Source: an optimization exercise on an open RTL-to-GDS flow (aim: small area). Production flows keep margins and buffers that such runs may drop. Function was checked by simulation only, so behaviour that the tests miss may differ from the original. Some runs may be left out. An edit can pass the tests and still lose a function that they never use.

run_1/port_nets.png
Scale bar: 200 µm.
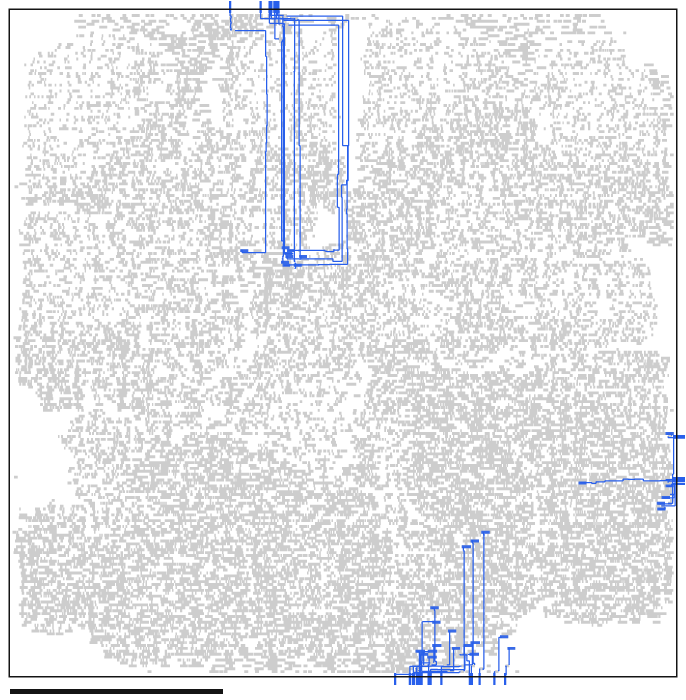
run_1/wire_density.png
31 x 31 tiles, from dark blue (low) to red (high), scaled to the fullest tile. Values are wire area over tile area, all layers added.
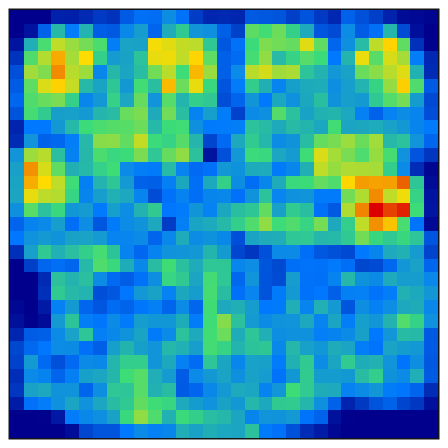
run_1/metal_stack.png
Scale bar: 200 µm.
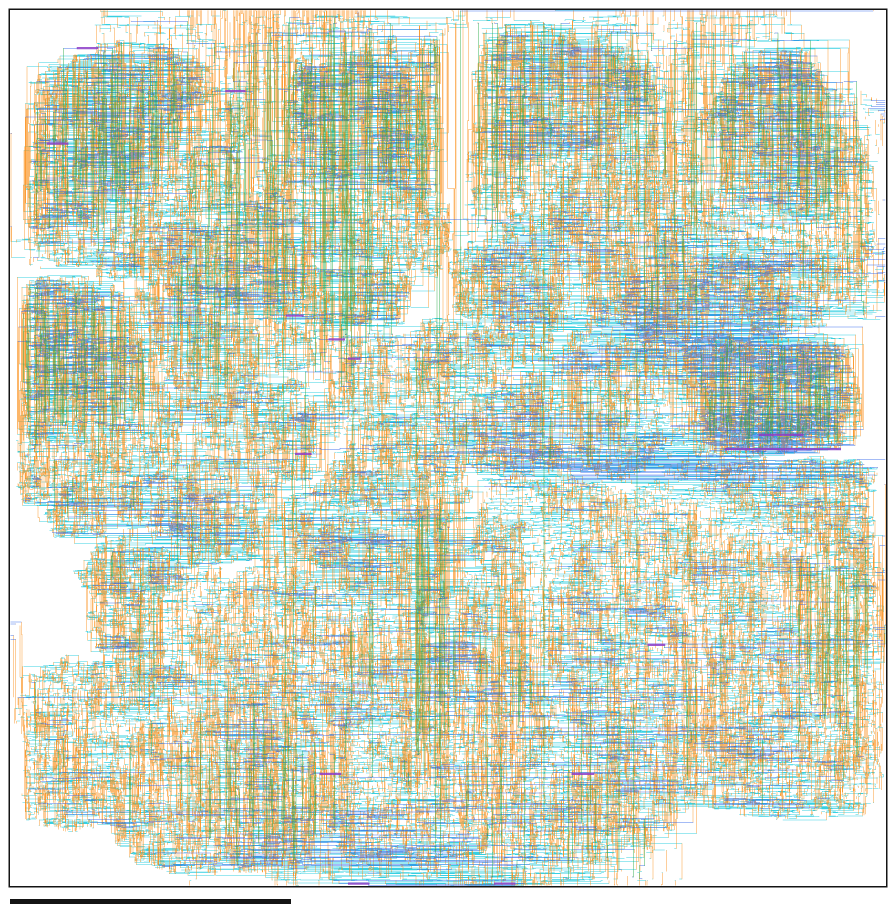
run_1/cts_layout.png
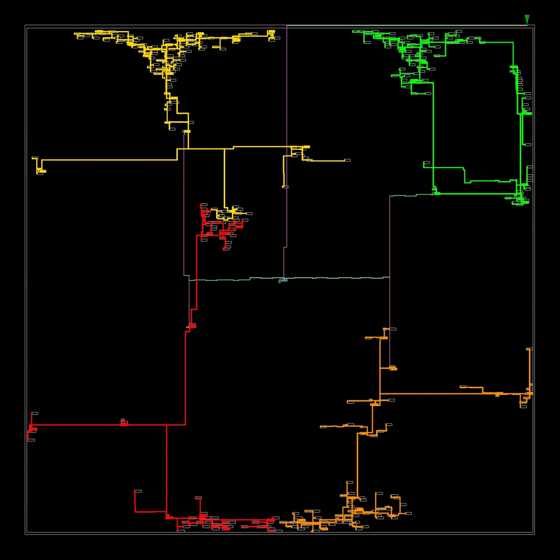
==> design/flow/design.v <==
module priority_encoder(
			input [24:0] significand,
			input [7:0] Exponent_a,
			output reg [24:0] Significand,
			output [7:0] Exponent_sub
			);
reg [4:0] shift;
always @(significand)
begin
	casex (significand)
		25'b1_1xxx_xxxx_xxxx_xxxx_xxxx_xxxx :	begin
													Significand = significand;
									 				shift = 5'd0;
								 			  	end
		25'b1_01xx_xxxx_xxxx_xxxx_xxxx_xxxx : 	begin						
										 			Significand = significand << 1;
									 				shift = 5'd1;
								 			  	end
		25'b1_001x_xxxx_xxxx_xxxx_xxxx_xxxx : 	begin						
										 			Significand = significand << 2;
									 				shift = 5'd2;
								 				end
		25'b1_0001_xxxx_xxxx_xxxx_xxxx_xxxx : 	begin 							
													Significand = significand << 3;
								 	 				shift = 5'd3;
								 				end
		25'b1_0000_1xxx_xxxx_xxxx_xxxx_xxxx : 	begin						
									 				Significand = significand << 4;
								 	 				shift = 5'd4;
								 				end
		25'b1_0000_01xx_xxxx_xxxx_xxxx_xxxx : 	begin						
									 				Significand = significand << 5;
								 	 				shift = 5'd5;
								 				end
		25'b1_0000_001x_xxxx_xxxx_xxxx_xxxx : 	begin						 
									 				Significand = significand << 6;
								 	 				shift = 5'd6;
								 				end
		25'b1_0000_0001_xxxx_xxxx_xxxx_xxxx : 	begin						 
									 				Significand = significand << 7;
								 	 				shift = 5'd7;
								 				end
		25'b1_0000_0000_1xxx_xxxx_xxxx_xxxx : 	begin						 
									 				Significand = significand << 8;
								 	 				shift = 5'd8;
								 				end
		25'b1_0000_0000_01xx_xxxx_xxxx_xxxx : 	begin						 
									 				Significand = significand << 9;
								 	 				shift = 5'd9;
								 				end
		25'b1_0000_0000_001x_xxxx_xxxx_xxxx : 	begin						 
									 				Significand = significand << 10;
								 	 				shift = 5'd10;
								 				end
		25'b1_0000_0000_0001_xxxx_xxxx_xxxx : 	begin						 
									 				Significand = significand << 11;
								 	 				shift = 5'd11;
								 				end
		25'b1_0000_0000_0000_1xxx_xxxx_xxxx : 	begin						 
									 				Significand = significand << 12;
								 	 				shift = 5'd12;
								 				end
		25'b1_0000_0000_0000_01xx_xxxx_xxxx : 	begin						 
									 				Significand = significand << 13;
								 	 				shift = 5'd13;
								 				end
		25'b1_0000_0000_0000_001x_xxxx_xxxx : 	begin						 
									 				Significand = significand << 14;
								 	 				shift = 5'd14;
								 				end
		25'b1_0000_0000_0000_0001_xxxx_xxxx  : 	begin						 
									 				Significand = significand << 15;
								 	 				shift = 5'd15;
								 				end
		25'b1_0000_0000_0000_0000_1xxx_xxxx : 	begin						 
									 				Significand = significand << 16;
								 	 				shift = 5'd16;
								 				end
		25'b1_0000_0000_0000_0000_01xx_xxxx : 	begin						 
											 		Significand = significand << 17;
										 	 		shift = 5'd17;
												end
		25'b1_0000_0000_0000_0000_001x_xxxx : 	begin						 
									 				Significand = significand << 18;
								 	 				shift = 5'd18;
								 				end
		25'b1_0000_0000_0000_0000_0001_xxxx : 	begin						 
									 				Significand = significand << 19;
								 	 				shift = 5'd19;
												end
		25'b1_0000_0000_0000_0000_0000_1xxx :	begin						 
									 				Significand = significand << 20;
								 					shift = 5'd20;
								 				end
		25'b1_0000_0000_0000_0000_0000_01xx : 	begin						 
									 				Significand = significand << 21;
								 	 				shift = 5'd21;
								 				end
		25'b1_0000_0000_0000_0000_0000_001x : 	begin						 
									 				Significand = significand << 22;
								 	 				shift = 5'd22;
								 				end
		25'b1_0000_0000_0000_0000_0000_0001 : 	begin						 
									 				Significand = significand << 23;
								 	 				shift = 5'd23;
								 				end
		25'b1_0000_0000_0000_0000_0000_0000 : 	begin						 
								 					Significand = significand << 24;
							 	 					shift = 5'd24;
								 				end
		default : 	begin
						Significand = (~significand) + 1'b1;
						shift = 8'd0;
					end
	endcase
end
assign Exponent_sub = Exponent_a - shift;
endmodule
module Addition_Subtraction(
input [31:0] a_operand,b_operand,  
input AddBar_Sub,				   
output [31:0] result               
);
wire Exception;
wire operation_sub_addBar;
wire Comp_enable;
wire output_sign;
wire [31:0] operand_a,operand_b;
wire [23:0] significand_a,significand_b;
wire [7:0] exponent_diff;
wire [23:0] significand_b_add_sub;
wire [7:0] exponent_b_add_sub;
wire [24:0] significand_add;
wire [30:0] add_sum;
wire [23:0] significand_sub_complement;
wire [24:0] significand_sub;
wire [30:0] sub_diff;
wire [24:0] subtraction_diff; 
wire [7:0] exponent_sub;
assign {Comp_enable,operand_a,operand_b} = (a_operand[30:0] < b_operand[30:0]) ? {1'b1,b_operand,a_operand} : {1'b0,a_operand,b_operand};
assign exp_a = operand_a[30:23];
assign exp_b = operand_b[30:23];
assign Exception = (&operand_a[30:23]) | (&operand_b[30:23]);
assign output_sign = AddBar_Sub ? Comp_enable ? !operand_a[31] : operand_a[31] : operand_a[31] ;
assign operation_sub_addBar = AddBar_Sub ? operand_a[31] ^ operand_b[31] : ~(operand_a[31] ^ operand_b[31]);
assign significand_a = (|operand_a[30:23]) ? {1'b1,operand_a[22:0]} : {1'b0,operand_a[22:0]};
assign significand_b = (|operand_b[30:23]) ? {1'b1,operand_b[22:0]} : {1'b0,operand_b[22:0]};
assign exponent_diff = operand_a[30:23] - operand_b[30:23];
assign significand_b_add_sub = significand_b >> exponent_diff;
assign exponent_b_add_sub = operand_b[30:23] + exponent_diff; 
assign perform = (operand_a[30:23] == exponent_b_add_sub);
assign significand_add = (perform & operation_sub_addBar) ? (significand_a + significand_b_add_sub) : 25'd0; 
assign add_sum[22:0] = significand_add[24] ? significand_add[23:1] : significand_add[22:0];
assign add_sum[30:23] = significand_add[24] ? (1'b1 + operand_a[30:23]) : operand_a[30:23];
assign significand_sub_complement = (perform & !operation_sub_addBar) ? ~(significand_b_add_sub) + 24'd1 : 24'd0 ; 
assign significand_sub = perform ? (significand_a + significand_sub_complement) : 25'd0;
priority_encoder pe(significand_sub,operand_a[30:23],subtraction_diff,exponent_sub);
assign sub_diff[30:23] = exponent_sub;
assign sub_diff[22:0] = subtraction_diff[22:0];
assign result = Exception ? 32'b0 : ((!operation_sub_addBar) ? {output_sign,sub_diff} : {output_sign,add_sum});
endmodule
module multiplication( 
				input [31:0] A,
				input [31:0] B,
				output [31:0] Result);
wire Exception,Overflow,Underflow;
wire [8:0] exponent,sum_exponent;
wire [22:0] product_mantissa;
wire [47:0] product,product_normalised;
wire bitandA,bitandB,bitorA,bitorB,pro_man_bitand;
wire sign,product_round,normalised,zero,carry,sign_carry,not_zero,w1;
wire [31:0]ripple_result_1,ripple_result_2,ripple_result_3;
xor (sign,A[31],B[31]);  
bitand_mul C1(.bitandin(A[30:23]),.bitandout(bitandA));
bitand_mul C2(.bitandin(B[30:23]),.bitandout(bitandB));
or(Exception,bitandA,bitandB); 
bitor_mul  C3(.bitorin(A[30:23]),.bitorout(bitorA));
bitor_mul  C4(.bitorin(B[30:23]),.bitorout(bitorB));
assign product = {bitorA,A[22:0]} * {bitorB,B[22:0]};
bitor2_mul C5(.in(product[22:0]),.out(product_round));	
and(normalised,product[47],1'b1);
assign product_normalised = normalised ? product : product << 1;
assign product_mantissa = product_normalised[46:24] + (product_normalised[23] & product_round);
bitand2_mul C6(.in(product_mantissa[22:0]),.out(pro_man_bitand));
mux_mul C7(.fi(pro_man_bitand),.si(1'b0),.SL(Exception),.Y(zero));
rca8bit_mul  C8(.A(A[30:23]),.B(B[30:23]),.Cin(1'b0),.Sum(sum_exponent[7:0]),.Cout(sum_exponent[8]));
rca9bit_mul  C10( .A(sum_exponent[8:0]), .B(9'b110000001), .Cin(normalised),       .Sum(exponent[8:0]), .Cout(sign_carry));
not(Underflow,sign_carry);
and(Overflow,sign_carry,exponent[8]);
mux_multi_mul C13( .A({sign,exponent[7:0],product_mantissa}), .B(32'b00000000000000000000000000000000),       .SL(Exception),    .O(ripple_result_1[31:0]));
mux_multi_mul C14( .A(ripple_result_1[31:0]),                 .B({sign,31'b0000000000000000000000000000000}), .SL(zero),         .O(ripple_result_2[31:0]));
mux_multi_mul C15( .A(ripple_result_2[31:0]),                 .B({sign,31'b1111111100000000000000000000000}), .SL(Overflow),     .O(ripple_result_3[31:0]));
mux_multi_mul C16( .A(ripple_result_3[31:0]),                 .B({sign,31'b0000000000000000000000000000000}), .SL(Underflow),    .O(Result[31:0])         );
endmodule
module bitand_mul(
	 input [7:0]bitandin,
	 output bitandout
	 );
and(bitandout,bitandin[7],bitandin[6],bitandin[5],bitandin[4],bitandin[3],bitandin[2],bitandin[1],bitandin[0]);
endmodule
module bitor_mul(
	 input [7:0]bitorin,
	 output bitorout
	 );
or(bitorout,bitorin[7],bitorin[6],bitorin[5],bitorin[4],bitorin[3],bitorin[2],bitorin[1],bitorin[0]);
endmodule
module bitor2_mul(
	 input [22:0]in,
	 output out
	 );
or(out,in[22],in[21],in[20],in[19],in[18],in[17],in[16],in[15],in[14],in[13],in[12],in[11],in[10],in[9],in[8],in[7],in[6],in[5],in[4],in[3],in[2],in[1],in[0]);
endmodule
module bitand2_mul(
	 input [22:0]in,
	 output out
	 );
and(out,in[22],in[21],in[20],in[19],in[18],in[17],in[16],in[15],in[14],in[13],in[12],in[11],in[10],in[9],in[8],in[7],in[6],in[5],in[4],in[3],in[2],in[1],in[0]);
endmodule
module mux_mul(
	 input fi,
	 input si,
	 input SL,
	 output Y
	 );
wire invSL,and1,and2,or1;
and(and1,SL,si);
not(invSL,SL);
and(and2,invSL,fi);
or(Y,and1,and2);
endmodule
module rca9bit_mul(
    input [8:0] A,
    input [8:0] B,
    input Cin,
    output [8:0] Sum,
    output Cout
    );
rca8bit_mul adder0(.A(A[7:0]),  .B(B[7:0]), .Cin(Cin),  .Sum(Sum[7:0]),  .Cout(ripple));
adder_full_mul fa0(.a(A[8]),  .b(B[8]),  .cin(ripple),  .sum(Sum[8]),  .carry(Cout));
endmodule
module rca8bit_mul(
    input [7:0] A,
    input [7:0] B,
	 input Cin,
	 output [7:0] Sum,
	 output Cout
    );
adder4_mul F0( .a(A[3:0]),  .b(B[3:0]),  .cin(Cin),      .sum(Sum[3:0]),  .carry(ripple));
adder4_mul F1( .a(A[7:4]),  .b(B[7:4]),  .cin(ripple),   .sum(Sum[7:4]),  .carry(Cout));
endmodule
module adder4_mul(
	 input [3:0]a,
	 input [3:0]b,
	 input cin,
	 output [3:0]sum,
	 output carry
	 );
wire w1,w2,w3;
adder_full_mul G0(.a(a[0]),  .b(b[0]),  .cin(cin),  .sum(sum[0]),  .carry(w1));
adder_full_mul G1(.a(a[1]),  .b(b[1]),  .cin(w1),   .sum(sum[1]),  .carry(w2));
adder_full_mul G2(.a(a[2]),  .b(b[2]),  .cin(w2),   .sum(sum[2]),  .carry(w3));
adder_full_mul G3(.a(a[3]),  .b(b[3]),  .cin(w3),   .sum(sum[3]),  .carry(carry));
endmodule
module adder_full_mul(
	 input a,
	 input b,
	 input cin,
	 output sum,
	 output carry
	 );
wire w1,w2,w3;
adder_half_mul H0(.a(a),    .b(b),    .sum(w1),   .carry(w2));
adder_half_mul H1(.a(w1),   .b(cin),  .sum(sum),  .carry(w3));
or(carry,w2,w3);
endmodule
module adder_half_mul(
	 input a,
	 input b,
	 output sum,
	 output carry
	 );
xor(sum,a,b);
and(carry,a,b);
endmodule
module mux_multi_mul(
	 input [31:0]A,
	 input [31:0]B,
	 input SL,
	 output [31:0]O
	 );
mux_mul M01 (.fi(A[31]),.si(B[31]),.SL(SL),.Y(O[31]));
mux_mul M02 (.fi(A[30]),.si(B[30]),.SL(SL),.Y(O[30]));
mux_mul M03 (.fi(A[29]),.si(B[29]),.SL(SL),.Y(O[29]));
mux_mul M04 (.fi(A[28]),.si(B[28]),.SL(SL),.Y(O[28]));
mux_mul M05 (.fi(A[27]),.si(B[27]),.SL(SL),.Y(O[27]));
mux_mul M06 (.fi(A[26]),.si(B[26]),.SL(SL),.Y(O[26]));
mux_mul M07 (.fi(A[25]),.si(B[25]),.SL(SL),.Y(O[25]));
mux_mul M08 (.fi(A[24]),.si(B[24]),.SL(SL),.Y(O[24]));
mux_mul M09 (.fi(A[23]),.si(B[23]),.SL(SL),.Y(O[23]));
mux_mul M10 (.fi(A[22]),.si(B[22]),.SL(SL),.Y(O[22]));
mux_mul M11 (.fi(A[21]),.si(B[21]),.SL(SL),.Y(O[21]));
mux_mul M12 (.fi(A[20]),.si(B[20]),.SL(SL),.Y(O[20]));
mux_mul M13 (.fi(A[19]),.si(B[19]),.SL(SL),.Y(O[19]));
mux_mul M14 (.fi(A[18]),.si(B[18]),.SL(SL),.Y(O[18]));
mux_mul M15 (.fi(A[17]),.si(B[17]),.SL(SL),.Y(O[17]));
mux_mul M16 (.fi(A[16]),.si(B[16]),.SL(SL),.Y(O[16]));
mux_mul M17 (.fi(A[15]),.si(B[15]),.SL(SL),.Y(O[15]));
mux_mul M18 (.fi(A[14]),.si(B[14]),.SL(SL),.Y(O[14]));
mux_mul M19 (.fi(A[13]),.si(B[13]),.SL(SL),.Y(O[13]));
mux_mul M20 (.fi(A[12]),.si(B[12]),.SL(SL),.Y(O[12]));
mux_mul M21 (.fi(A[11]),.si(B[11]),.SL(SL),.Y(O[11]));
mux_mul M22 (.fi(A[10]),.si(B[10]),.SL(SL),.Y(O[10]));
mux_mul M23 (.fi(A[9]) ,.si(B[9]) ,.SL(SL),.Y(O[9]) );
mux_mul M24 (.fi(A[8]) ,.si(B[8]) ,.SL(SL),.Y(O[8]) );
mux_mul M25 (.fi(A[7]) ,.si(B[7]) ,.SL(SL),.Y(O[7]) );
mux_mul M26 (.fi(A[6]) ,.si(B[6]) ,.SL(SL),.Y(O[6]) );
mux_mul M27 (.fi(A[5]) ,.si(B[5]) ,.SL(SL),.Y(O[5]) );
mux_mul M28 (.fi(A[4]) ,.si(B[4]) ,.SL(SL),.Y(O[4]) );
mux_mul M29 (.fi(A[3]) ,.si(B[3]) ,.SL(SL),.Y(O[3]) );
mux_mul M30 (.fi(A[2]) ,.si(B[2]) ,.SL(SL),.Y(O[2]) );
mux_mul M31 (.fi(A[1]) ,.si(B[1]) ,.SL(SL),.Y(O[1]) );
mux_mul M32 (.fi(A[0]) ,.si(B[0]) ,.SL(SL),.Y(O[0]) );
endmodule
module bfly4_4(xr,xi,yr,yi,wr,wi,x0r,x0i,x1r,x1i); 
input signed [31:0]xr,xi,yr,yi;
input signed [31:0]wr,wi;
output [31:0] x0r,x0i,x1r,x1i;
wire [31:0] p1,p2,p3,p4;
wire [31:0] tmp1,tmp2,tmp3,tmp4;
multiplication m1(wr,yr,p1);
multiplication m2(wi,yi,p2);
multiplication m3(wr,yi,p3);
multiplication m4(wi,yr,p4);
Addition_Subtraction t1(p1,p2,1,tmp1);
Addition_Subtraction t2(tmp1,xr,0,x0r);
Addition_Subtraction t3(p3,p4,0,tmp2);
Addition_Subtraction t4(tmp2,xi,0,x0i);
Addition_Subtraction t5(xr,tmp1,1,x1r);
Addition_Subtraction t6(xi,tmp2,1,x1i);
endmodule
module fft_bfly(
    input             clk,
    input      [31:0] xr, xi, yr, yi,
    input      [31:0] wr, wi,
    output reg [31:0] x0r, x0i, x1r, x1i
);
reg  [31:0] xr_q, xi_q, yr_q, yi_q, wr_q, wi_q;
wire [31:0] x0r_d, x0i_d, x1r_d, x1i_d;
always @(posedge clk) begin
    xr_q <= xr;
    xi_q <= xi;
    yr_q <= yr;
    yi_q <= yi;
    wr_q <= wr;
    wi_q <= wi;
end
bfly4_4 u_bfly(xr_q, xi_q, yr_q, yi_q, wr_q, wi_q, x0r_d, x0i_d, x1r_d, x1i_d);
always @(posedge clk) begin
    x0r <= x0r_d;
    x0i <= x0i_d;
    x1r <= x1r_d;
    x1i <= x1i_d;
end
endmodule
==> design/flow/run.sh <==
#!/bin/bash
# synth_recipe.tcl (not shown) runs the flow's synth.tcl, then flattens the netlist and writes it again
# the make line also repeats each setting of config.mk as NAME=value (left out here)
make -C /OpenROAD-flow-scripts/flow DESIGN_CONFIG=/design/flow/config.mk WORK_HOME=/design/flow/orfs CLKGATE_MAP_FILE= SYNTH_SCRIPT=/design/flow/synth_recipe.tcl finish
==> design/flow/config.mk <==
export PLATFORM = sky130hd
export DESIGN_NAME = fft_bfly
export DESIGN_NICKNAME = fft_bfly
export VERILOG_FILES = /design/flow/design.v
export SDC_FILE = /design/flow/constraint.sdc
export NUM_CORES = 4
export LEC_CHECK = 0
export CAP_MARGIN = 20
export CORE_MARGIN = 2
export CORE_UTILIZATION = 40
export SLEW_MARGIN = 20
==> design/flow/constraint.sdc <==
create_clock -name core_clock -period 40.0 [get_ports {clk}]
set_input_delay 8.0000 -clock core_clock [delete_from_list [all_inputs] [get_ports {clk}]]
set_output_delay 8.0000 -clock core_clock [all_outputs]
set_load 0.01 [all_outputs]
==> metrics.md, run 1 <==
| Metric | Value |
|---|---|
| Status | `no timing/DRC/antenna violations` |
| Number of synthesized flops with an enable pin | `0` |
| Antenna Violating Nets Remaining | `0` |
| Die area | `389,000 µm²` |
| Hold Fails Final Rpt | `0` |
| Worst hold slack | `0.773 ns` |
| Clock latency (worst-skew pair) | `0.78 ns` |
| Syn Std Cell Area | `154,000 µm²` |
| Die H | `624 µm` |
| Die width | `624 µm` |
| #FFs+latches synth | `320` |
| I/O pins | `321` |
| CP endpoint kind | `flop` |
| Initial antenna violation count | `59` |
| Fin nets | `24,257` |
| 1st-iter DRT viols | `18,134` |
| Crit path kind | `reg2reg` |
| DRT Pass-1 Iters | `12` |
| Period utilization | `95.6%` |
| Vias in the first global route | `158,267` |
| Synth Net Count | `23,966` |
| Synth Instances | `20,527` |
| Slowest cell on crit path | `dfxtp_4` |
| Peak Freq | `0.0262 GHz` |
| CTS tree | `yes` |
| Synthesized area per cell | `7.49 µm²` |
| Via-to-Cell Ratio | `6.14` |
| Max-slew headroom | `13.0%` |
| Crit-path max FO | `25` |
| Clock transition at path regs | `0.06 ns` |
| Hold Crit Class | `reg2reg` |
| Async S/R FF share, synth | `0%` |
| Overall routing resource usage | `35.6%` |
| Setup violations, final | `0` |
| Ys flop type | `dfxtp_1` |
| Port-buffer cells | `320` |
| Top cell by count, worst path | `o21ai_0` |
| Worst slew pin tran | `1.29 ns` |
| Cell variety after synth | `122` |
| Fin Clk Skew | `0.0598 ns` |
| CP peak stage delay | `0.59 ns` |
| Max-slew violations | `0` |
| Area grow syn2layout | `11.5%` |
| Largest net degree at the start of global routing | `66` |
| First-pass GRT wire length | `1,050,000 µm` |
| Clock buffer depth | `3` |
| Max_cap viols | `0` |
| DRC | `0` |
| Initial Utilization | `40.2%` |
| Yosys warns | `13` |
| HPWL after detailed placement | `568,000 µm` |
| Core Area | `383,000 µm²` |
Back to the opening pictures, port_nets.png:
Blue is yr, direction input, edge 17 bottom, 9 top, 6 right, end cells 32, wire 3,940 µm.

Back to the opening pictures, wire_density.png:
The fullest tile reaches 0.89. The mean over all tiles is 0.31. 18% of the tiles are over half the peak. 4.2% of the tiles are nearly empty.
Total Wirelength: 713,000 µm
Vias: 159,535
Avg WL per Cell: 27.5 µm

Back to the opening pictures, metal_stack.png:
Green is met4, wire length 39.0 mm. Orange is met2, wire length 307 mm. Purple is met5, wire length 258 µm. Cyan is met1, wire length 296 mm. Blue is met3, wire length 69.9 mm.

Back to the opening pictures, cts_layout.png:
CTS H-tree lvls: 2
CTS buffer count: 47

==> run 1: sequential cells by signal, indices dropped and copies added (netlist names) <==
name	flops
wi_q	32
wr_q	32
x0i	32
x0r	32
x1i	32
x1r	32
xi_q	32
xr_q	32
yi_q	32
yr_q	32
==> run 1: cell families after synthesis <==
family          count (synthesis)  synth area share, %
mux                           393                 3.07
simple gates                 7369                 23.1
compound gates               4424                 19.3
xor+xnor                      767                 4.41
fa+ha+maj                    3249                 36.1
buf+inv                      4005                 9.86
flops                         320                 4.17
==> run 1: worst max-delay path: cells and delay by family (launching register included) <==
family | cells | cell delay [ns]
xor gates and xnor gates | 8 | 2.03
adders and majority gates | 21 | 8.20
muxes | 3 | 0.91
AOI/OAI and AO/OA | 55 | 10.32
buffers and inverters | 21 | 3.52
and+or+nand+nor | 65 | 12.31
DFF | 1 | 0.59
==> run 1: synth_stat cells (218+ instances only) <==
cell type	count	area, µm²
and2_1	1029	6440
a21oi_1	956	4780
o21ai_0	866	4330
nor3_1	528	2640
nor4_1	218	1360
inv_1	2720	10200
ha_1	1265	15800
dfxtp_1	320	6410
a21o_1	229	1720
xor2_1	223	1950
mux2i_1	235	2350
nand4_1	234	1460
nor2_1	1324	4970
fa_1	1981	39700
clkbuf_1	1126	4230
nand2_1	2702	10100
o22ai_1	277	1730
nand3_1	447	2240
xnor2_1	540	4730
==> run 1: stage by stage <==
stage	util (%)	TNS (ns)	worst slack [ns]	std cells	instance area (µm²)
floorplan	-	0	0.0205	20527	154000
finish	44.8	0	1.77	25962	171000
CTS	44.3	0	0.0425	25861	169000
global placement	43.8	-9.32	-0.762	25772	168000
detailed placement	43.8	-9.78	-0.753	25773	168000
global route	44.8	-0.402	-0.130	25957	171000
==> run 1: repair_timing <==
action,4_1_cts,5_1_grt
pin swaps,1,31
cloned,0,1
resized for setup,17,357
buffers inserted,1,29
hold buffers,0,0
setup endpoints to repair,57,124
==> run 1: final cells by class <==
class	instances	area [µm²]	area share (%)
clock inverters	27	347	0.202
well taps	5038	6300	3.68
inverters	2747	10300	6.02
diodes	68	170	0.0993
repair buffers	1499	12500	7.29
clock buffers	60	1290	0.756
flip-flops and latches	320	6640	3.88
multi-input cells	16203	134000	78.1
==> run 1: per-layer routing <==
layer  global-route usage [%]  share of wire [%]  vias to the layer above
met3                     7.74                9.8                     1827
met4                     16.7                5.5                       28
li1                         -                  -                    70468
met5                        0              0.036                        -
met2                     54.8                 43                     8501
met1                     47.6                 42                    78711
==> run 1: cell usage in the layout, fill, tap and decap left out, types with 132 or more instances in the layout <==
master              n
nor3_1            507
nand4_1           234
a21oi_1           922
nor2_1           1313
o22ai_1           276
o21ai_0           834
and2_1           1026
a21o_1            229
and3_1            145
o211ai_1          158
xnor2_1           525
fa_1             1981
clkdlybuf4s50_1   320
a31oi_1           171
xor2_1            209
buf_4            1119
dfxtp_1           230
inv_1            2718
nand2_1          2692
ha_1             1246
nand2b_1          132
a211oi_1          182
a22oi_1           135
nand3_1           442
mux2i_1           228
nor4_1            202
==> run 1: final timing paths <==
path | to | cells after the start | slack, ns | startpoint
worst min register to register | x1r[31]$_SDFF_PP0_ | 2 | 0.77 | xr_q[31]$_DFF_P_
worst max-delay path | x1r[30]$_SDFF_PP0_ | 173 | 1.77 | yi_q[10]$_DFF_P_
worst min-delay path | x1r[31]$_SDFF_PP0_ | 2 | 0.77 | xr_q[31]$_DFF_P_
worst max register to register | x1r[30]$_SDFF_PP0_ | 173 | 1.77 | yi_q[10]$_DFF_P_
## Run 2: large edit since run 1, in outline
design/flow/design.v: 364 -> 1220 lines; modules unchanged: 0
  priority_encoder: edited, 118 -> 21 lines
  rca: new, 16 lines
  ltcmp: new, 13 lines
  fp_align: new, 25 lines
  fp_addpath: new, 8 lines
  fp_subpath: new, 16 lines
  Addition_Subtraction: edited, 43 -> 22 lines
  fp_addsub2_a: new, 16 lines
  fp_addsub2_b: new, 23 lines
  multiplication: edited, 33 -> 26 lines
  mul24: new, 979 lines
  bfly4_4_front: new, 9 lines
  bfly4_4_mid: new, 10 lines
  bfly4_4_back: new, 7 lines
  fft_bfly: edited, 24 -> 29 lines
  removed: bitand_mul, bitor_mul, bitor2_mul, bitand2_mul, mux_mul, rca9bit_mul, rca8bit_mul, adder4_mul, adder_full_mul, adder_half_mul, mux_multi_mul, bfly4_4
==> module rca as of run 2 <==
module rca #(parameter W = 8) (
    input  [W-1:0] a,
    input  [W-1:0] b,
    input          cin,
    output [W-1:0] s,
    output         cout
);
wire [W:0] c;
assign c[0] = cin;
genvar i;
generate for (i = 0; i < W; i = i + 1) begin : bit_
    assign s[i]   = a[i] ^ b[i] ^ c[i];
    assign c[i+1] = (a[i] & b[i]) | (c[i] & (a[i] ^ b[i]));
end endgenerate
assign cout = c[W];
endmodule
==> module Addition_Subtraction as of run 2 <==
module Addition_Subtraction(
    input  [31:0] a_operand,
    input  [31:0] b_operand,
    input         AddBar_Sub,
    output [31:0] result
);
wire        swap, z, exc;
wire [7:0]  ea;
wire [23:0] siga, sh;
fp_align u_al(.a(a_operand[30:0]), .b(b_operand[30:0]), .swap(swap), .ea(ea),
              .siga(siga), .sh(sh), .z(z), .exc(exc));
wire es   = a_operand[31] ^ b_operand[31] ^ AddBar_Sub;
wire sign = swap ? (b_operand[31] ^ AddBar_Sub) : a_operand[31];
wire [23:0] xs;
wire        xc;
rca #(24) u_add(.a(siga), .b(sh ^ {24{es}}), .cin(es & ~z), .s(xs), .cout(xc));
wire [30:0] ra, rs;
wire dzero;
fp_addpath u_ap(.ea(ea), .s({xc, xs}), .r(ra));
fp_subpath u_sp(.ea(ea), .d(xs ^ {24{z}}), .hold(z), .r(rs), .dzero(dzero));
assign result = exc ? 32'd0 : {sign, es ? rs : ra};
endmodule
==> module bfly4_4_front as of run 2 <==
module bfly4_4_front(
    input  [31:0] yr, yi, wr, wi,
    output [31:0] p1, p2, p3, p4
);
multiplication m1(wr, yr, p1);
multiplication m2(wi, yi, p2);
multiplication m3(wr, yi, p3);
multiplication m4(wi, yr, p4);
endmodule
==> module bfly4_4_mid as of run 2 <==
module bfly4_4_mid(
    input  [31:0] xr, xi, p1, p2, p3, p4,
    output [61:0] str, sti
);
wire [31:0] t1, t2;
Addition_Subtraction u_t1(p1, p2, 1'b1, t1);
Addition_Subtraction u_t2(p3, p4, 1'b0, t2);
fp_addsub2_a u_r(.t(t1), .x(xr), .st(str));
fp_addsub2_a u_i(.t(t2), .x(xi), .st(sti));
endmodule
==> module fp_align as of run 2 <==
module fp_align(
    input  [30:0] a,           
    input  [30:0] b,
    output        swap,        
    output [7:0]  ea,          
    output [23:0] siga,        
    output [23:0] sh,          
    output        z,           
    output        exc
);
ltcmp #(31) u_lt(.a(a), .b(b), .lt(swap));
wire [30:0] A = swap ? b : a;
wire [30:0] B = swap ? a : b;
assign ea   = A[30:23];
wire [7:0] eb = B[30:23];
assign siga = {|ea, A[22:0]};
wire [23:0] sigb = {|eb, B[22:0]};
wire [7:0] diff;
wire unused_c;
rca #(8) u_diff(.a(ea), .b(~eb), .cin(1'b1), .s(diff), .cout(unused_c));
wire [23:0] shr = sigb >> diff[4:0];
assign sh  = (|diff[7:5]) ? 24'd0 : shr;
assign z   = ~|sh;
assign exc = (&a[30:23]) | (&b[30:23]);
endmodule
==> module fp_addsub2_a as of run 2 <==
module fp_addsub2_a(
    input  [31:0] t,
    input  [31:0] x,
    output [61:0] st
);
wire        c, z, exc;
wire [7:0]  ea;
wire [23:0] siga, sh;
fp_align u_al(.a(t[30:0]), .b(x[30:0]), .swap(c), .ea(ea),
              .siga(siga), .sh(sh), .z(z), .exc(exc));
wire [23:0] ss, ds;
wire        sc, dc;
rca #(24) u_add(.a(siga), .b(sh), .cin(1'b0), .s(ss), .cout(sc));
rca #(24) u_sub(.a(siga), .b(~sh), .cin(~z), .s(ds), .cout(dc));
assign st = {t[31], x[31], c, exc, z, ea, sc, ss, ds};
endmodule
==> module fp_addpath as of run 2 <==
module fp_addpath(
    input  [7:0]  ea,
    input  [24:0] s,
    output [30:0] r
);
wire [7:0] e1 = ea + 8'd1;
assign r = s[24] ? {e1, s[23:1]} : {ea, s[22:0]};
endmodule
==> module fp_addsub2_b as of run 2 <==
module fp_addsub2_b(
    input  [61:0] st,
    output [31:0] x0,
    output [31:0] x1
);
wire        ts  = st[61];
wire        xs  = st[60];
wire        c   = st[59];
wire        exc = st[58];
wire        z   = st[57];
wire [7:0]  ea  = st[56:49];
wire [24:0] s   = st[48:24];
wire [23:0] ds  = st[23:0];
wire [30:0] ra, rs;
wire eq;
fp_addpath u_ap(.ea(ea), .s(s), .r(ra));
fp_subpath u_sp(.ea(ea), .d(ds ^ {24{z}}), .hold(z), .r(rs), .dzero(eq));
wire es0   = ts ^ xs;
wire sign0 = c ? xs : ts;
wire sign1 = (~c & ~eq) ? ~ts : xs;
assign x0 = exc ? 32'd0 : {sign0, es0 ? rs : ra};
assign x1 = exc ? 32'd0 : {sign1, es0 ? ra : rs};
endmodule
==> module multiplication as of run 2 <==
module multiplication(
    input  [31:0] A,
    input  [31:0] B,
    output [31:0] Result
);
wire sign = A[31] ^ B[31];
wire exc  = (&A[30:23]) | (&B[30:23]);
wire ha   = |A[30:23];
wire hb   = |B[30:23];
wire [47:0] p;
mul24 u_mul(.a({ha, A[22:0]}), .b({hb, B[22:0]}), .p(p));
wire norm   = p[47];
wire sticky = |p[22:0];
wire [22:0] top = norm ? p[46:24] : p[45:23];
wire inc        = norm ? (p[23] & sticky) : p[22];
wire [22:0] mant = top + {22'd0, inc};
wire zero = ~exc & (&mant);
wire [9:0] T = {2'b00, A[30:23]} + {2'b00, B[30:23]} + 10'd385 + {9'd0, norm};
wire underflow = ~T[9];
wire overflow  = T[9] & T[8];
assign Result = underflow ? {sign, 31'd0} :
                overflow  ? {sign, 8'hff, 23'd0} :
                zero      ? {sign, 31'd0} :
                exc       ? 32'd0 :
                            {sign, T[7:0], mant};
endmodule
==> module bfly4_4_back as of run 2 <==
module bfly4_4_back(
    input  [61:0] str, sti,
    output [31:0] x0r, x0i, x1r, x1i
);
fp_addsub2_b u_r(.st(str), .x0(x0r), .x1(x1r));
fp_addsub2_b u_i(.st(sti), .x0(x0i), .x1(x1i));
endmodule
==> module fft_bfly as of run 2 <==
module fft_bfly(
    input             clk,
    input      [31:0] xr, xi, yr, yi,
    input      [31:0] wr, wi,
    output     [31:0] x0r, x0i, x1r, x1i
);
wire [31:0] p1_d, p2_d, p3_d, p4_d;
reg  [31:0] xr_q, xi_q, p1_q, p2_q, p3_q, p4_q;
wire [61:0] str_d, sti_d;
reg  [61:0] str_q, sti_q;
bfly4_4_front u_front(.yr(yr), .yi(yi), .wr(wr), .wi(wi),
                      .p1(p1_d), .p2(p2_d), .p3(p3_d), .p4(p4_d));
always @(posedge clk) begin
    xr_q <= xr;
    xi_q <= xi;
    p1_q <= p1_d;
    p2_q <= p2_d;
    p3_q <= p3_d;
    p4_q <= p4_d;
end
bfly4_4_mid u_mid(.xr(xr_q), .xi(xi_q), .p1(p1_q), .p2(p2_q), .p3(p3_q), .p4(p4_q),
                  .str(str_d), .sti(sti_d));
always @(posedge clk) begin
    str_q <= str_d;
    sti_q <= sti_d;
end
bfly4_4_back u_back(.str(str_q), .sti(sti_q),
                    .x0r(x0r), .x0i(x0i), .x1r(x1r), .x1i(x1i));
endmodule
==> module fp_subpath as of run 2 <==
module fp_subpath(
    input  [7:0]  ea,
    input  [23:0] d,
    input         hold,
    output [30:0] r,
    output        dzero
);
wire [22:0] m;
wire [4:0]  k;
priority_encoder u_pe(.d(d), .hold(hold), .m(m), .k(k), .zero(dzero));
wire [7:0] kk = {3'd0, k[4:3], k[2:0] & {3{~dzero}}};
wire [7:0] e;
wire unused_c;
rca #(8) u_e(.a(ea), .b(~kk), .cin(1'b1), .s(e), .cout(unused_c));
assign r = {e, m};
endmodule
==> module ltcmp as of run 2 <==
module ltcmp #(parameter W = 31) (
    input  [W-1:0] a,
    input  [W-1:0] b,
    output         lt
);
wire [W:0] c;
assign c[0] = 1'b0;
genvar i;
generate for (i = 0; i < W; i = i + 1) begin : bit_
    assign c[i+1] = (~a[i] & b[i]) | (c[i] & ~(a[i] ^ b[i]));
end endgenerate
assign lt = c[W];
endmodule
==> module priority_encoder as of run 2 <==
module priority_encoder(
    input  [23:0] d,
    input         hold,
    output [22:0] m,
    output [4:0]  k,
    output        zero
);
wire s4 = ~hold & ~|d[23:8];
wire [23:0] v1 = s4 ? {d[7:0], 16'd0} : d;
wire s3 = ~hold & ~|v1[23:16];
wire [23:0] v2 = s3 ? {v1[15:0], 8'd0} : v1;
wire s2 = ~hold & ~|v2[23:20];
wire [23:0] v3 = s2 ? {v2[19:0], 4'd0} : v2;
wire s1 = ~hold & ~|v3[23:22];
wire [23:0] v4 = s1 ? {v3[21:0], 2'd0} : v3;
wire s0 = ~hold & ~v4[23];
wire [23:0] v5 = s0 ? {v4[22:0], 1'd0} : v4;
assign m    = v5[22:0];
assign k    = {s4, s3, s2, s1, s0};
assign zero = ~|d;
endmodule
--- a/design/flow/config.mk
+++ b/design/flow/config.mk
@@ -6,6 +6,7 @@
 export NUM_CORES = 4
 export LEC_CHECK = 0
+export ABC_AREA = 1
 export CAP_MARGIN = 20
 export CORE_MARGIN = 2
-export CORE_UTILIZATION = 40
+export CORE_UTILIZATION = 50
 export SLEW_MARGIN = 20
==> metrics.md, run 2 <==
| Metric | Value |
|---|---|
| Status | `no timing/DRC/antenna violations (unchanged)` |
| Vias in the first global route | `87,084 (was 158,267)` |
| Crit Reg-Reg Endpoint | `sti_q[47]$_DFF_P_ (was x1r[30]$_SDFF_PP0_)` |
| Finished Core Util | `53.5% (was 44.8%)` |
| Synthesized area per cell | `7.34 µm² (was 7.49 µm²)` |
| Setup Slack @ Placement | `2.44 ns (was -0.753 ns)` |
| Final instance area | `96,600 µm² (was 171,000 µm²)` |
| Slowest cell on crit path | `fa_1 (was dfxtp_4)` |
| Worst hold slack | `0.323 ns (was 0.773 ns)` |
| Yosys warns | `1 (was 13)` |
| Worst path depth | `241 (was 173)` |
| Die width | `430 µm (was 624 µm)` |
| Synth top area share | `29.2% (was 25.8%)` |
| Synth Area in Simple Gates | `17.5% (was 23.1%)` |
| Via-to-Cell Ratio | `6.00 (was 6.14)` |
| Max_cap viols | `0 (unchanged)` |
| Setup violations, final | `0 (unchanged)` |
| Worst path bufs/invs | `12 (was 21)` |
| Hold Crit Class | `reg2reg (unchanged)` |
| CP peak stage delay | `0.49 ns (was 0.59 ns)` |
| Syn Std Cell Area | `90,700 µm² (was 154,000 µm²)` |
| Crit-path max FO | `30 (was 25)` |
| Synth Area in Adders | `35.1% (was 36.1%)` |
| Core Area | `181,000 µm² (was 383,000 µm²)` |
| HPWL after detailed placement | `265,000 µm (was 568,000 µm)` |
| Max-slew violations | `0 (unchanged)` |
| Biggest regs | `sti_q (62), str_q (62)` |
| CTS Hold Buffers Added | `0 (unchanged)` |
| Largest net degree at the start of global routing | `90 (was 66)` |
| R2R Setup Slk | `2.71 ns (was 1.77 ns)` |
| Multiplexer share of the synthesized area | `0.861% (was 3.07%)` |
| Register area | `6330 µm² (was 6640 µm²)` |
| First-pass GRT wire length | `540,000 µm (was 1,050,000 µm)` |
| Period utilization | `93.2% (was 95.6%)` |
| Crit path kind | `reg2reg (unchanged)` |
| CTS tree | `yes (unchanged)` |
| Max-slew headroom | `26.8% (was 13.0%)` |
| Largest family of logic cells by synthesized area | `adder cells (unchanged)` |
| CP endpoint kind | `flop (unchanged)` |
| Area post-placement | `95,300 µm² (was 168,000 µm²)` |
| Synth Area in XOR/XNOR | `13.4% (was 4.41%)` |
| I/O pins | `321 (unchanged)` |
| #FFs+latches synth | `316 (was 320)` |
run 2: cell count changes after synthesis, sizes merged, moves of 488 or more:
cell and delta:
nor3 -488, fa -657, o22ai +828, a21oi -750, and2 -1029, xor2 +1115
nand2 -627, inv -614, nor2 -684, ha -841
run 2: layout make-up:
cell class / count / area share [%]
Multi-Input combinational cell: 8975 / 75.6
Inverter: 2152 / 8.37
Sequential cell: 316 / 6.55
Timing Repair Buffer: 567 / 5.14
Tap cell: 2370 / 3.07
Clock buffer: 42 / 1.01
Clock inverter: 22 / 0.253
Antenna cell: 6 / 0.0155
run 2: what timing repair did:
item,in CTS,in global routing
setup endpoints to repair,0,11
gates resized for setup,0,15
buffers inserted,0,7
run 2: worst register-to-register path: cells and delay by family, from the launching register on:
family,cells,cell delay [ns]
AO/OA/AOI/OAI,20,3.13
adder cells (fa/ha/maj),62,21.66
buffers and inverters,12,1.41
flip-flops,1,0.30
AND/OR/NAND/NOR,147,10.72
run 2: worst min-delay path by stage:
stage | slack, ns | cells after the start | endpoint
after floorplan | 0.31 | 0 | sti_q[60]$_DFF_P_
after global placement | 0.32 | 0 | str_q[60]$_DFF_P_
after detailed placement | 0.32 | 0 | sti_q[60]$_DFF_P_
after CTS | 0.33 | 0 | sti_q[60]$_DFF_P_
after global routing | 0.33 | 0 | sti_q[60]$_DFF_P_
final | 0.32 | 0 | sti_q[60]$_DFF_P_
run 2: kinds of logic (layout without fill, tap and decap cells):
family / after synthesis / count (layout)
AOI/OAI and AO/OA: 2027 / 2027
xor gates and xnor gates: 1393 / 1393
adders and majority gates: 1748 / 1748
buffers and inverters: 3065 / 2783
DFF: 316 / 316
muxes: 78 / 78
other: 0 / 6
and+or+nand+nor: 3729 / 3729
run 2: routing by layer:
layer	track usage (%)	up-vias	part of all wire [%]
met4	22.0	12	6.9
met2	60.9	4960	45
li1	-	38606	-
met5	0	-	0.022
met3	6.70	1209	9.6
met1	48.5	41911	39
run_2/gate_families.png
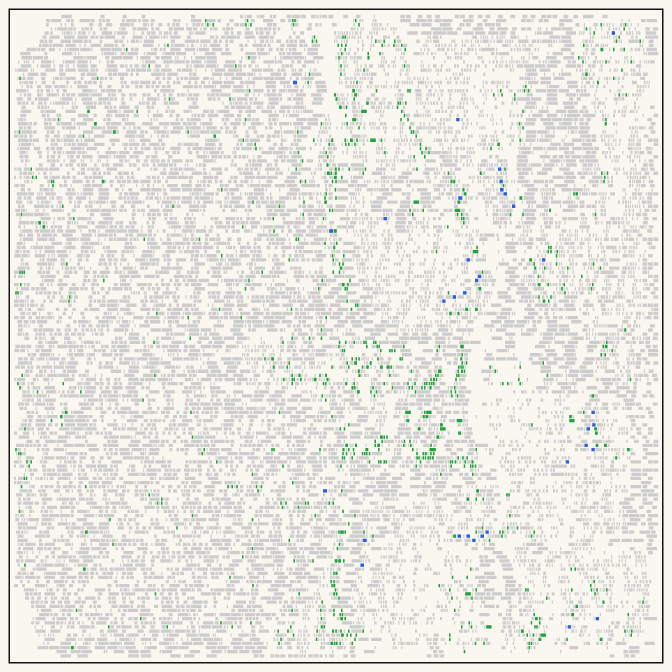
Green is NOR gates, cells 756, where all over the die. Blue is AND-OR and OR-AND gates, cells 34.
fraction of area in multi-input gates: 75.6%
commonest non-fill, non-tap cell in the layout: nand2_1
Non-Filler Instances: 14,450

run_2/wire_density.png
21 x 21 tiles, from dark blue (low) to red (high), scaled to the fullest tile. Values are wire area over tile area, all layers added.
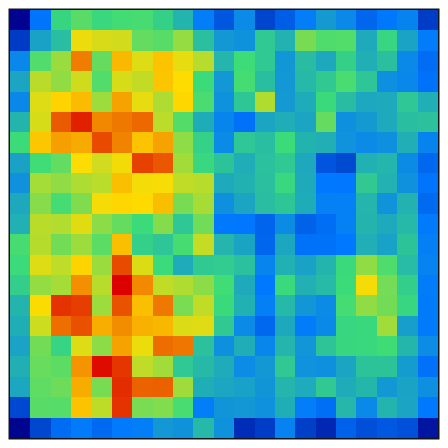
The mean over all tiles is 0.34. The fullest tile reaches 0.70. 39% of the tiles are over half the peak.
Avg WL per Cell: 24.8 µm
Vias: 86,698

run_2/metal_stack.png
Scale bar: 100 µm.
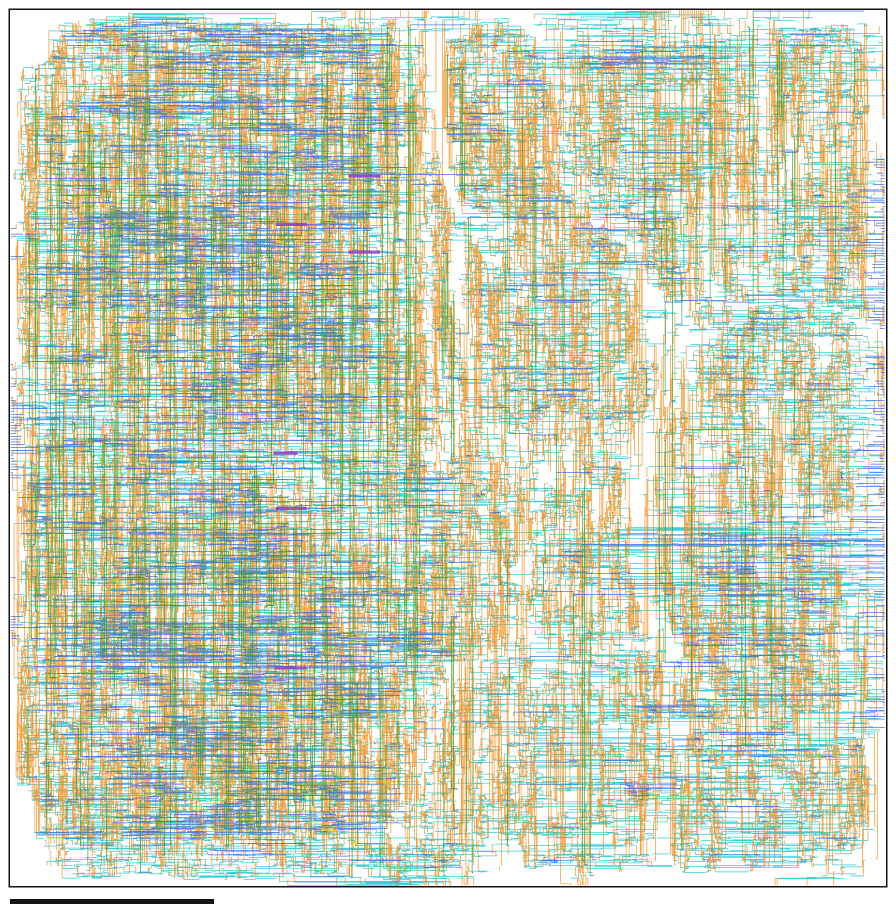
Blue is met3, wire length 34.6 mm. Green is met4, wire length 24.7 mm. Purple is met5, wire length 79.1 µm. Orange is met2, wire length 160 mm. Cyan is met1, wire length 139 mm.
Total Wirelength: 359,000 µm
overall routing resource usage: 38.1%

==> run 3, diff against run 2 <==
--- a/design/flow/design.v
+++ b/design/flow/design.v
@@ -44,7 +44,7 @@
 assign c[0] = 1'b0;
 genvar i;
 generate for (i = 0; i < W; i = i + 1) begin : bit_
-    assign c[i+1] = (~a[i] & b[i]) | (c[i] & ~(a[i] ^ b[i]));
+    assign c[i+1] = a[i] ? (b[i] & c[i]) : (b[i] | c[i]);
 end endgenerate
 assign lt = c[W];
 endmodule
@@ -122,35 +122,35 @@
 module fp_addsub2_a(
     input  [31:0] t,
     input  [31:0] x,
-    output [61:0] st
+    output [60:0] st
 );
 wire        c, z, exc;
 wire [7:0]  ea;
 wire [23:0] siga, sh;
 fp_align u_al(.a(t[30:0]), .b(x[30:0]), .swap(c), .ea(ea),
               .siga(siga), .sh(sh), .z(z), .exc(exc));
-wire [23:0] ss, ds;
-wire        sc, dc;
-rca #(24) u_add(.a(siga), .b(sh), .cin(1'b0), .s(ss), .cout(sc));
-rca #(24) u_sub(.a(siga), .b(~sh), .cin(~z), .s(ds), .cout(dc));
-assign st = {t[31], x[31], c, exc, z, ea, sc, ss, ds};
+assign st = {t[31], x[31], c, exc, z, ea, siga, sh};
 endmodule
 module fp_addsub2_b(
-    input  [61:0] st,
+    input  [60:0] st,
     output [31:0] x0,
     output [31:0] x1
 );
-wire        ts  = st[61];
-wire        xs  = st[60];
-wire        c   = st[59];
-wire        exc = st[58];
-wire        z   = st[57];
-wire [7:0]  ea  = st[56:49];
-wire [24:0] s   = st[48:24];
-wire [23:0] ds  = st[23:0];
+wire        ts   = st[60];
+wire        xs   = st[59];
+wire        c    = st[58];
+wire        exc  = st[57];
+wire        z    = st[56];
+wire [7:0]  ea   = st[55:48];
+wire [23:0] siga = st[47:24];
+wire [23:0] sh   = st[23:0];
+wire [23:0] ss, ds;
+wire        sc, dc;
+rca #(24) u_add(.a(siga), .b(sh), .cin(1'b0), .s(ss), .cout(sc));
+rca #(24) u_sub(.a(siga), .b(~sh), .cin(~z), .s(ds), .cout(dc));
 wire [30:0] ra, rs;
 wire eq;
-fp_addpath u_ap(.ea(ea), .s(s), .r(ra));
+fp_addpath u_ap(.ea(ea), .s({sc, ss}), .r(ra));
 fp_subpath u_sp(.ea(ea), .d(ds ^ {24{z}}), .hold(z), .r(rs), .dzero(eq));
 wire es0   = ts ^ xs;
 wire sign0 = c ? xs : ts;
@@ -1174,7 +1174,7 @@
 endmodule
 module bfly4_4_mid(
     input  [31:0] xr, xi, p1, p2, p3, p4,
-    output [61:0] str, sti
+    output [60:0] str, sti
 );
 wire [31:0] t1, t2;
 Addition_Subtraction u_t1(p1, p2, 1'b1, t1);
@@ -1183,7 +1183,7 @@
 fp_addsub2_a u_i(.t(t2), .x(xi), .st(sti));
 endmodule
 module bfly4_4_back(
-    input  [61:0] str, sti,
+    input  [60:0] str, sti,
     output [31:0] x0r, x0i, x1r, x1i
 );
 fp_addsub2_b u_r(.st(str), .x0(x0r), .x1(x1r));
@@ -1197,8 +1197,8 @@
 );
 wire [31:0] p1_d, p2_d, p3_d, p4_d;
 reg  [31:0] xr_q, xi_q, p1_q, p2_q, p3_q, p4_q;
-wire [61:0] str_d, sti_d;
-reg  [61:0] str_q, sti_q;
+wire [60:0] str_d, sti_d;
+reg  [60:0] str_q, sti_q;
 bfly4_4_front u_front(.yr(yr), .yi(yi), .wr(wr), .wi(wi),
                       .p1(p1_d), .p2(p2_d), .p3(p3_d), .p4(p4_d));
 always @(posedge clk) begin
==> design/flow/flow/run.sh (new file) <==
#!/bin/bash
# Own layout flow: the standard flow (standard.sh) with two changes to
# synthesis, neither of which touches the registers:
#  1. ABC maps the logic with an area-oriented script (flow/area.abc) in place
#     of ORFS's; the synthesis script is otherwise synth_recipe.tcl unchanged.
#  2. flow/fapol.py then chooses each full adder's polarity (a full adder
#     with all inputs inverted gives both outputs inverted) so that fewer
#     inverters sit between the adders, and the layout continues from that
#     netlist.
# Each step writes its full output to a log file of its own in this folder.
set -euo pipefail
W=$(pwd)
F=$W/flow
R=$W/orfs/results/$FLOW_PLATFORM/fft_bfly/base

{ head -n 1 synth_recipe.tcl; cat "$F/abc_override.tcl"; tail -n +2 synth_recipe.tcl; } > "$W/own_synth.tcl"
sed -e "s#SYNTH_SCRIPT=[^ ]*#SYNTH_SCRIPT=$W/own_synth.tcl#" standard.sh > "$W/own.sh"
grep -q "SYNTH_SCRIPT=$W/own_synth.tcl" "$W/own.sh"
export OWN_ABC_SCRIPT=$F/area.abc

bash "$W/own.sh" synth > "$W/log_1_synth.log" 2>&1

cp "$R/1_2_yosys.v" "$W/1_2_yosys.before_fapol.v"
python3 "$F/fapol.py" "$W/1_2_yosys.before_fapol.v" "$W/1_2_yosys.fapol.v" > "$W/log_2_fapol.log" 2>&1
cp "$W/1_2_yosys.fapol.v" "$R/1_2_yosys.v"
touch "$R/1_2_yosys.v"

bash "$W/own.sh" finish > "$W/log_3_layout.log" 2>&1
test -f "$W/out/final.def"
==> design/flow/flow/abc_override.tcl (new file) <==
# Map with flow/area.abc instead of the script ORFS picks; all else as given.
proc abc {args} {
  set i [lsearch -exact $args -script]
  if { $i >= 0 && [info exists ::env(OWN_ABC_SCRIPT)] } {
    lset args [expr {$i + 1}] $::env(OWN_ABC_SCRIPT)
  }
  yosys abc {*}$args
}
==> design/flow/flow/area.abc (new file) <==
strash
dch -f
amap
topo
stime -c
buffer -c
dnsize -c
==> design/flow/flow/fapol.py (new file) <==
#!/usr/bin/env python3
"""Choose the polarity of each full adder in a flat sky130 netlist so as to
need fewer inverters around it. A full adder is self-dual: with all three
inputs inverted its sum and carry come out inverted. Rewrites the netlist in
place, keeping every register and port as it is.

usage: fapol.py IN.v OUT.v
"""
import re
import sys

PFX = "sky130_fd_sc_hd__"
OUT_PINS = {"X", "Y", "Q", "Q_N", "SUM", "COUT", "HI", "LO"}
INV_TYPES = {PFX + "inv_1"}
FA_TYPES = {PFX + "fa_1"}

src = open(sys.argv[1]).read()
m = re.search(r"^  " + PFX, src, re.M)
head, body = src[:m.start()], src[m.start():]
tail_i = body.rindex("endmodule")
body, tail = body[:tail_i], body[tail_i:]
cell_re = re.compile(r"  (" + PFX + r"\w+) (\\\S+ |\S+) \((.*?)\n  \);\n", re.S)
pin_re = re.compile(r"\.(\w+)\(([^()]*)\)")

cells = {}      # name -> [type, {pin: net}]
order = []
pos = 0
for cm in cell_re.finditer(body):
    assert body[pos:cm.start()].strip() == "", body[pos:cm.start()][:200]
    pos = cm.end()
    typ, name, pins = cm.group(1), cm.group(2), cm.group(3)
    cells[name] = [typ, {p: n.strip() for p, n in pin_re.findall(pins)}]
    order.append(name)
assert body[pos:].strip() == ""

ports = set()
for pm in re.finditer(r"^\s*(input|output)\s+(\[[^\]]*\]\s*)?(\S+);", head, re.M):
    ports.add(pm.group(3))

def is_port(net):
    return net.split("[")[0].strip() in ports

drv = {}
loads = {}
def add_conn(name, pin, net):
    if pin in OUT_PINS:
        drv[net] = (name, pin)
    else:
        loads.setdefault(net, set()).add((name, pin))
def del_conn(name, pin, net):
    if pin in OUT_PINS:
        if drv.get(net) == (name, pin):
            del drv[net]
    else:
        loads[net].discard((name, pin))
for name in order:
    typ, pins = cells[name]
    for p, n in pins.items():
        add_conn(name, p, n)

inv_of = {}     # net -> inverter cell whose input it is
for name in order:
    if cells[name][0] in INV_TYPES:
        inv_of.setdefault(cells[name][1]["A"], name)

counter = [0]
new_wires = []
def new_net():
    counter[0] += 1
    n = f"_fp{counter[0]}_"
    new_wires.append(n)
    return n

def connect(name, pin, net):
    old = cells[name][1].get(pin)
    if old is not None:
        del_conn(name, pin, old)
    cells[name][1][pin] = net
    add_conn(name, pin, net)

def remove_cell(name):
    typ, pins = cells.pop(name)
    for p, n in pins.items():
        del_conn(name, p, n)
    if typ in INV_TYPES and inv_of.get(pins["A"]) == name:
        del inv_of[pins["A"]]
        for other, (t2, p2) in cells.items():
            if t2 in INV_TYPES and p2["A"] == pins["A"]:
                inv_of[pins["A"]] = other
                break

def add_inv(a, y):
    counter[0] += 1
    name = f"_fpinv{counter[0]}_"
    cells[name] = [PFX + "inv_1", {}]
    order.append(name)
    connect(name, "A", a)
    connect(name, "Y", y)
    inv_of.setdefault(a, name)
    return name

def driver_inv_input(net):
    d = drv.get(net)
    if d and cells[d[0]][0] in INV_TYPES:
        return cells[d[0]][1]["A"]
    return None

def inverted(net):
    """A net carrying ~net, made with a new inverter if none exists."""
    m = driver_inv_input(net)
    if m is not None:
        return m
    if net in inv_of:
        return cells[inv_of[net]][1]["Y"]
    y = new_net()
    add_inv(net, y)
    return y

def gain(f):
    pins = cells[f][1]
    g = 0
    for p in ("A", "B", "CIN"):
        n = pins[p]
        if driver_inv_input(n) is not None:
            if len(loads.get(n, ())) == 1 and not is_port(n):
                g += 1
        elif n not in inv_of:
            g -= 1
    for p in ("COUT", "SUM"):
        o = pins[p]
        other = 0
        for (c, cp) in loads.get(o, ()):
            if cells[c][0] in INV_TYPES and not is_port(cells[c][1]["Y"]):
                g += 1
            else:
                other += 1
        if other or is_port(o):
            g -= 1
    return g

def flip(f):
    pins = cells[f][1]
    for p in ("A", "B", "CIN"):
        connect(f, p, inverted(pins[p]))
    for p in ("COUT", "SUM"):
        o = pins[p]
        o2 = new_net()
        connect(f, p, o2)
        for (c, cp) in list(loads.get(o, ())):
            if c in cells and cells[c][0] in INV_TYPES and not is_port(cells[c][1]["Y"]):
                r = cells[c][1]["Y"]
                remove_cell(c)
                for (c2, p2) in list(loads.get(r, ())):
                    connect(c2, p2, o2)
        if loads.get(o) or is_port(o):
            add_inv(o2, o)
    # drop inverters left without loads
    for p in ("A", "B", "CIN"):
        pass
    changed = True
    while changed:
        changed = False
        for name in list(cells):
            if name in cells and cells[name][0] in INV_TYPES:
                y = cells[name][1]["Y"]
                if not loads.get(y) and not is_port(y):
                    remove_cell(name)
                    changed = True

def count_inv():
    return sum(1 for c in cells.values() if c[0] in INV_TYPES)

before = count_inv()
for it in range(20):
    flips = 0
    for f in [n for n in order if n in cells and cells[n][0] in FA_TYPES]:
        if gain(f) > 0:
            flip(f)
            flips += 1
    sys.stderr.write(f"pass {it}: {flips} flips, {count_inv()} inverters\n")
    if not flips:
        break
sys.stderr.write(f"inverters: {before} -> {count_inv()}\n")

out = [head]
for w in new_wires:
    if any(w in p.values() for _, p in [cells[c] for c in cells if True][:0]):
        pass
used = set()
for c in cells.values():
    used.update(c[1].values())
for w in new_wires:
    if w in used:
        out.append(f"  wire {w};\n")
for name in order:
    if name not in cells:
        continue
    typ, pins = cells[name]
    conns = ",\n".join(f"    .{p}({n} )" if n.startswith("\\") else f"    .{p}({n})"
                        for p, n in pins.items())
    out.append(f"  {typ} {name.strip()}{' ' if name.startswith(chr(92)) else ''} (\n{conns}\n  );\n")
out.append(tail)
open(sys.argv[2], "w").write("".join(out))
==> design/flow/standard.sh (new file) <==
#!/bin/bash
# synth_recipe.tcl (not shown) runs the flow's synth.tcl, then flattens the netlist and writes it again
# the make line also repeats each setting of config.mk as NAME=value (left out here)
make -C /OpenROAD-flow-scripts/flow DESIGN_CONFIG=/design/flow/config.mk WORK_HOME=/design/flow/orfs CLKGATE_MAP_FILE= SYNTH_SCRIPT=/design/flow/synth_recipe.tcl "${@:-finish}"
removed: design/flow/run.sh
==> metrics.md, run 3 <==
| Metric | Value |
|---|---|
| DRC | `0 (unchanged)` |
| Max-slew violations | `0 (unchanged)` |
| Hold Crit Class | `reg2reg (unchanged)` |
| Worst path bufs/invs | `16 (was 12)` |
| Top cell by count, worst path | `a21oi_1 (was nand2_1)` |
| Worst slew pin tran | `1.06 ns (was 1.10 ns)` |
| Synthesized area per cell | `7.40 µm² (was 7.34 µm²)` |
| Period utilization | `91.9% (was 93.2%)` |
| I/O pins | `321 (unchanged)` |
| CTS H-tree lvls | `2 (unchanged)` |
| CTS Hold Buffers Added | `0 (unchanged)` |
| Crit-path max FO | `64 (was 30)` |
| Max_cap viols | `0 (unchanged)` |
| Commonest non-fill, non-tap cell in the layout | `o22ai_1 (was nand2_1)` |
| First-pass GRT wire length | `517,000 µm (was 540,000 µm)` |
| Hold depth | `0 (unchanged)` |
| Worst Setup SP | `p3_q[1]$_SDFF_PP0_ (unchanged)` |
| DRT Pass-1 Iters | `9 (was 6)` |
| Hold Fails Final Rpt | `0 (unchanged)` |
| Status | `no timing/DRC/antenna violations (unchanged)` |
| Clock latency (worst-skew pair) | `0.59 ns (was 0.60 ns)` |
| Die area | `167,000 µm² (was 185,000 µm²)` |
| Worst hold slack | `0.327 ns (was 0.323 ns)` |
| 1st-iter DRT viols | `10,431 (was 8,850)` |
| Peak Freq | `0.0272 GHz (was 0.0268 GHz)` |
| Port-buffer cells | `320 (unchanged)` |
| Initial Utilization | `50.3% (was 50.2%)` |
| Max-slew headroom | `27.2% (was 26.8%)` |
| Hold Crit Start | `xi_q[31]$_DFF_P_ (unchanged)` |
| Setup TNS | `0 ns (unchanged)` |
| Core Area | `163,000 µm² (was 181,000 µm²)` |
| Die width | `409 µm (was 430 µm)` |
| Die H | `409 µm (was 430 µm)` |
| HPWL after detailed placement | `250,000 µm (was 265,000 µm)` |
| Worst path depth | `199 (was 241)` |
| CP peak stage delay | `0.51 ns (was 0.49 ns)` |
| Worst path top cell family by delay | `compound AO/OA/AOI/OAI gates (was adder cells)` |
| Biggest regs | `sti_q (61), str_q (61) (was sti_q (62), str_q (62))` |
| Fin nets | `12,451 (was 13,988)` |
| Fin Clk Skew | `0.0290 ns (was 0.0251 ns)` |
| CTS buffer count | `36 (was 35)` |
## run 3: cell types whose count changed in the layout (fill, tap and decap cells not counted), sizes merged, moves of 78 or more
cell   delta
nand2  -1366
nor2    +982
a21oi   +854
inv    -1096
mux2i    -78
nand3   -673
o22a    +258
o21ai   +135
xor2   -1334
ha      -124
o22ai   +804
## run 3: worst paths after layout
check | endpoint
worst max-delay path | sti_q[56]$_DFF_P_
worst min-delay path | sti_q[59]$_DFF_P_
worst max register to register | sti_q[56]$_DFF_P_
worst min register to register | sti_q[59]$_DFF_P_
## run 3: repair_timing
item,CTS,global route
resized for setup,0,12
setup endpoints to repair,0,49
buffers inserted,0,4
## run 3: area by class of cell
cell class	count	share of cell area, %
clock inverters	21	0.286
multi-input cells	8674	78.1
repair buffers	574	5.76
diodes	19	0.0544
inverters	1034	4.45
flip-flops and latches	314	7.19
clock buffers	40	1.08
well taps	2175	3.11
## run 3: per-stage QoR
step | instances | setup WS, ns | utilization, %
after floorplan | 11071 | 6.91 | -
after global placement | 12766 | 2.76 | 52.9
after detailed placement | 12766 | 2.91 | 52.9
after CTS | 12827 | 2.79 | 53.6
after global routing | 12833 | 0.00345 | 53.7
final | 12851 | 3.24 | 53.7
## run 3: routing by layer
layer,global-route usage (%),vias up,share of wire (%)
li1,-,38491,-
met1,51.1,40642,37
met2,62.9,5981,44
met3,8.46,1320,11
met4,25.1,2,7.3
met5,0,-,0.0052
## run 3: worst reg2reg max path: cells and delay by family, from the launching register on
kind                       cells  cell delay (ns)
buffers and inverters         16             4.41
DFF                            1             0.36
AOI/OAI and AO/OA            110            13.42
and+or+nand+nor               37             7.16
adders and majority gates     36            11.37
run_3/wire_density.png
20 x 20 tiles, from dark blue (low) to red (high), scaled to the fullest tile. Values are wire area over tile area, all layers added.
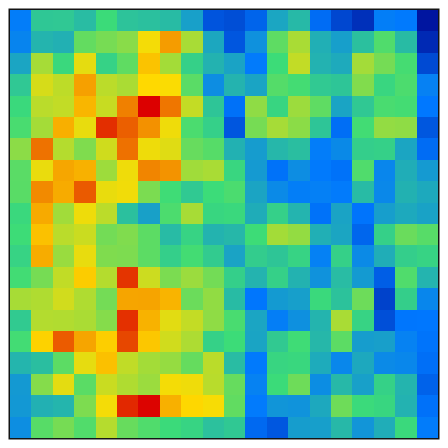
The fullest tile reaches 0.73. The mean over all tiles is 0.37. 48% of the tiles are over half the peak.
Vias: 86,436
Total Wirelength: 349,000 µm
Avg WL per Cell: 27.1 µm
overall routing resource usage: 40.3%

run_3/registers.png
Scale bar: 100 µm. Other sequential cells in the stronger gray, the rest of the logic in the fainter gray.
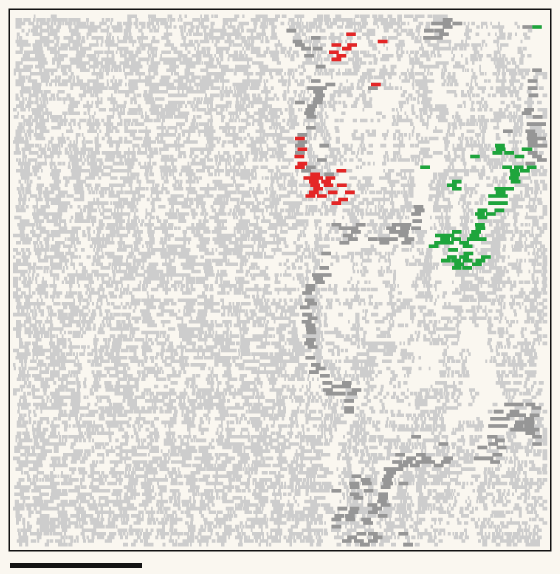
Red is p4_q, placed flops 32. Green is sti_q, placed flops 61.
Another 221 sequential cells are not colored.

run_3/metal_stack.png
Scale bar: 100 µm.
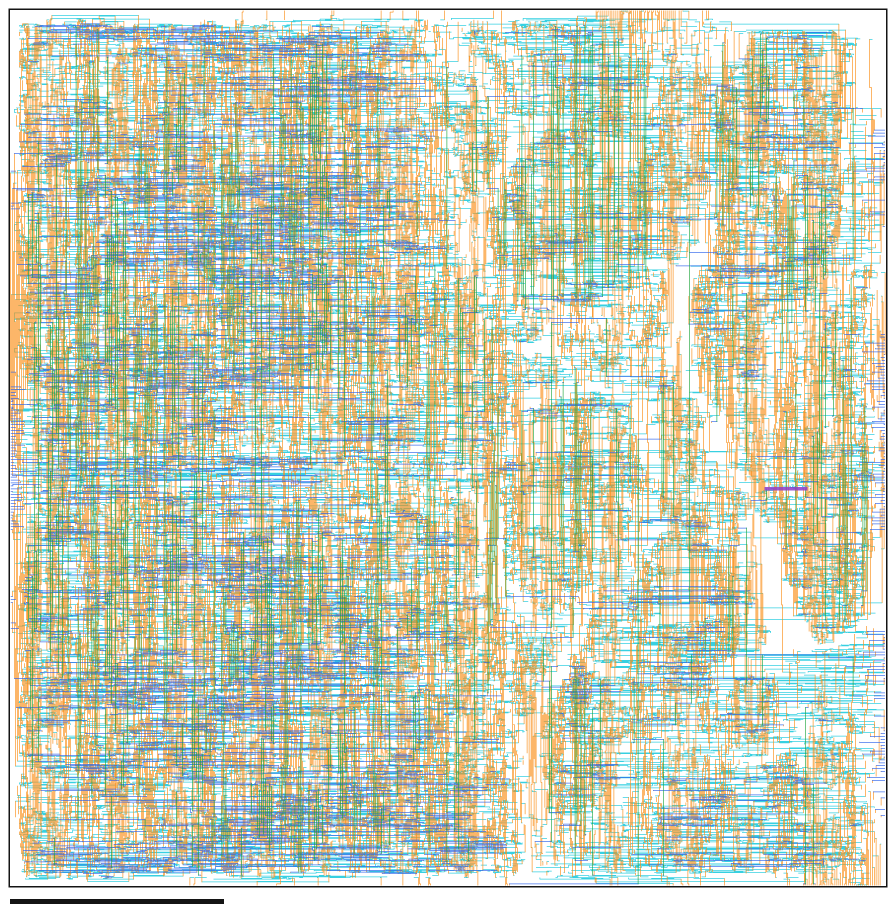
Green is met4, wire length 25.3 mm. Blue is met3, wire length 38.2 mm. Cyan is met1, wire length 131 mm. Purple is met5, wire length 18.4 µm. Orange is met2, wire length 154 mm.

==> run 4, diff against run 3 <==
==> design/flow/flow/run.sh (replaced) <==
#!/bin/bash
# Own layout flow: the standard flow (standard.sh) with changes to
# synthesis only, none of which touches the registers:
#  1. ABC maps the logic with an area-oriented script (flow/area.abc) in place
#     of ORFS's; the synthesis script is otherwise synth_recipe.tcl unchanged.
#  2. flow/fapol.py chooses each full adder's polarity (a full adder with all
#     inputs inverted gives both outputs inverted) so that fewer inverters sit
#     between the adders and the registers.
#  3. Yosys maps the logic between the full/half adders and the registers
#     again with ABC (flow/area.abc), folding the inverters left next to logic
#     gates into them.
#  If step 2 or 3 fails, the layout goes on from the netlist of step 1.
# Each step writes its full output to a log file of its own in this folder.
set -euo pipefail
W=$(pwd)
F=$W/flow
R=$W/orfs/results/$FLOW_PLATFORM/fft_bfly/base
L=$W/orfs/logs/$FLOW_PLATFORM/fft_bfly/base
LIB=$FLOW_HOME/platforms/$FLOW_PLATFORM/lib/sky130_fd_sc_hd__tt_025C_1v80.lib

{ head -n 1 synth_recipe.tcl; cat "$F/abc_override.tcl"; tail -n +2 synth_recipe.tcl; } > "$W/own_synth.tcl"
sed -e "s#SYNTH_SCRIPT=[^ ]*#SYNTH_SCRIPT=$W/own_synth.tcl#" standard.sh > "$W/own.sh"
grep -q "SYNTH_SCRIPT=$W/own_synth.tcl" "$W/own.sh"
export OWN_ABC_SCRIPT=$F/area.abc

bash "$W/own.sh" synth > "$W/log_1_synth.log" 2>&1
cp "$R/1_2_yosys.v" "$W/netlist_1_synth.v"

post() {
  python3 "$F/fapol.py" "$W/netlist_1_synth.v" "$W/netlist_2_fapol.v" > "$W/log_2_fapol.log" 2>&1
  DONT_USE=$(grep -m1 '^abc -script' "$L/1_2_yosys.log" | grep -o -- '-dont_use [^ ]*' | tr '\n' ' ')
  cat > "$W/resyn.ys" <<EOY
read_liberty -ignore_miss_func $LIB
blackbox sky130_fd_sc_hd__fa_1 sky130_fd_sc_hd__ha_1 sky130_fd_sc_hd__conb_1 sky130_fd_sc_hd__dfxtp_1
read_verilog $W/netlist_2_fapol.v
hierarchy -top $FLOW_TOP
flatten
opt_clean
rename -hide w:*.*
abc -liberty $LIB $DONT_USE -script $F/area.abc -D $(awk "BEGIN{print $FLOW_PERIOD_NS*1000}")
opt_clean -purge
stat -liberty $LIB
write_verilog -noattr -noexpr -nohex -nodec $W/netlist_3_resyn.v
EOY
  yosys -l "$W/log_3_resyn.log" -q "$W/resyn.ys" > /dev/null 2>&1
  # the registers must be the same cells with the same names as before
  diff <(grep -o 'sky130_fd_sc_hd__df[a-z0-9_]* [^ ]*' "$W/netlist_1_synth.v" | sort) \
       <(grep -o 'sky130_fd_sc_hd__df[a-z0-9_]* [^ ]*' "$W/netlist_3_resyn.v" | sort) > "$W/log_3_regs.log"
  grep -q 'sky130_fd_sc_hd__fa_1' "$W/netlist_3_resyn.v"
  cp "$W/netlist_3_resyn.v" "$R/1_2_yosys.v"
}
if post; then echo "post-synthesis steps: done" > "$W/log_post.log"
else echo "post-synthesis steps failed: layout of the step 1 netlist" > "$W/log_post.log"
     cp "$W/netlist_1_synth.v" "$R/1_2_yosys.v"; fi
touch "$R/1_2_yosys.v"

bash "$W/own.sh" finish > "$W/log_4_layout.log" 2>&1
test -f "$W/out/final.def"
--- a/design/flow/flow/fapol.py
+++ b/design/flow/flow/fapol.py
@@ -58,10 +58,12 @@
     for p, n in pins.items():
         add_conn(name, p, n)
 
-inv_of = {}     # net -> inverter cell whose input it is
-for name in order:
-    if cells[name][0] in INV_TYPES:
-        inv_of.setdefault(cells[name][1]["A"], name)
+def inv_of(net):
+    """An inverter cell whose input is net, or None."""
+    for c, p in loads.get(net, ()):
+        if p == "A" and cells[c][0] in INV_TYPES:
+            return c
+    return None
 
 counter = [0]
 new_wires = []
@@ -71,32 +73,33 @@
     new_wires.append(n)
     return n
 
+journal = None
+
 def connect(name, pin, net):
     old = cells[name][1].get(pin)
+    if journal is not None:
+        journal.append(("conn", name, pin, old))
     if old is not None:
         del_conn(name, pin, old)
     cells[name][1][pin] = net
     add_conn(name, pin, net)
 
 def remove_cell(name):
+    if journal is not None:
+        journal.append(("del", name, cells[name][0], dict(cells[name][1])))
     typ, pins = cells.pop(name)
     for p, n in pins.items():
         del_conn(name, p, n)
-    if typ in INV_TYPES and inv_of.get(pins["A"]) == name:
-        del inv_of[pins["A"]]
-        for other, (t2, p2) in cells.items():
-            if t2 in INV_TYPES and p2["A"] == pins["A"]:
-                inv_of[pins["A"]] = other
-                break
 
 def add_inv(a, y):
     counter[0] += 1
     name = f"_fpinv{counter[0]}_"
+    if journal is not None:
+        journal.append(("add", name))
     cells[name] = [PFX + "inv_1", {}]
     order.append(name)
     connect(name, "A", a)
     connect(name, "Y", y)
-    inv_of.setdefault(a, name)
     return name
 
 def driver_inv_input(net):
@@ -110,8 +113,9 @@
     m = driver_inv_input(net)
     if m is not None:
         return m
-    if net in inv_of:
-        return cells[inv_of[net]][1]["Y"]
+    i = inv_of(net)
+    if i is not None:
+        return cells[i][1]["Y"]
     y = new_net()
     add_inv(net, y)
     return y
@@ -124,7 +128,7 @@
         if driver_inv_input(n) is not None:
             if len(loads.get(n, ())) == 1 and not is_port(n):
                 g += 1
-        elif n not in inv_of:
+        elif inv_of(n) is None:
             g -= 1
     for p in ("COUT", "SUM"):
         o = pins[p]
@@ -170,17 +174,92 @@
 def count_inv():
     return sum(1 for c in cells.values() if c[0] in INV_TYPES)
 
+BOX = {PFX + "fa_1", PFX + "ha_1", PFX + "conb_1"}
+def is_box(c):
+    t = cells[c][0]
+    return t in BOX or t.startswith(PFX + "df")
+
+def costly(inv):
+    """An inverter that resynthesis cannot fold into a neighbouring gate."""
+    a, y = cells[inv][1]["A"], cells[inv][1]["Y"]
+    d = drv.get(a)
+    if d is not None and not is_box(d[0]) and cells[d[0]][0] not in INV_TYPES:
+        return False
+    if is_port(y):
+        return True
+    return any(is_box(c) for c, p in loads.get(y, ()))
+
+def hood(f):
+    nets = set(cells[f][1].values())
+    invs = set()
+    for n in list(nets):
+        d = drv.get(n)
+        if d and cells[d[0]][0] in INV_TYPES:
+            invs.add(d[0])
+        for c, p in loads.get(n, ()):
+            if cells[c][0] in INV_TYPES:
+                invs.add(c)
+    for i in list(invs):
+        for n in cells[i][1].values():
+            d = drv.get(n)
+            if d and cells[d[0]][0] in INV_TYPES:
+                invs.add(d[0])
+            for c, p in loads.get(n, ()):
+                if cells[c][0] in INV_TYPES:
+                    invs.add(c)
+    return invs
+
+def local_cost(invs):
+    return sum(1 for i in invs if i in cells and costly(i))
+
+def rollback(j):
+    global journal
+    journal = None
+    for e in reversed(j):
+        if e[0] == "conn":
+            _, name, pin, old = e
+            cur = cells[name][1][pin]
+            del_conn(name, pin, cur)
+            if old is None:
+                del cells[name][1][pin]
+            else:
+                cells[name][1][pin] = old
+                add_conn(name, pin, old)
+        elif e[0] == "add":
+            name = e[1]
+            if name in cells:
+                for p, n in cells[name][1].items():
+                    del_conn(name, p, n)
+                del cells[name]
+        elif e[0] == "del":
+            _, name, typ, pins = e
+            cells[name] = [typ, dict(pins)]
+            for p, n in pins.items():
+                add_conn(name, p, n)
+
+def total_cost():
+    return sum(1 for c in list(cells) if cells[c][0] in INV_TYPES and costly(c))
+
 before = count_inv()
-for it in range(20):
+before_cost = total_cost()
+fas = [n for n in order if n in cells and cells[n][0] in FA_TYPES]
+for it in range(30):
     flips = 0
-    for f in [n for n in order if n in cells and cells[n][0] in FA_TYPES]:
-        if gain(f) > 0:
-            flip(f)
+    for f in fas:
+        h0 = hood(f)
+        c0 = local_cost(h0)
+        journal = []
+        flip(f)
+        j, journal = journal, None
+        c1 = local_cost(h0 | hood(f))
+        if c1 < c0:
             flips += 1
-    sys.stderr.write(f"pass {it}: {flips} flips, {count_inv()} inverters\n")
+        else:
+            rollback(j)
+    sys.stderr.write(f"pass {it}: {flips} flips, {count_inv()} inverters, {total_cost()} costly\n")
     if not flips:
         break
-sys.stderr.write(f"inverters: {before} -> {count_inv()}\n")
+sys.stderr.write(f"inverters: {before} -> {count_inv()}, costly {before_cost} -> {total_cost()}\n")
 
 out = [head]
 for w in new_wires:
==> metrics.md, run 4 <==
| Metric | Value |
|---|---|
| Area grow syn2layout | `7.92% (was 6.76%)` |
| Synthesized area per cell | `7.44 µm² (was 7.40 µm²)` |
| Max-slew headroom | `20.8% (was 27.2%)` |
| Port-buffer cells | `320 (unchanged)` |
| Largest net degree at the start of global routing | `88 (was 113)` |
| Area post-placement | `86,200 µm² (was 86,100 µm²)` |
| Crit-path max FO | `42 (was 64)` |
| Vias in the first global route | `83,106 (was 82,829)` |
| I/O pins | `321 (unchanged)` |
| CP peak stage delay | `0.53 ns (was 0.51 ns)` |
| Worst Setup SP | `p3_q[2]$_SDFF_PP0_ (was p3_q[1]$_SDFF_PP0_)` |
| Initial Utilization | `50.5% (was 50.3%)` |
| Clock latency (worst-skew pair) | `0.59 ns (about the same)` |
| Biggest regs | `sti_q (61), str_q (61) (unchanged)` |
| Commonest non-fill, non-tap cell in the layout | `o22ai_1 (unchanged)` |
| First-pass GRT wire length | `527,000 µm (was 517,000 µm)` |
| Final instance area | `87,700 µm² (was 87,400 µm²)` |
| Die width | `407 µm (was 409 µm)` |
| Synth Net Count | `12,733 (was 12,888)` |
| M1 GR Usage | `51.3% (was 51.1%)` |
| Via-to-Cell Ratio | `6.75 (was 6.73)` |
| Worst path top cell family by delay | `simple AND/OR/NAND/NOR gates (was compound AO/OA/AOI/OAI gates)` |
| Met3 global-route usage | `10.7% (was 8.46%)` |
| Die area | `166,000 µm² (was 167,000 µm²)` |
| Hold Crit Class | `reg2reg (unchanged)` |
| Hold Fails Final Rpt | `0 (unchanged)` |
| Synth Instances | `10,916 (was 11,071)` |
| Syn Std Cell Area | `81,200 µm² (was 81,900 µm²)` |
| Worst r2r path cells | `213 (was 199)` |
| Max_cap viols | `0 (unchanged)` |
| 1st-iter DRT viols | `10,944 (was 10,431)` |
| Antenna Violating Nets Remaining | `0 (unchanged)` |
| Initial antenna violation count | `13 (was 10)` |
| CTS H-tree lvls | `2 (unchanged)` |
| Period utilization | `93.0% (was 91.9%)` |
| Worst path bufs/invs | `15 (was 16)` |
| Total Wirelength | `359,000 µm (was 349,000 µm)` |
| Slowest cell on crit path | `or3b_2 (was inv_1)` |
| Die H | `407 µm (was 409 µm)` |
| FF-to-FF Start | `p3_q[2]$_SDFF_PP0_ (was p3_q[1]$_SDFF_PP0_)` |
| Max-slew violations | `0 (unchanged)` |
| Hold Crit Start | `xi_q[31]$_DFF_P_ (unchanged)` |
| GRT met2 Usage | `65.7% (was 62.9%)` |
| Setup violations, final | `0 (unchanged)` |
| Status | `no timing/DRC/antenna violations (unchanged)` |
| Clock buffer depth | `3 (unchanged)` |
| Fin Clk Skew | `0.0350 ns (was 0.0290 ns)` |
| Fin nets | `12,474 (was 12,451)` |
| Peak Freq | `0.0269 GHz (was 0.0272 GHz)` |
run 4: worst max-delay path by stage:
stage,endpoint,depth (start not counted)
6_report,sti_q[56]$_DFF_P_,213
5_1_grt,str_q[56]$_DFF_P_,231
4_1_cts,sti_q[56]$_DFF_P_,212
3_5_place_dp,sti_q[56]$_DFF_P_,211
3_3_place_gp,sti_q[56]$_DFF_P_,211
2_1_floorplan,sti_q[56]$_DFF_P_,217
run 4: area by class of cell:
type                            instances  area, µm²  share of cell area [%]
Timing Repair Buffer                  620       5470                    6.24
Timing Repair inverter                  6       35.0                  0.0400
Multi-Input combinational cell       8817      68700                    78.4
Clock inverter                         14        156                   0.178
Inverter                              864       3290                    3.75
Clock buffer                           46        967                    1.10
Antenna cell                            8       20.0                  0.0228
Tap cell                             2160       2700                    3.08
Sequential cell                       314       6290                    7.17
run 4: layer usage:
| metal | share of wire [%] | up-vias |
|---|---|---|
| met3 | 12 | 1531 |
| met4 | 8.2 | 18 |
| met1 | 36 | 40895 |
| met2 | 44 | 5962 |
| met5 | 0.033 | - |
| li1 | - | 38344 |
run 4: worst register-to-register path: cells and delay by family, from the launching register on:
| family | cells | cell delay [ns] |
|---|---|---|
| fa+ha+maj | 36 | 11.93 |
| flops | 1 | 0.33 |
| simple gates | 95 | 12.56 |
| buf+inv | 15 | 2.70 |
| compound gates | 67 | 9.65 |
run 4: stage by stage:
stage                     utilization, %  setup TNS, ns  cells  setup WS [ns]  hold WS (ns)
after floorplan                        -              0  10916           5.05         0.310
after global placement              53.5              0  12755          0.658         0.311
after detailed placement            53.5              0  12755          0.345         0.314
after CTS                           54.2              0  12815          0.207         0.330
after global routing                54.5        -0.0134  12841        -0.0134         0.342
final                               54.5              0  12849           2.78         0.331
run 4: repair_timing:
action                     4_1_cts  5_1_grt
gates resized for setup          0       51
hold buffers                     0        0
setup endpoints to repair        0       50
setup buffers                    0       20
run_4/metal_stack.png
Scale bar: 100 µm.
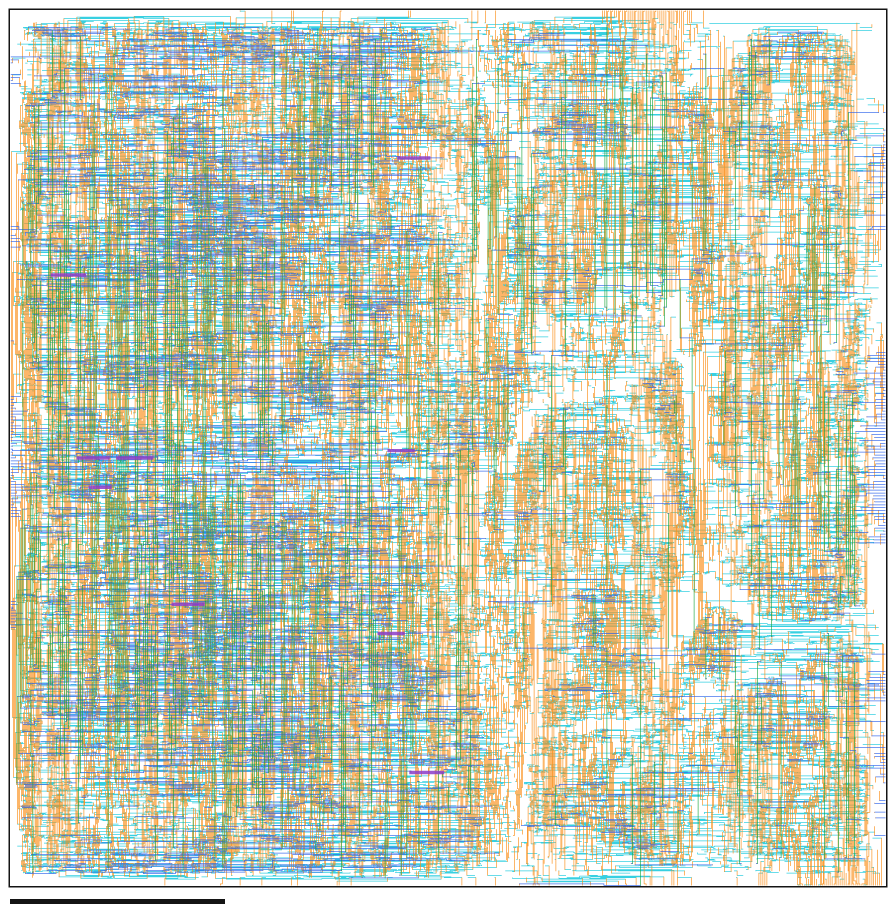
Blue is met3, wire length 42.7 mm. Purple is met5, wire length 118 µm. Cyan is met1, wire length 129 mm. Orange is met2, wire length 158 mm. Green is met4, wire length 29.5 mm.
Vias: 86,750
Avg WL per Cell: 27.9 µm
overall routing resource usage: 42.1%

run_4/gate_families.png
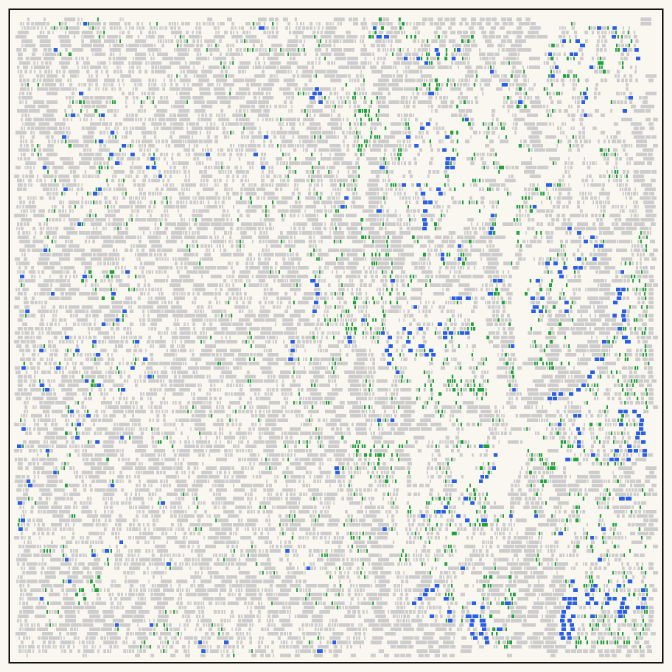
Blue is AND-OR and OR-AND gates, cells 383, where all over the die. Green is NOR gates, cells 1,249, where all over the die.

run_4/registers.png
Scale bar: 100 µm. Other sequential cells in the stronger gray, the rest of the logic in the fainter gray.
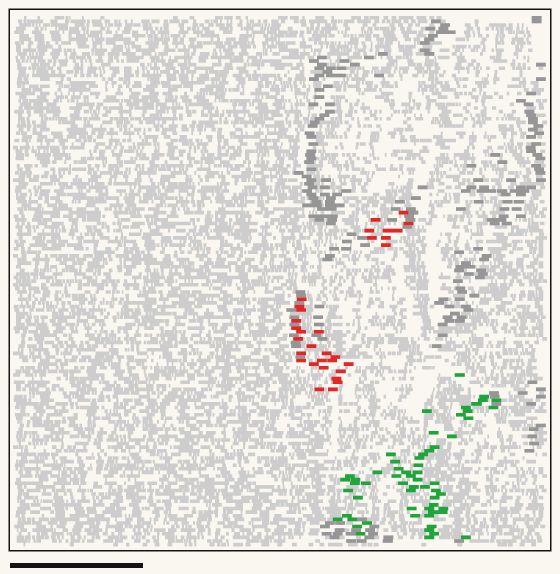
Green is sti_q, placed flops 61, where bottom right. Red is p4_q, placed flops 32.
register area: 6290 µm²
Seq/total area: 7.17%

==> run 5, diff against run 4 <==
==> design/flow/flow/run.sh (replaced) <==
#!/bin/bash
# Own layout flow: the standard flow (standard.sh) with changes to
# synthesis, none of which touches the registers, and a smaller port buffer:
#  1. ABC maps the logic with an area-oriented script (flow/area.abc) in place
#     of ORFS's; the synthesis script is otherwise synth_recipe.tcl unchanged.
#  2. flow/fapol.py chooses each full adder's polarity (a full adder with all
#     inputs inverted gives both outputs inverted) so that fewer inverters sit
#     between the adders and the registers.
#  3. Yosys maps the logic between the full/half adders and the registers
#     again with ABC (flow/area.abc), folding the inverters left next to logic
#     gates into them. This is repeated a few times on its own result; the
#     netlist with the least cell area is kept.
#  If step 2 or 3 fails, the layout goes on from the netlist of step 1.
#  4. The layout: standard.sh, with every input and output port buffered by
#     sky130_fd_sc_hd__buf_1 (BUFFER_PORTS_ARGS).
# Each step writes its full output to a log file of its own in this folder.
set -euo pipefail
W=$(pwd)
F=$W/flow
R=$W/orfs/results/$FLOW_PLATFORM/fft_bfly/base
L=$W/orfs/logs/$FLOW_PLATFORM/fft_bfly/base
LIB=$FLOW_HOME/platforms/$FLOW_PLATFORM/lib/sky130_fd_sc_hd__tt_025C_1v80.lib

{ head -n 1 synth_recipe.tcl; cat "$F/abc_override.tcl"; tail -n +2 synth_recipe.tcl; } > "$W/own_synth.tcl"
sed -e "s#SYNTH_SCRIPT=[^ ]*#SYNTH_SCRIPT=$W/own_synth.tcl#" standard.sh > "$W/own.sh"
grep -q "SYNTH_SCRIPT=$W/own_synth.tcl" "$W/own.sh"
export OWN_ABC_SCRIPT=$F/area.abc

bash "$W/own.sh" synth > "$W/log_1_synth.log" 2>&1
cp "$R/1_2_yosys.v" "$W/netlist_1_synth.v"

post() {
  python3 "$F/fapol.py" "$W/netlist_1_synth.v" "$W/netlist_2_fapol.v" > "$W/log_2_fapol.log" 2>&1 || return 1
  DONT_USE=$(grep -m1 '^abc -script' "$L/1_2_yosys.log" | grep -o -- '-dont_use [^ ]*' | tr '\n' ' ')
  D_PS=$(awk "BEGIN{print $FLOW_PERIOD_NS*1000}")
  prev=$W/netlist_2_fapol.v
  best=""; best_area=""
  for i in 1 2 3 4; do
    cat > "$W/resyn_$i.ys" <<EOY
read_liberty -ignore_miss_func $LIB
blackbox sky130_fd_sc_hd__fa_1 sky130_fd_sc_hd__ha_1 sky130_fd_sc_hd__conb_1 sky130_fd_sc_hd__dfxtp_1
read_verilog $prev
hierarchy -top $FLOW_TOP
flatten
opt_clean
rename -hide w:*.*
abc -liberty $LIB $DONT_USE -script $F/area.abc -D $D_PS
opt_clean -purge
tee -o $W/resyn_$i.area stat -liberty $LIB
write_verilog -noattr -noexpr -nohex -nodec $W/netlist_3_resyn_$i.v
EOY
    yosys -l "$W/log_3_resyn_$i.log" -q "$W/resyn_$i.ys" > /dev/null 2>&1 || return 1
    area=$(grep -m1 'Chip area' "$W/resyn_$i.area" | awk '{print $NF}')
    echo "resynthesis $i: cell area $area" >> "$W/log_3_resyn.log"
    if [[ -z "$best" ]] || awk "BEGIN{exit !($area < $best_area)}"; then
      best=$W/netlist_3_resyn_$i.v; best_area=$area
    fi
    prev=$W/netlist_3_resyn_$i.v
  done
  echo "kept $best ($best_area)" >> "$W/log_3_resyn.log"
  # the registers must be the same cells with the same names as before
  diff <(grep -o 'sky130_fd_sc_hd__df[a-z0-9_]* [^ ]*' "$W/netlist_1_synth.v" | sort) \
       <(grep -o 'sky130_fd_sc_hd__df[a-z0-9_]* [^ ]*' "$best" | sort) > "$W/log_3_regs.log" || return 1
  grep -q 'sky130_fd_sc_hd__fa_1' "$best" || return 1
  cp "$best" "$R/1_2_yosys.v" || return 1
}
if post; then echo "post-synthesis steps: done" > "$W/log_post.log"
else echo "post-synthesis steps failed: layout of the step 1 netlist" > "$W/log_post.log"
     cp "$W/netlist_1_synth.v" "$R/1_2_yosys.v"; fi
touch "$R/1_2_yosys.v"

bash "$W/own.sh" "BUFFER_PORTS_ARGS=-buffer_cell sky130_fd_sc_hd__buf_1" finish > "$W/log_4_layout.log" 2>&1
test -f "$W/out/final.def"
==> metrics.md, run 5 <==
| Metric | Value |
|---|---|
| Status | `no timing/DRC/antenna violations (unchanged)` |
| Avg WL per Cell | `27.6 µm (was 27.9 µm)` |
| Crit-path max FO | `58 (was 42)` |
| Finished Core Util | `53.0% (was 54.5%)` |
| Max_cap viols | `0 (unchanged)` |
| Port-buffer cells | `320 (unchanged)` |
| Clock buffer depth | `3 (unchanged)` |
| Commonest non-fill, non-tap cell in the layout | `o22ai_1 (unchanged)` |
| Most frequent cells in the layout | `o22ai_1, nand2_1, o21ai_0 (was o22ai_1, nand2_1, fa_1)` |
| Period utilization | `92.0% (was 93.0%)` |
| Clock latency (worst-skew pair) | `0.58 ns (was 0.59 ns)` |
| Fin Clk Skew | `0.0318 ns (was 0.0350 ns)` |
| Via-to-Cell Ratio | `6.73 (was 6.75)` |
| Die H | `404 µm (was 407 µm)` |
| Hold Crit Class | `reg2reg (unchanged)` |
| Hold Fails Final Rpt | `0 (unchanged)` |
| Core Area | `159,000 µm² (was 161,000 µm²)` |
| DRT Pass-1 Iters | `15 (was 7)` |
| Synth Net Count | `12,585 (was 12,733)` |
| 1st-iter DRT viols | `10,437 (was 10,944)` |
| Initial Utilization | `50.4% (was 50.5%)` |
| Max-slew violations | `0 (unchanged)` |
| Slowest cell on crit path | `fa_1 (was or3b_2)` |
| Total Wirelength | `348,000 µm (was 359,000 µm)` |
| Yosys warns | `1 (unchanged)` |
| I/O pins | `321 (unchanged)` |
| Fin nets | `12,303 (was 12,474)` |
| CP peak stage delay | `0.58 ns (was 0.53 ns)` |
==> run 5: worst paths after layout <==
check	startpoint	cells past startpoint	slack, ns	end
setup / recovery	p3_q[0]$_SDFF_PP0_	205	3.19	sti_q[56]$_DFF_P_
hold / removal	xr_q[31]$_DFF_P_	0	0.34	str_q[59]$_DFF_P_
setup reg to reg	p3_q[0]$_SDFF_PP0_	205	3.19	sti_q[56]$_DFF_P_
hold reg to reg	xr_q[31]$_DFF_P_	0	0.34	str_q[59]$_DFF_P_
==> run 5: worst max-delay path, delay by kind of cell, from the launching register on <==
| family | cells | cell delay [ns] |
|---|---|---|
| flops | 1 | 0.30 |
| compound gates | 89 | 12.27 |
| fa+ha+maj | 36 | 11.82 |
| buf+inv | 14 | 3.59 |
| simple gates | 66 | 8.60 |
==> run 5: area by class of cell <==
| class | count | area, µm² |
|---|---|---|
| clock inverter | 15 | 179 |
| timing repair buffer | 587 | 3230 |
| antenna | 13 | 32.5 |
| timing repair inverter | 2 | 10.0 |
| multi-input combinational | 8696 | 67500 |
| tap | 2072 | 2590 |
| sequential | 314 | 6290 |
| fill | 15584 | 74500 |
| inverter | 851 | 3220 |
| clock buffer | 44 | 940 |
==> run 5: metrics by stage <==
stage               instance area [µm²]  std cells  worst slack (ns)
floorplan                         80000      10768              5.16
global placement                  82700      12516              2.46
detailed placement                82700      12517              2.13
CTS                               83800      12576              2.01
global route                      84000      12582            0.0304
finish                            84000      12594              3.19
==> run 5: layer usage <==
metal  track usage [%]  share of wire [%]  up-vias
li1                  -                  -    37811
met1              51.7                 37    39924
met2              64.2                 44     5629
met3              8.99                 11     1398
met4              29.0                8.5       20
met5                 0              0.034        -
==> run 5: repair_timing <==
item	4_1_cts	5_1_grt
setup endpoints to repair	0	50
setup buffers	0	3
gates resized for setup	0	29
hold buffers	0	0
run_5/cts_layout.png
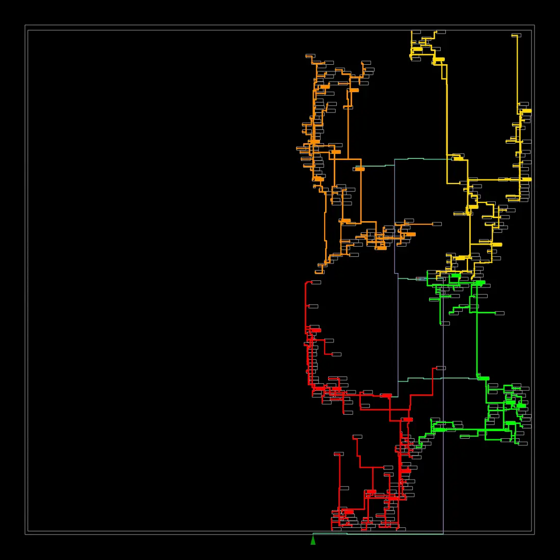
sinks on the clock net: 314
seq_cells: 314
CTS buffer count: 34

run_5/gate_families.png
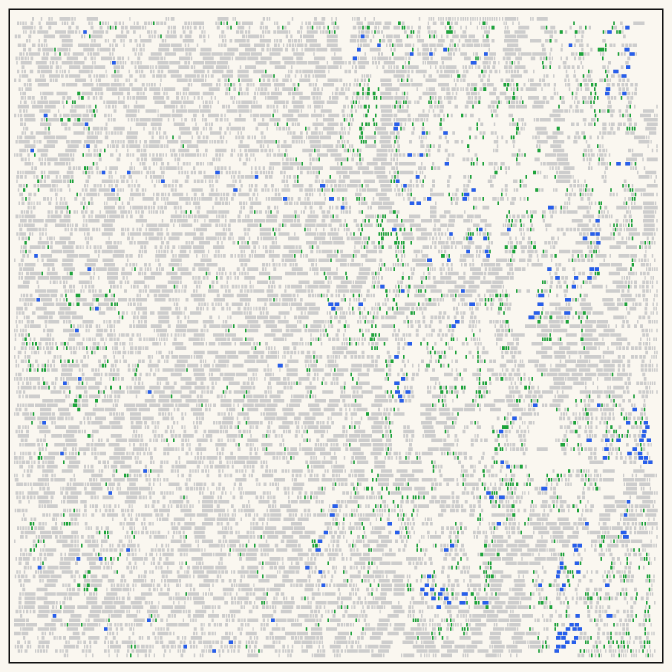
Green is NOR gates, cells 1,227, where all over the die. Blue is AND-OR and OR-AND gates, cells 219, where all over the die.

run_5/registers.png
Scale bar: 100 µm. Other sequential cells in the stronger gray, the rest of the logic in the fainter gray.
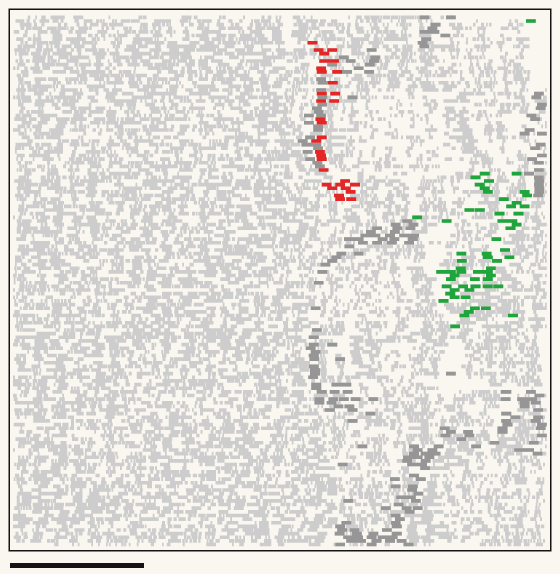
Green is sti_q, placed flops 61, where right middle. Red is p4_q, placed flops 32, where top middle.
Seq/total area: 7.48%

==> run 6, diff against run 5 <==
--- a/design/flow/design.v
+++ b/design/flow/design.v
@@ -113,11 +113,17 @@
 wire [23:0] xs;
 wire        xc;
 rca #(24) u_add(.a(siga), .b(sh ^ {24{es}}), .cin(es & ~z), .s(xs), .cout(xc));
-wire [30:0] ra, rs;
-wire dzero;
-fp_addpath u_ap(.ea(ea), .s({xc, xs}), .r(ra));
-fp_subpath u_sp(.ea(ea), .d(xs ^ {24{z}}), .hold(z), .r(rs), .dzero(dzero));
-assign result = exc ? 32'd0 : {sign, es ? rs : ra};
+wire        up = xc & ~es;
+wire [23:0] d  = up ? {1'b1, xs[23:1]} : (xs ^ {24{es & z}});
+wire [22:0] m;
+wire [4:0]  k;
+wire        dzero;
+priority_encoder u_pe(.d(d), .hold(~es | z), .m(m), .k(k), .zero(dzero));
+wire [7:0] kk = up ? 8'hff : {3'd0, k[4:3], k[2:0] & {3{~dzero}}};
+wire [7:0] e;
+wire unused_c;
+rca #(8) u_e(.a(ea), .b(~kk), .cin(1'b1), .s(e), .cout(unused_c));
+assign result = exc ? 32'd0 : {sign, e, m};
 endmodule
 module fp_addsub2_a(
     input  [31:0] t,
@@ -173,16 +179,22 @@
 wire sticky = |p[22:0];
 wire [22:0] top = norm ? p[46:24] : p[45:23];
 wire inc        = norm ? (p[23] & sticky) : p[22];
-wire [22:0] mant = top + {22'd0, inc};
-wire zero = ~exc & (&mant);
+wire [23:0] cy;
+assign cy[0] = inc;
+genvar g;
+generate for (g = 0; g < 23; g = g + 1) begin : rnd
+    assign cy[g+1] = top[g] & cy[g];
+end endgenerate
+wire [22:0] mant = top ^ cy[22:0];
+wire ones = (&top[22:1]) & (top[0] ^ inc);
+wire zero = ~exc & ones;
 wire [9:0] T = {2'b00, A[30:23]} + {2'b00, B[30:23]} + 10'd385 + {9'd0, norm};
 wire underflow = ~T[9];
 wire overflow  = T[9] & T[8];
-assign Result = underflow ? {sign, 31'd0} :
-                overflow  ? {sign, 8'hff, 23'd0} :
-                zero      ? {sign, 31'd0} :
-                exc       ? 32'd0 :
-                            {sign, T[7:0], mant};
+wire kill      = underflow | overflow | zero | exc;
+assign Result[31]    = sign & (underflow | overflow | ~exc);
+assign Result[30:23] = (overflow & ~underflow) ? 8'hff : (kill ? 8'd0 : T[7:0]);
+assign Result[22:0]  = kill ? 23'd0 : mant;
 endmodule
 module mul24(input [23:0] a, input [23:0] b, output [47:0] p);
 wire one_0 = b[0] ^ 1'b0;
==> metrics.md, run 6 <==
| Metric | Value |
|---|---|
| Status | `no timing/DRC/antenna violations (unchanged)` |
| Most frequent cells in the layout | `o22ai_1, fa_1, o21ai_0 (was o22ai_1, nand2_1, o21ai_0)` |
| Crit path kind | `reg2reg (unchanged)` |
| Setup TNS | `0 ns (unchanged)` |
| Max_cap viols | `0 (unchanged)` |
| Initial antenna violation count | `19 (unchanged)` |
| Syn Std Cell Area | `79,100 µm² (was 80,000 µm²)` |
| CP peak stage delay | `0.52 ns (was 0.58 ns)` |
| Worst r2r path cells | `211 (was 205)` |
| Vias | `82,577 (was 84,782)` |
| Top cell by count, worst path | `nor2_1` |
| Hold depth | `0 (unchanged)` |
| CTS tree | `yes (unchanged)` |
| Clock latency (worst-skew pair) | `0.56 ns (was 0.58 ns)` |
| Port-buffer cells | `320 (unchanged)` |
| I/O pins | `321 (unchanged)` |
| M1 GR Usage | `53.1% (was 51.7%)` |
| Slowest cell on crit path | `or4_1 (was fa_1)` |
| DRC | `0 (unchanged)` |
| CTS buffer count | `34 (unchanged)` |
| Clock transition at path regs | `0.07 ns (was 0.06 ns)` |
| Fin nets | `11,975 (was 12,303)` |
| Yosys warns | `1 (unchanged)` |
| Peak Freq | `0.0271 GHz (was 0.0272 GHz)` |
| HPWL after detailed placement | `240,000 µm (was 252,000 µm)` |
| Crit-path max FO | `62 (was 58)` |
| CP endpoint kind | `flop (unchanged)` |
| Largest net degree at the start of global routing | `98 (was 92)` |
| Fin Clk Skew | `0.0266 ns (was 0.0318 ns)` |
| Hold Fails Final Rpt | `0 (unchanged)` |
| Core Area | `157,000 µm² (was 159,000 µm²)` |
| Worst slew pin tran | `1.26 ns (was 1.11 ns)` |
| Vias in the first global route | `79,803 (was 81,448)` |
| Worst hold slack | `0.329 ns (was 0.343 ns)` |
| Die width | `402 µm (was 404 µm)` |
| Setup violations, final | `0 (unchanged)` |
| First-pass GRT wire length | `500,000 µm (was 514,000 µm)` |
| DRT Pass-1 Iters | `7 (was 15)` |
| Synth Instances | `10,395 (was 10,768)` |
| Met3 global-route usage | `10.3% (was 8.99%)` |
| Sinks on the clock net | `314 (unchanged)` |
-- run 6: final timing paths --
kind,from,to,slack [ns]
worst min-delay path,xr_q[31]$_DFF_P_,str_q[59]$_DFF_P_,0.33
worst max-delay path,p3_q[1]$_SDFF_PN0_,sti_q[56]$_DFF_P_,3.09
worst max register to register,p3_q[1]$_SDFF_PN0_,sti_q[56]$_DFF_P_,3.09
worst min register to register,xr_q[31]$_DFF_P_,str_q[59]$_DFF_P_,0.33
-- run 6: cell type report --
| type | instances | area (µm²) |
|---|---|---|
| fill | 15145 | 73700 |
| multi-input combinational | 8374 | 66800 |
| sequential | 314 | 6290 |
| timing repair buffer | 572 | 3130 |
| inverter | 784 | 2970 |
| tap | 2058 | 2570 |
| clock buffer | 45 | 1020 |
| clock inverter | 15 | 199 |
| antenna | 14 | 35.0 |
| timing repair inverter | 2 | 10.0 |
-- run 6: per-stage QoR --
| step | util, % | std cells | setup slack (ns) | cell area [µm²] |
|---|---|---|---|---|
| floorplan | - | 10395 | 5.95 | 79100 |
| global placement | 52.0 | 12089 | 1.30 | 81600 |
| detailed placement | 52.0 | 12089 | 1.08 | 81600 |
| CTS | 52.8 | 12149 | 0.847 | 82800 |
| global route | 53.0 | 12169 | -0.0843 | 83000 |
| finish | 53.0 | 12178 | 3.09 | 83000 |
-- run 6: timing repair --
item / in CTS / in global routing
gates resized for setup: 0 / 37
setup endpoints to repair: 0 / 50
setup buffers: 0 / 11
hold buffers: 0 / 0
endpoints found under the hold margin: 0 / 0
-- run 6: worst max-delay path: cells and delay by family, from the launching register on --
kind	cells	cell delay, ns
AO/OA/AOI/OAI	83	11.73
adder cells (fa/ha/maj)	35	11.21
AND/OR/NAND/NOR	78	10.56
buffers and inverters	15	2.94
flip-flops	1	0.30
-- run 6: per-layer routing --
layer / part of all wire, % / vias up / wire [µm]
met5: 0.050 / - / 167
met4: 6.3 / 18 / 21100
met3: 13 / 1081 / 41900
met2: 43 / 5689 / 144000
met1: 38 / 39249 / 128000
li1: - / 36540 / -
run_6/registers.png
Scale bar: 100 µm. Other sequential cells in the stronger gray, the rest of the logic in the fainter gray.
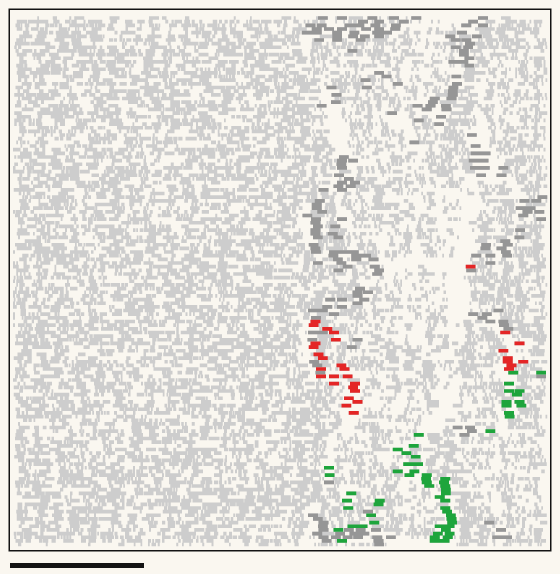
Finished Core Util: 53.0%

run_6/gate_families.png
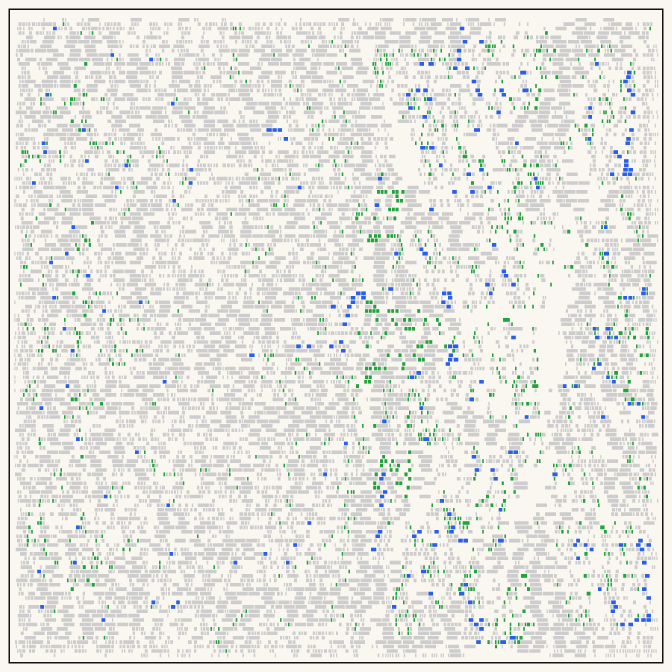
fraction of area in multi-input gates: 80.5%
Non-Filler Instances: 12,178
commonest non-fill, non-tap cell in the layout: o22ai_1

run_6/metal_stack.png
Scale bar: 100 µm.
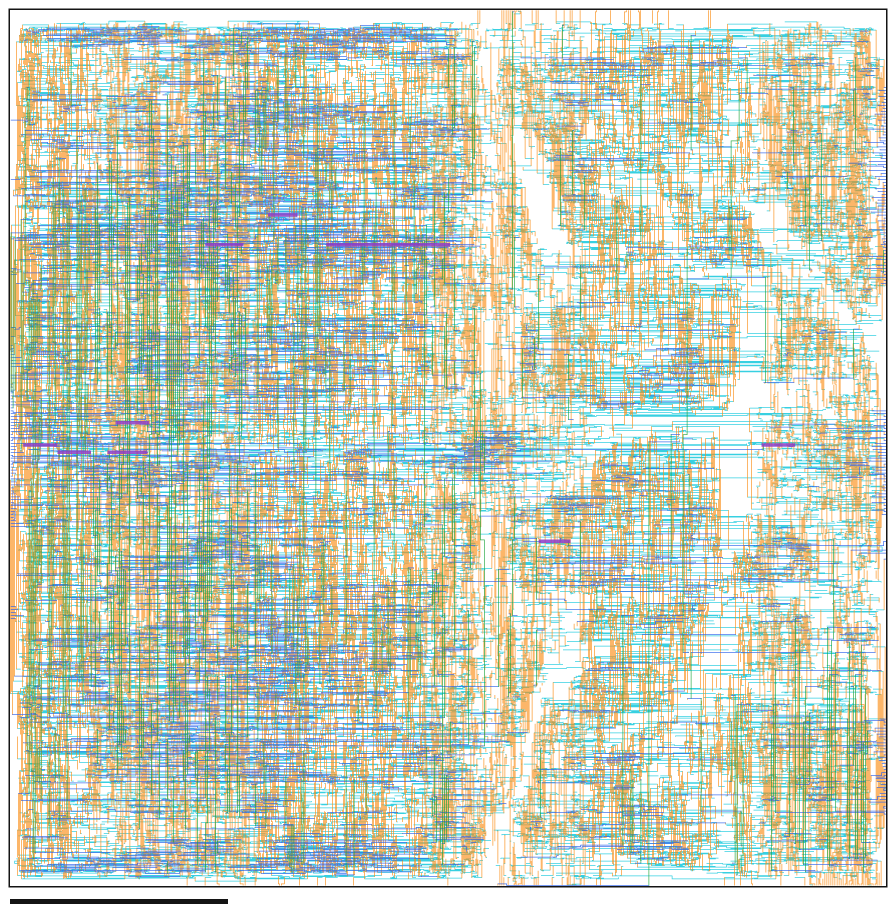
Avg WL per Cell: 27.5 µm
Total Wirelength: 335,000 µm
overall routing resource usage: 40.3%

==> run 7, diff against run 6 <==
--- a/design/flow/config.mk
+++ b/design/flow/config.mk
@@ -6,7 +6,8 @@
 export NUM_CORES = 4
 export LEC_CHECK = 0
 export ABC_AREA = 1
-export CAP_MARGIN = 20
+export CAP_MARGIN = 5
 export CORE_MARGIN = 2
-export CORE_UTILIZATION = 50
-export SLEW_MARGIN = 20
+export CORE_UTILIZATION = 55
+export CTS_BUF_LIST = sky130_fd_sc_hd__clkbuf_4 sky130_fd_sc_hd__clkbuf_8
+export SLEW_MARGIN = 5
==> metrics.md, run 7 <==
| Metric | Value |
|---|---|
| Status | `no timing/DRC/antenna violations (unchanged)` |
| Most frequent cells in the layout | `o22ai_1, fa_1, o21ai_0 (unchanged)` |
| I/O pins | `321 (unchanged)` |
| Die area | `147,000 µm² (was 161,000 µm²)` |
| Clock latency (worst-skew pair) | `0.66 ns (was 0.56 ns)` |
| Setup violations, final | `0 (unchanged)` |
| Crit path kind | `reg2reg (unchanged)` |
| Worst slew pin tran | `1.35 ns (was 1.26 ns)` |
| Die width | `383 µm (was 402 µm)` |
| 1st-iter DRT viols | `10,688 (was 10,040)` |
| Max-slew headroom | `9.81% (was 16.2%)` |
| Yosys warns | `1 (unchanged)` |
| Setup Slack @ Placement | `0.959 ns (was 1.08 ns)` |
| Final instance area | `82,800 µm² (was 83,000 µm²)` |
| Setup TNS | `0 ns (unchanged)` |
| Crit Reg-Reg Endpoint | `sti_q[56]$_DFF_P_ (unchanged)` |
| Synth Instances | `10,395 (unchanged)` |
| Core Area | `143,000 µm² (was 157,000 µm²)` |
| Setup crit end | `sti_q[56]$_DFF_P_ (unchanged)` |
| Biggest regs | `sti_q (61), str_q (61) (unchanged)` |
| Synthesized area per cell | `7.61 µm² (unchanged)` |
| Sinks on the clock net | `314 (unchanged)` |
| FF-to-FF Start | `p3_q[1]$_SDFF_PN0_ (unchanged)` |
| Top cell by count, worst path | `nor2_1 (unchanged)` |
| Worst hold slack | `0.334 ns (was 0.329 ns)` |
| Setup ws final | `2.88 ns (was 3.09 ns)` |
| CP peak stage delay | `0.52 ns (about the same)` |
| Crit-path max FO | `65 (was 62)` |
| CP endpoint kind | `flop (unchanged)` |
| HPWL after detailed placement | `233,000 µm (was 240,000 µm)` |
==> run 7: cell type report <==
type | count | area (µm²) | area share, %
multi-input cells | 8374 | 66800 | 80.6
flip-flops and latches | 314 | 6290 | 7.59
repair buffers | 582 | 3190 | 3.85
inverters | 784 | 2980 | 3.59
well taps | 1903 | 2380 | 2.87
clock buffers | 72 | 947 | 1.14
clock inverters | 18 | 186 | 0.225
diodes | 23 | 57.6 | 0.0695
repair inverters | 3 | 15.0 | 0.0181
==> run 7: metrics by stage <==
step / util (%)
CTS: 57.7
finish: 57.9
detailed placement: 56.9
global placement: 56.9
floorplan: -
global route: 57.8
==> run 7: repair_timing <==
action                                  in CTS  in global routing
setup buffers                                0                 11
hold endpoints to repair                     0                  0
hold buffers                                 0                  0
resized for setup                            0                 39
endpoints found under the setup margin       0                 51
==> run 7: critical path, delay by kind of cell, from the launching register on <==
kind                     cells  cell delay [ns]
adder cells (fa/ha/maj)     35            11.18
buffers and inverters       14             2.84
AND/OR/NAND/NOR             78            10.58
AO/OA/AOI/OAI               84            12.06
flip-flops                   1             0.31
==> run 7: worst min-delay path by stage <==
stage | from | endpoint | slack [ns] | cells after the start
after detailed placement | xi_q[31]$_DFF_P_ | sti_q[59]$_DFF_P_ | 0.32 | 0
final | xi_q[31]$_DFF_P_ | sti_q[59]$_DFF_P_ | 0.33 | 0
after floorplan | xi_q[31]$_DFF_P_ | sti_q[59]$_DFF_P_ | 0.31 | 0
after CTS | xi_q[31]$_DFF_P_ | sti_q[59]$_DFF_P_ | 0.34 | 0
after global routing | xi_q[31]$_DFF_P_ | sti_q[59]$_DFF_P_ | 0.35 | 0
after global placement | xr_q[31]$_DFF_P_ | str_q[59]$_DFF_P_ | 0.32 | 0
==> run 7: per-layer routing <==
| layer | GRT usage, % | vias to the layer above | routed length (µm) |
|---|---|---|---|
| met1 | 56.6 | 39233 | 123000 |
| met3 | 12.8 | 1402 | 44300 |
| li1 | - | 36637 | - |
| met5 | 0 | - | 72 |
| met4 | 24.7 | 10 | 22200 |
| met2 | 63.5 | 6387 | 136000 |
run_7/registers.png
Scale bar: 100 µm. Other sequential cells in the stronger gray, the rest of the logic in the fainter gray.
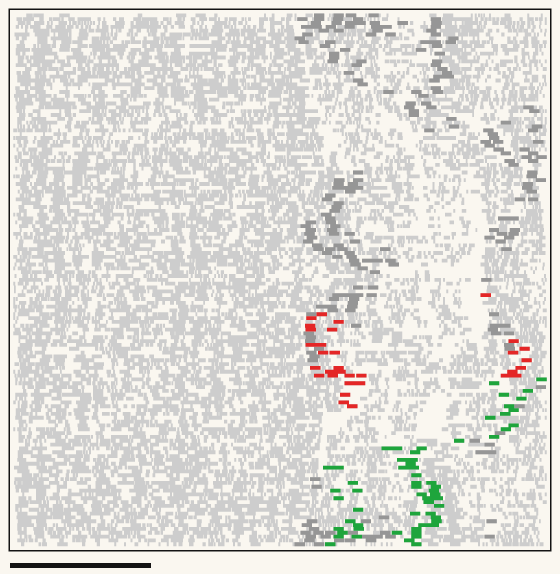
Finished Core Util: 57.9%
register area: 6290 µm²
Seq/total area: 7.59%

run_7/wire_density.png
38 x 38 tiles, from dark blue (low) to red (high), scaled to the fullest tile. Values are wire area over tile area, all layers added.
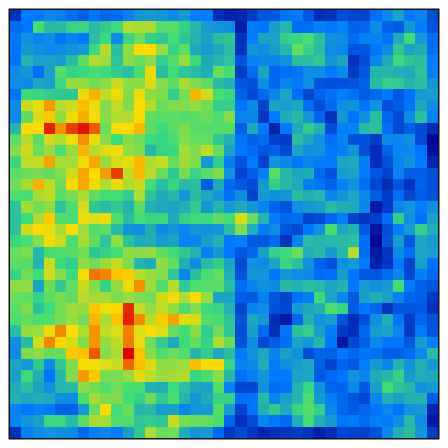
Vias: 83,669
overall routing resource usage: 43.2%
Total Wirelength: 326,000 µm

run_7/cts_layout.png
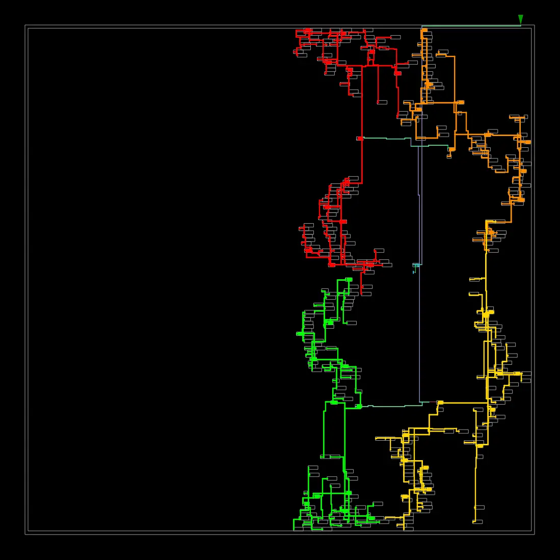
Clock Tree Root: clkbuf_8
CTS buffer count: 48


## Gallery

Clock tree after CTS.
(a)
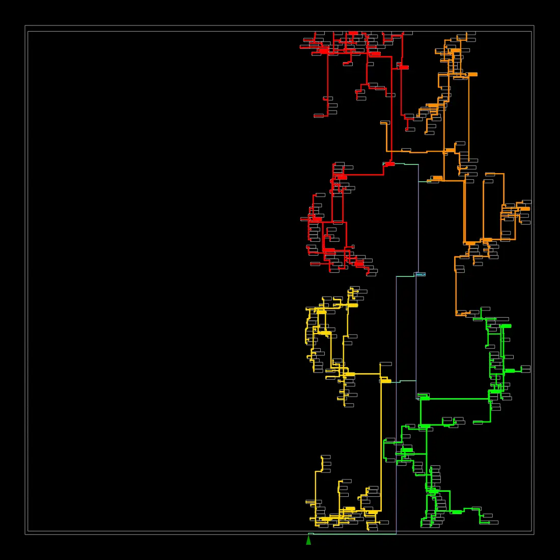
(b)
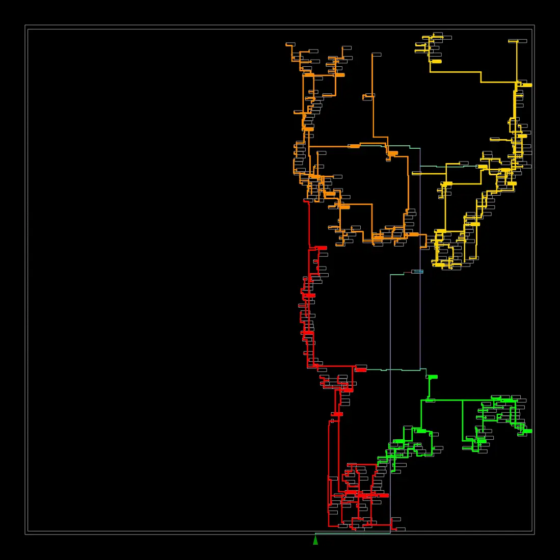
(c)
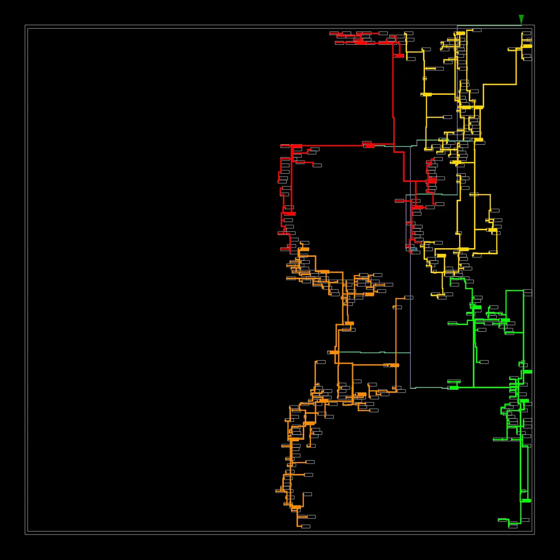
(a) is run 6.
(c) is run 2.
(b) is run 3.


==> layout pictures side by side <==
Wiring heat map.
20 x 20 tiles, from dark blue (low) to red (high), scaled to the fullest tile. Values are wire area over tile area, all layers added.
panel A
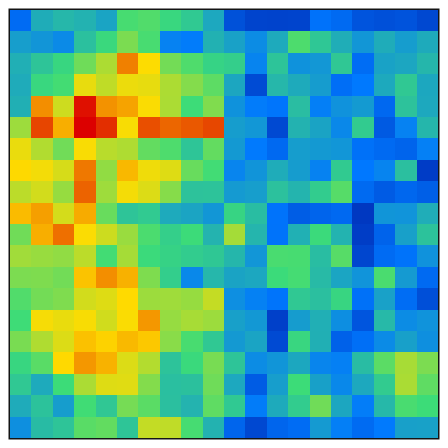
panel B
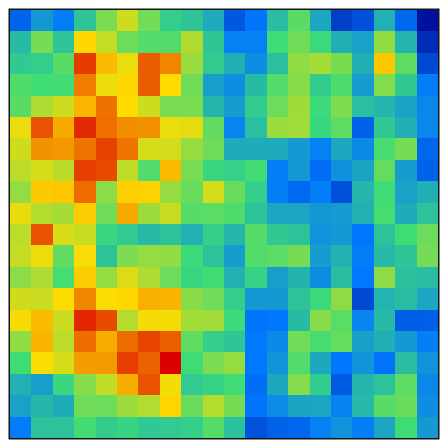
panel C
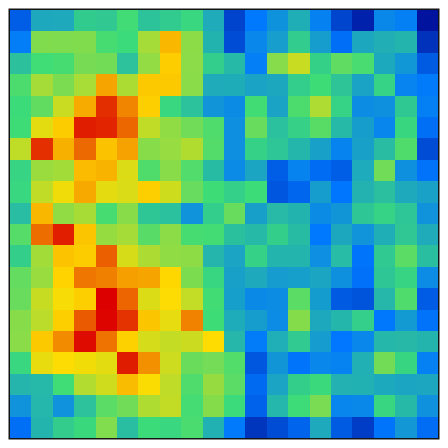
- panel C = run 4
- panel B = run 5
- panel A = run 6

Key to panel B:
The mean over all tiles is 0.38. The fullest tile reaches 0.73. 52% of the tiles are over half the peak.

==> re-timing with driven ports <==
The flow's constraints put no driver on any port. The routed layouts listed below were extracted and timed again, unchanged, in two steps.
Step 1 assumes that a clkbuf_16 drives the clock port and a buf_2 every other input.
Step 2 adds t to the input delays and takes it off the output delays; t is the mean of the earliest and latest rising clock arrival at the registers after step 1. Input paths then give back, and output paths get back, about the clock's delay inside the block.
Three values: no drivers, after step 1, after step 2; two values: the first two.
| run | shift t [ns] | slack for setup (ns) | worst hold slack (ns) | cell pins on the clock port's net |
|---|---|---|---|---|
| run 1 | 0.857 | 1.766 / 1.766 / 1.766 | 0.773 / 0.773 / 0.773 | 1 |
| run 2 | 0.659 | 2.711 / 2.711 / 2.711 | 0.323 / 0.323 / 0.323 | 1 |
| run 3 | 0.643 | 3.242 / 3.242 / 3.242 | 0.327 / 0.327 / 0.327 | 1 |
| run 4 | 0.643 | 2.785 / 2.785 / 2.785 | 0.331 / 0.331 / 0.331 | 1 |
| run 5 | 0.639 | 3.193 / 3.193 / 3.193 | 0.343 / 0.343 / 0.343 | 1 |
| run 6 | 0.613 | 3.092 / 3.092 / 3.092 | 0.329 / 0.329 / 0.329 | 1 |
| run 7 | 0.705 | 2.880 / 2.880 / 2.880 | 0.334 / 0.334 / 0.334 | 1 |
After both steps every run listed still meets setup and hold.
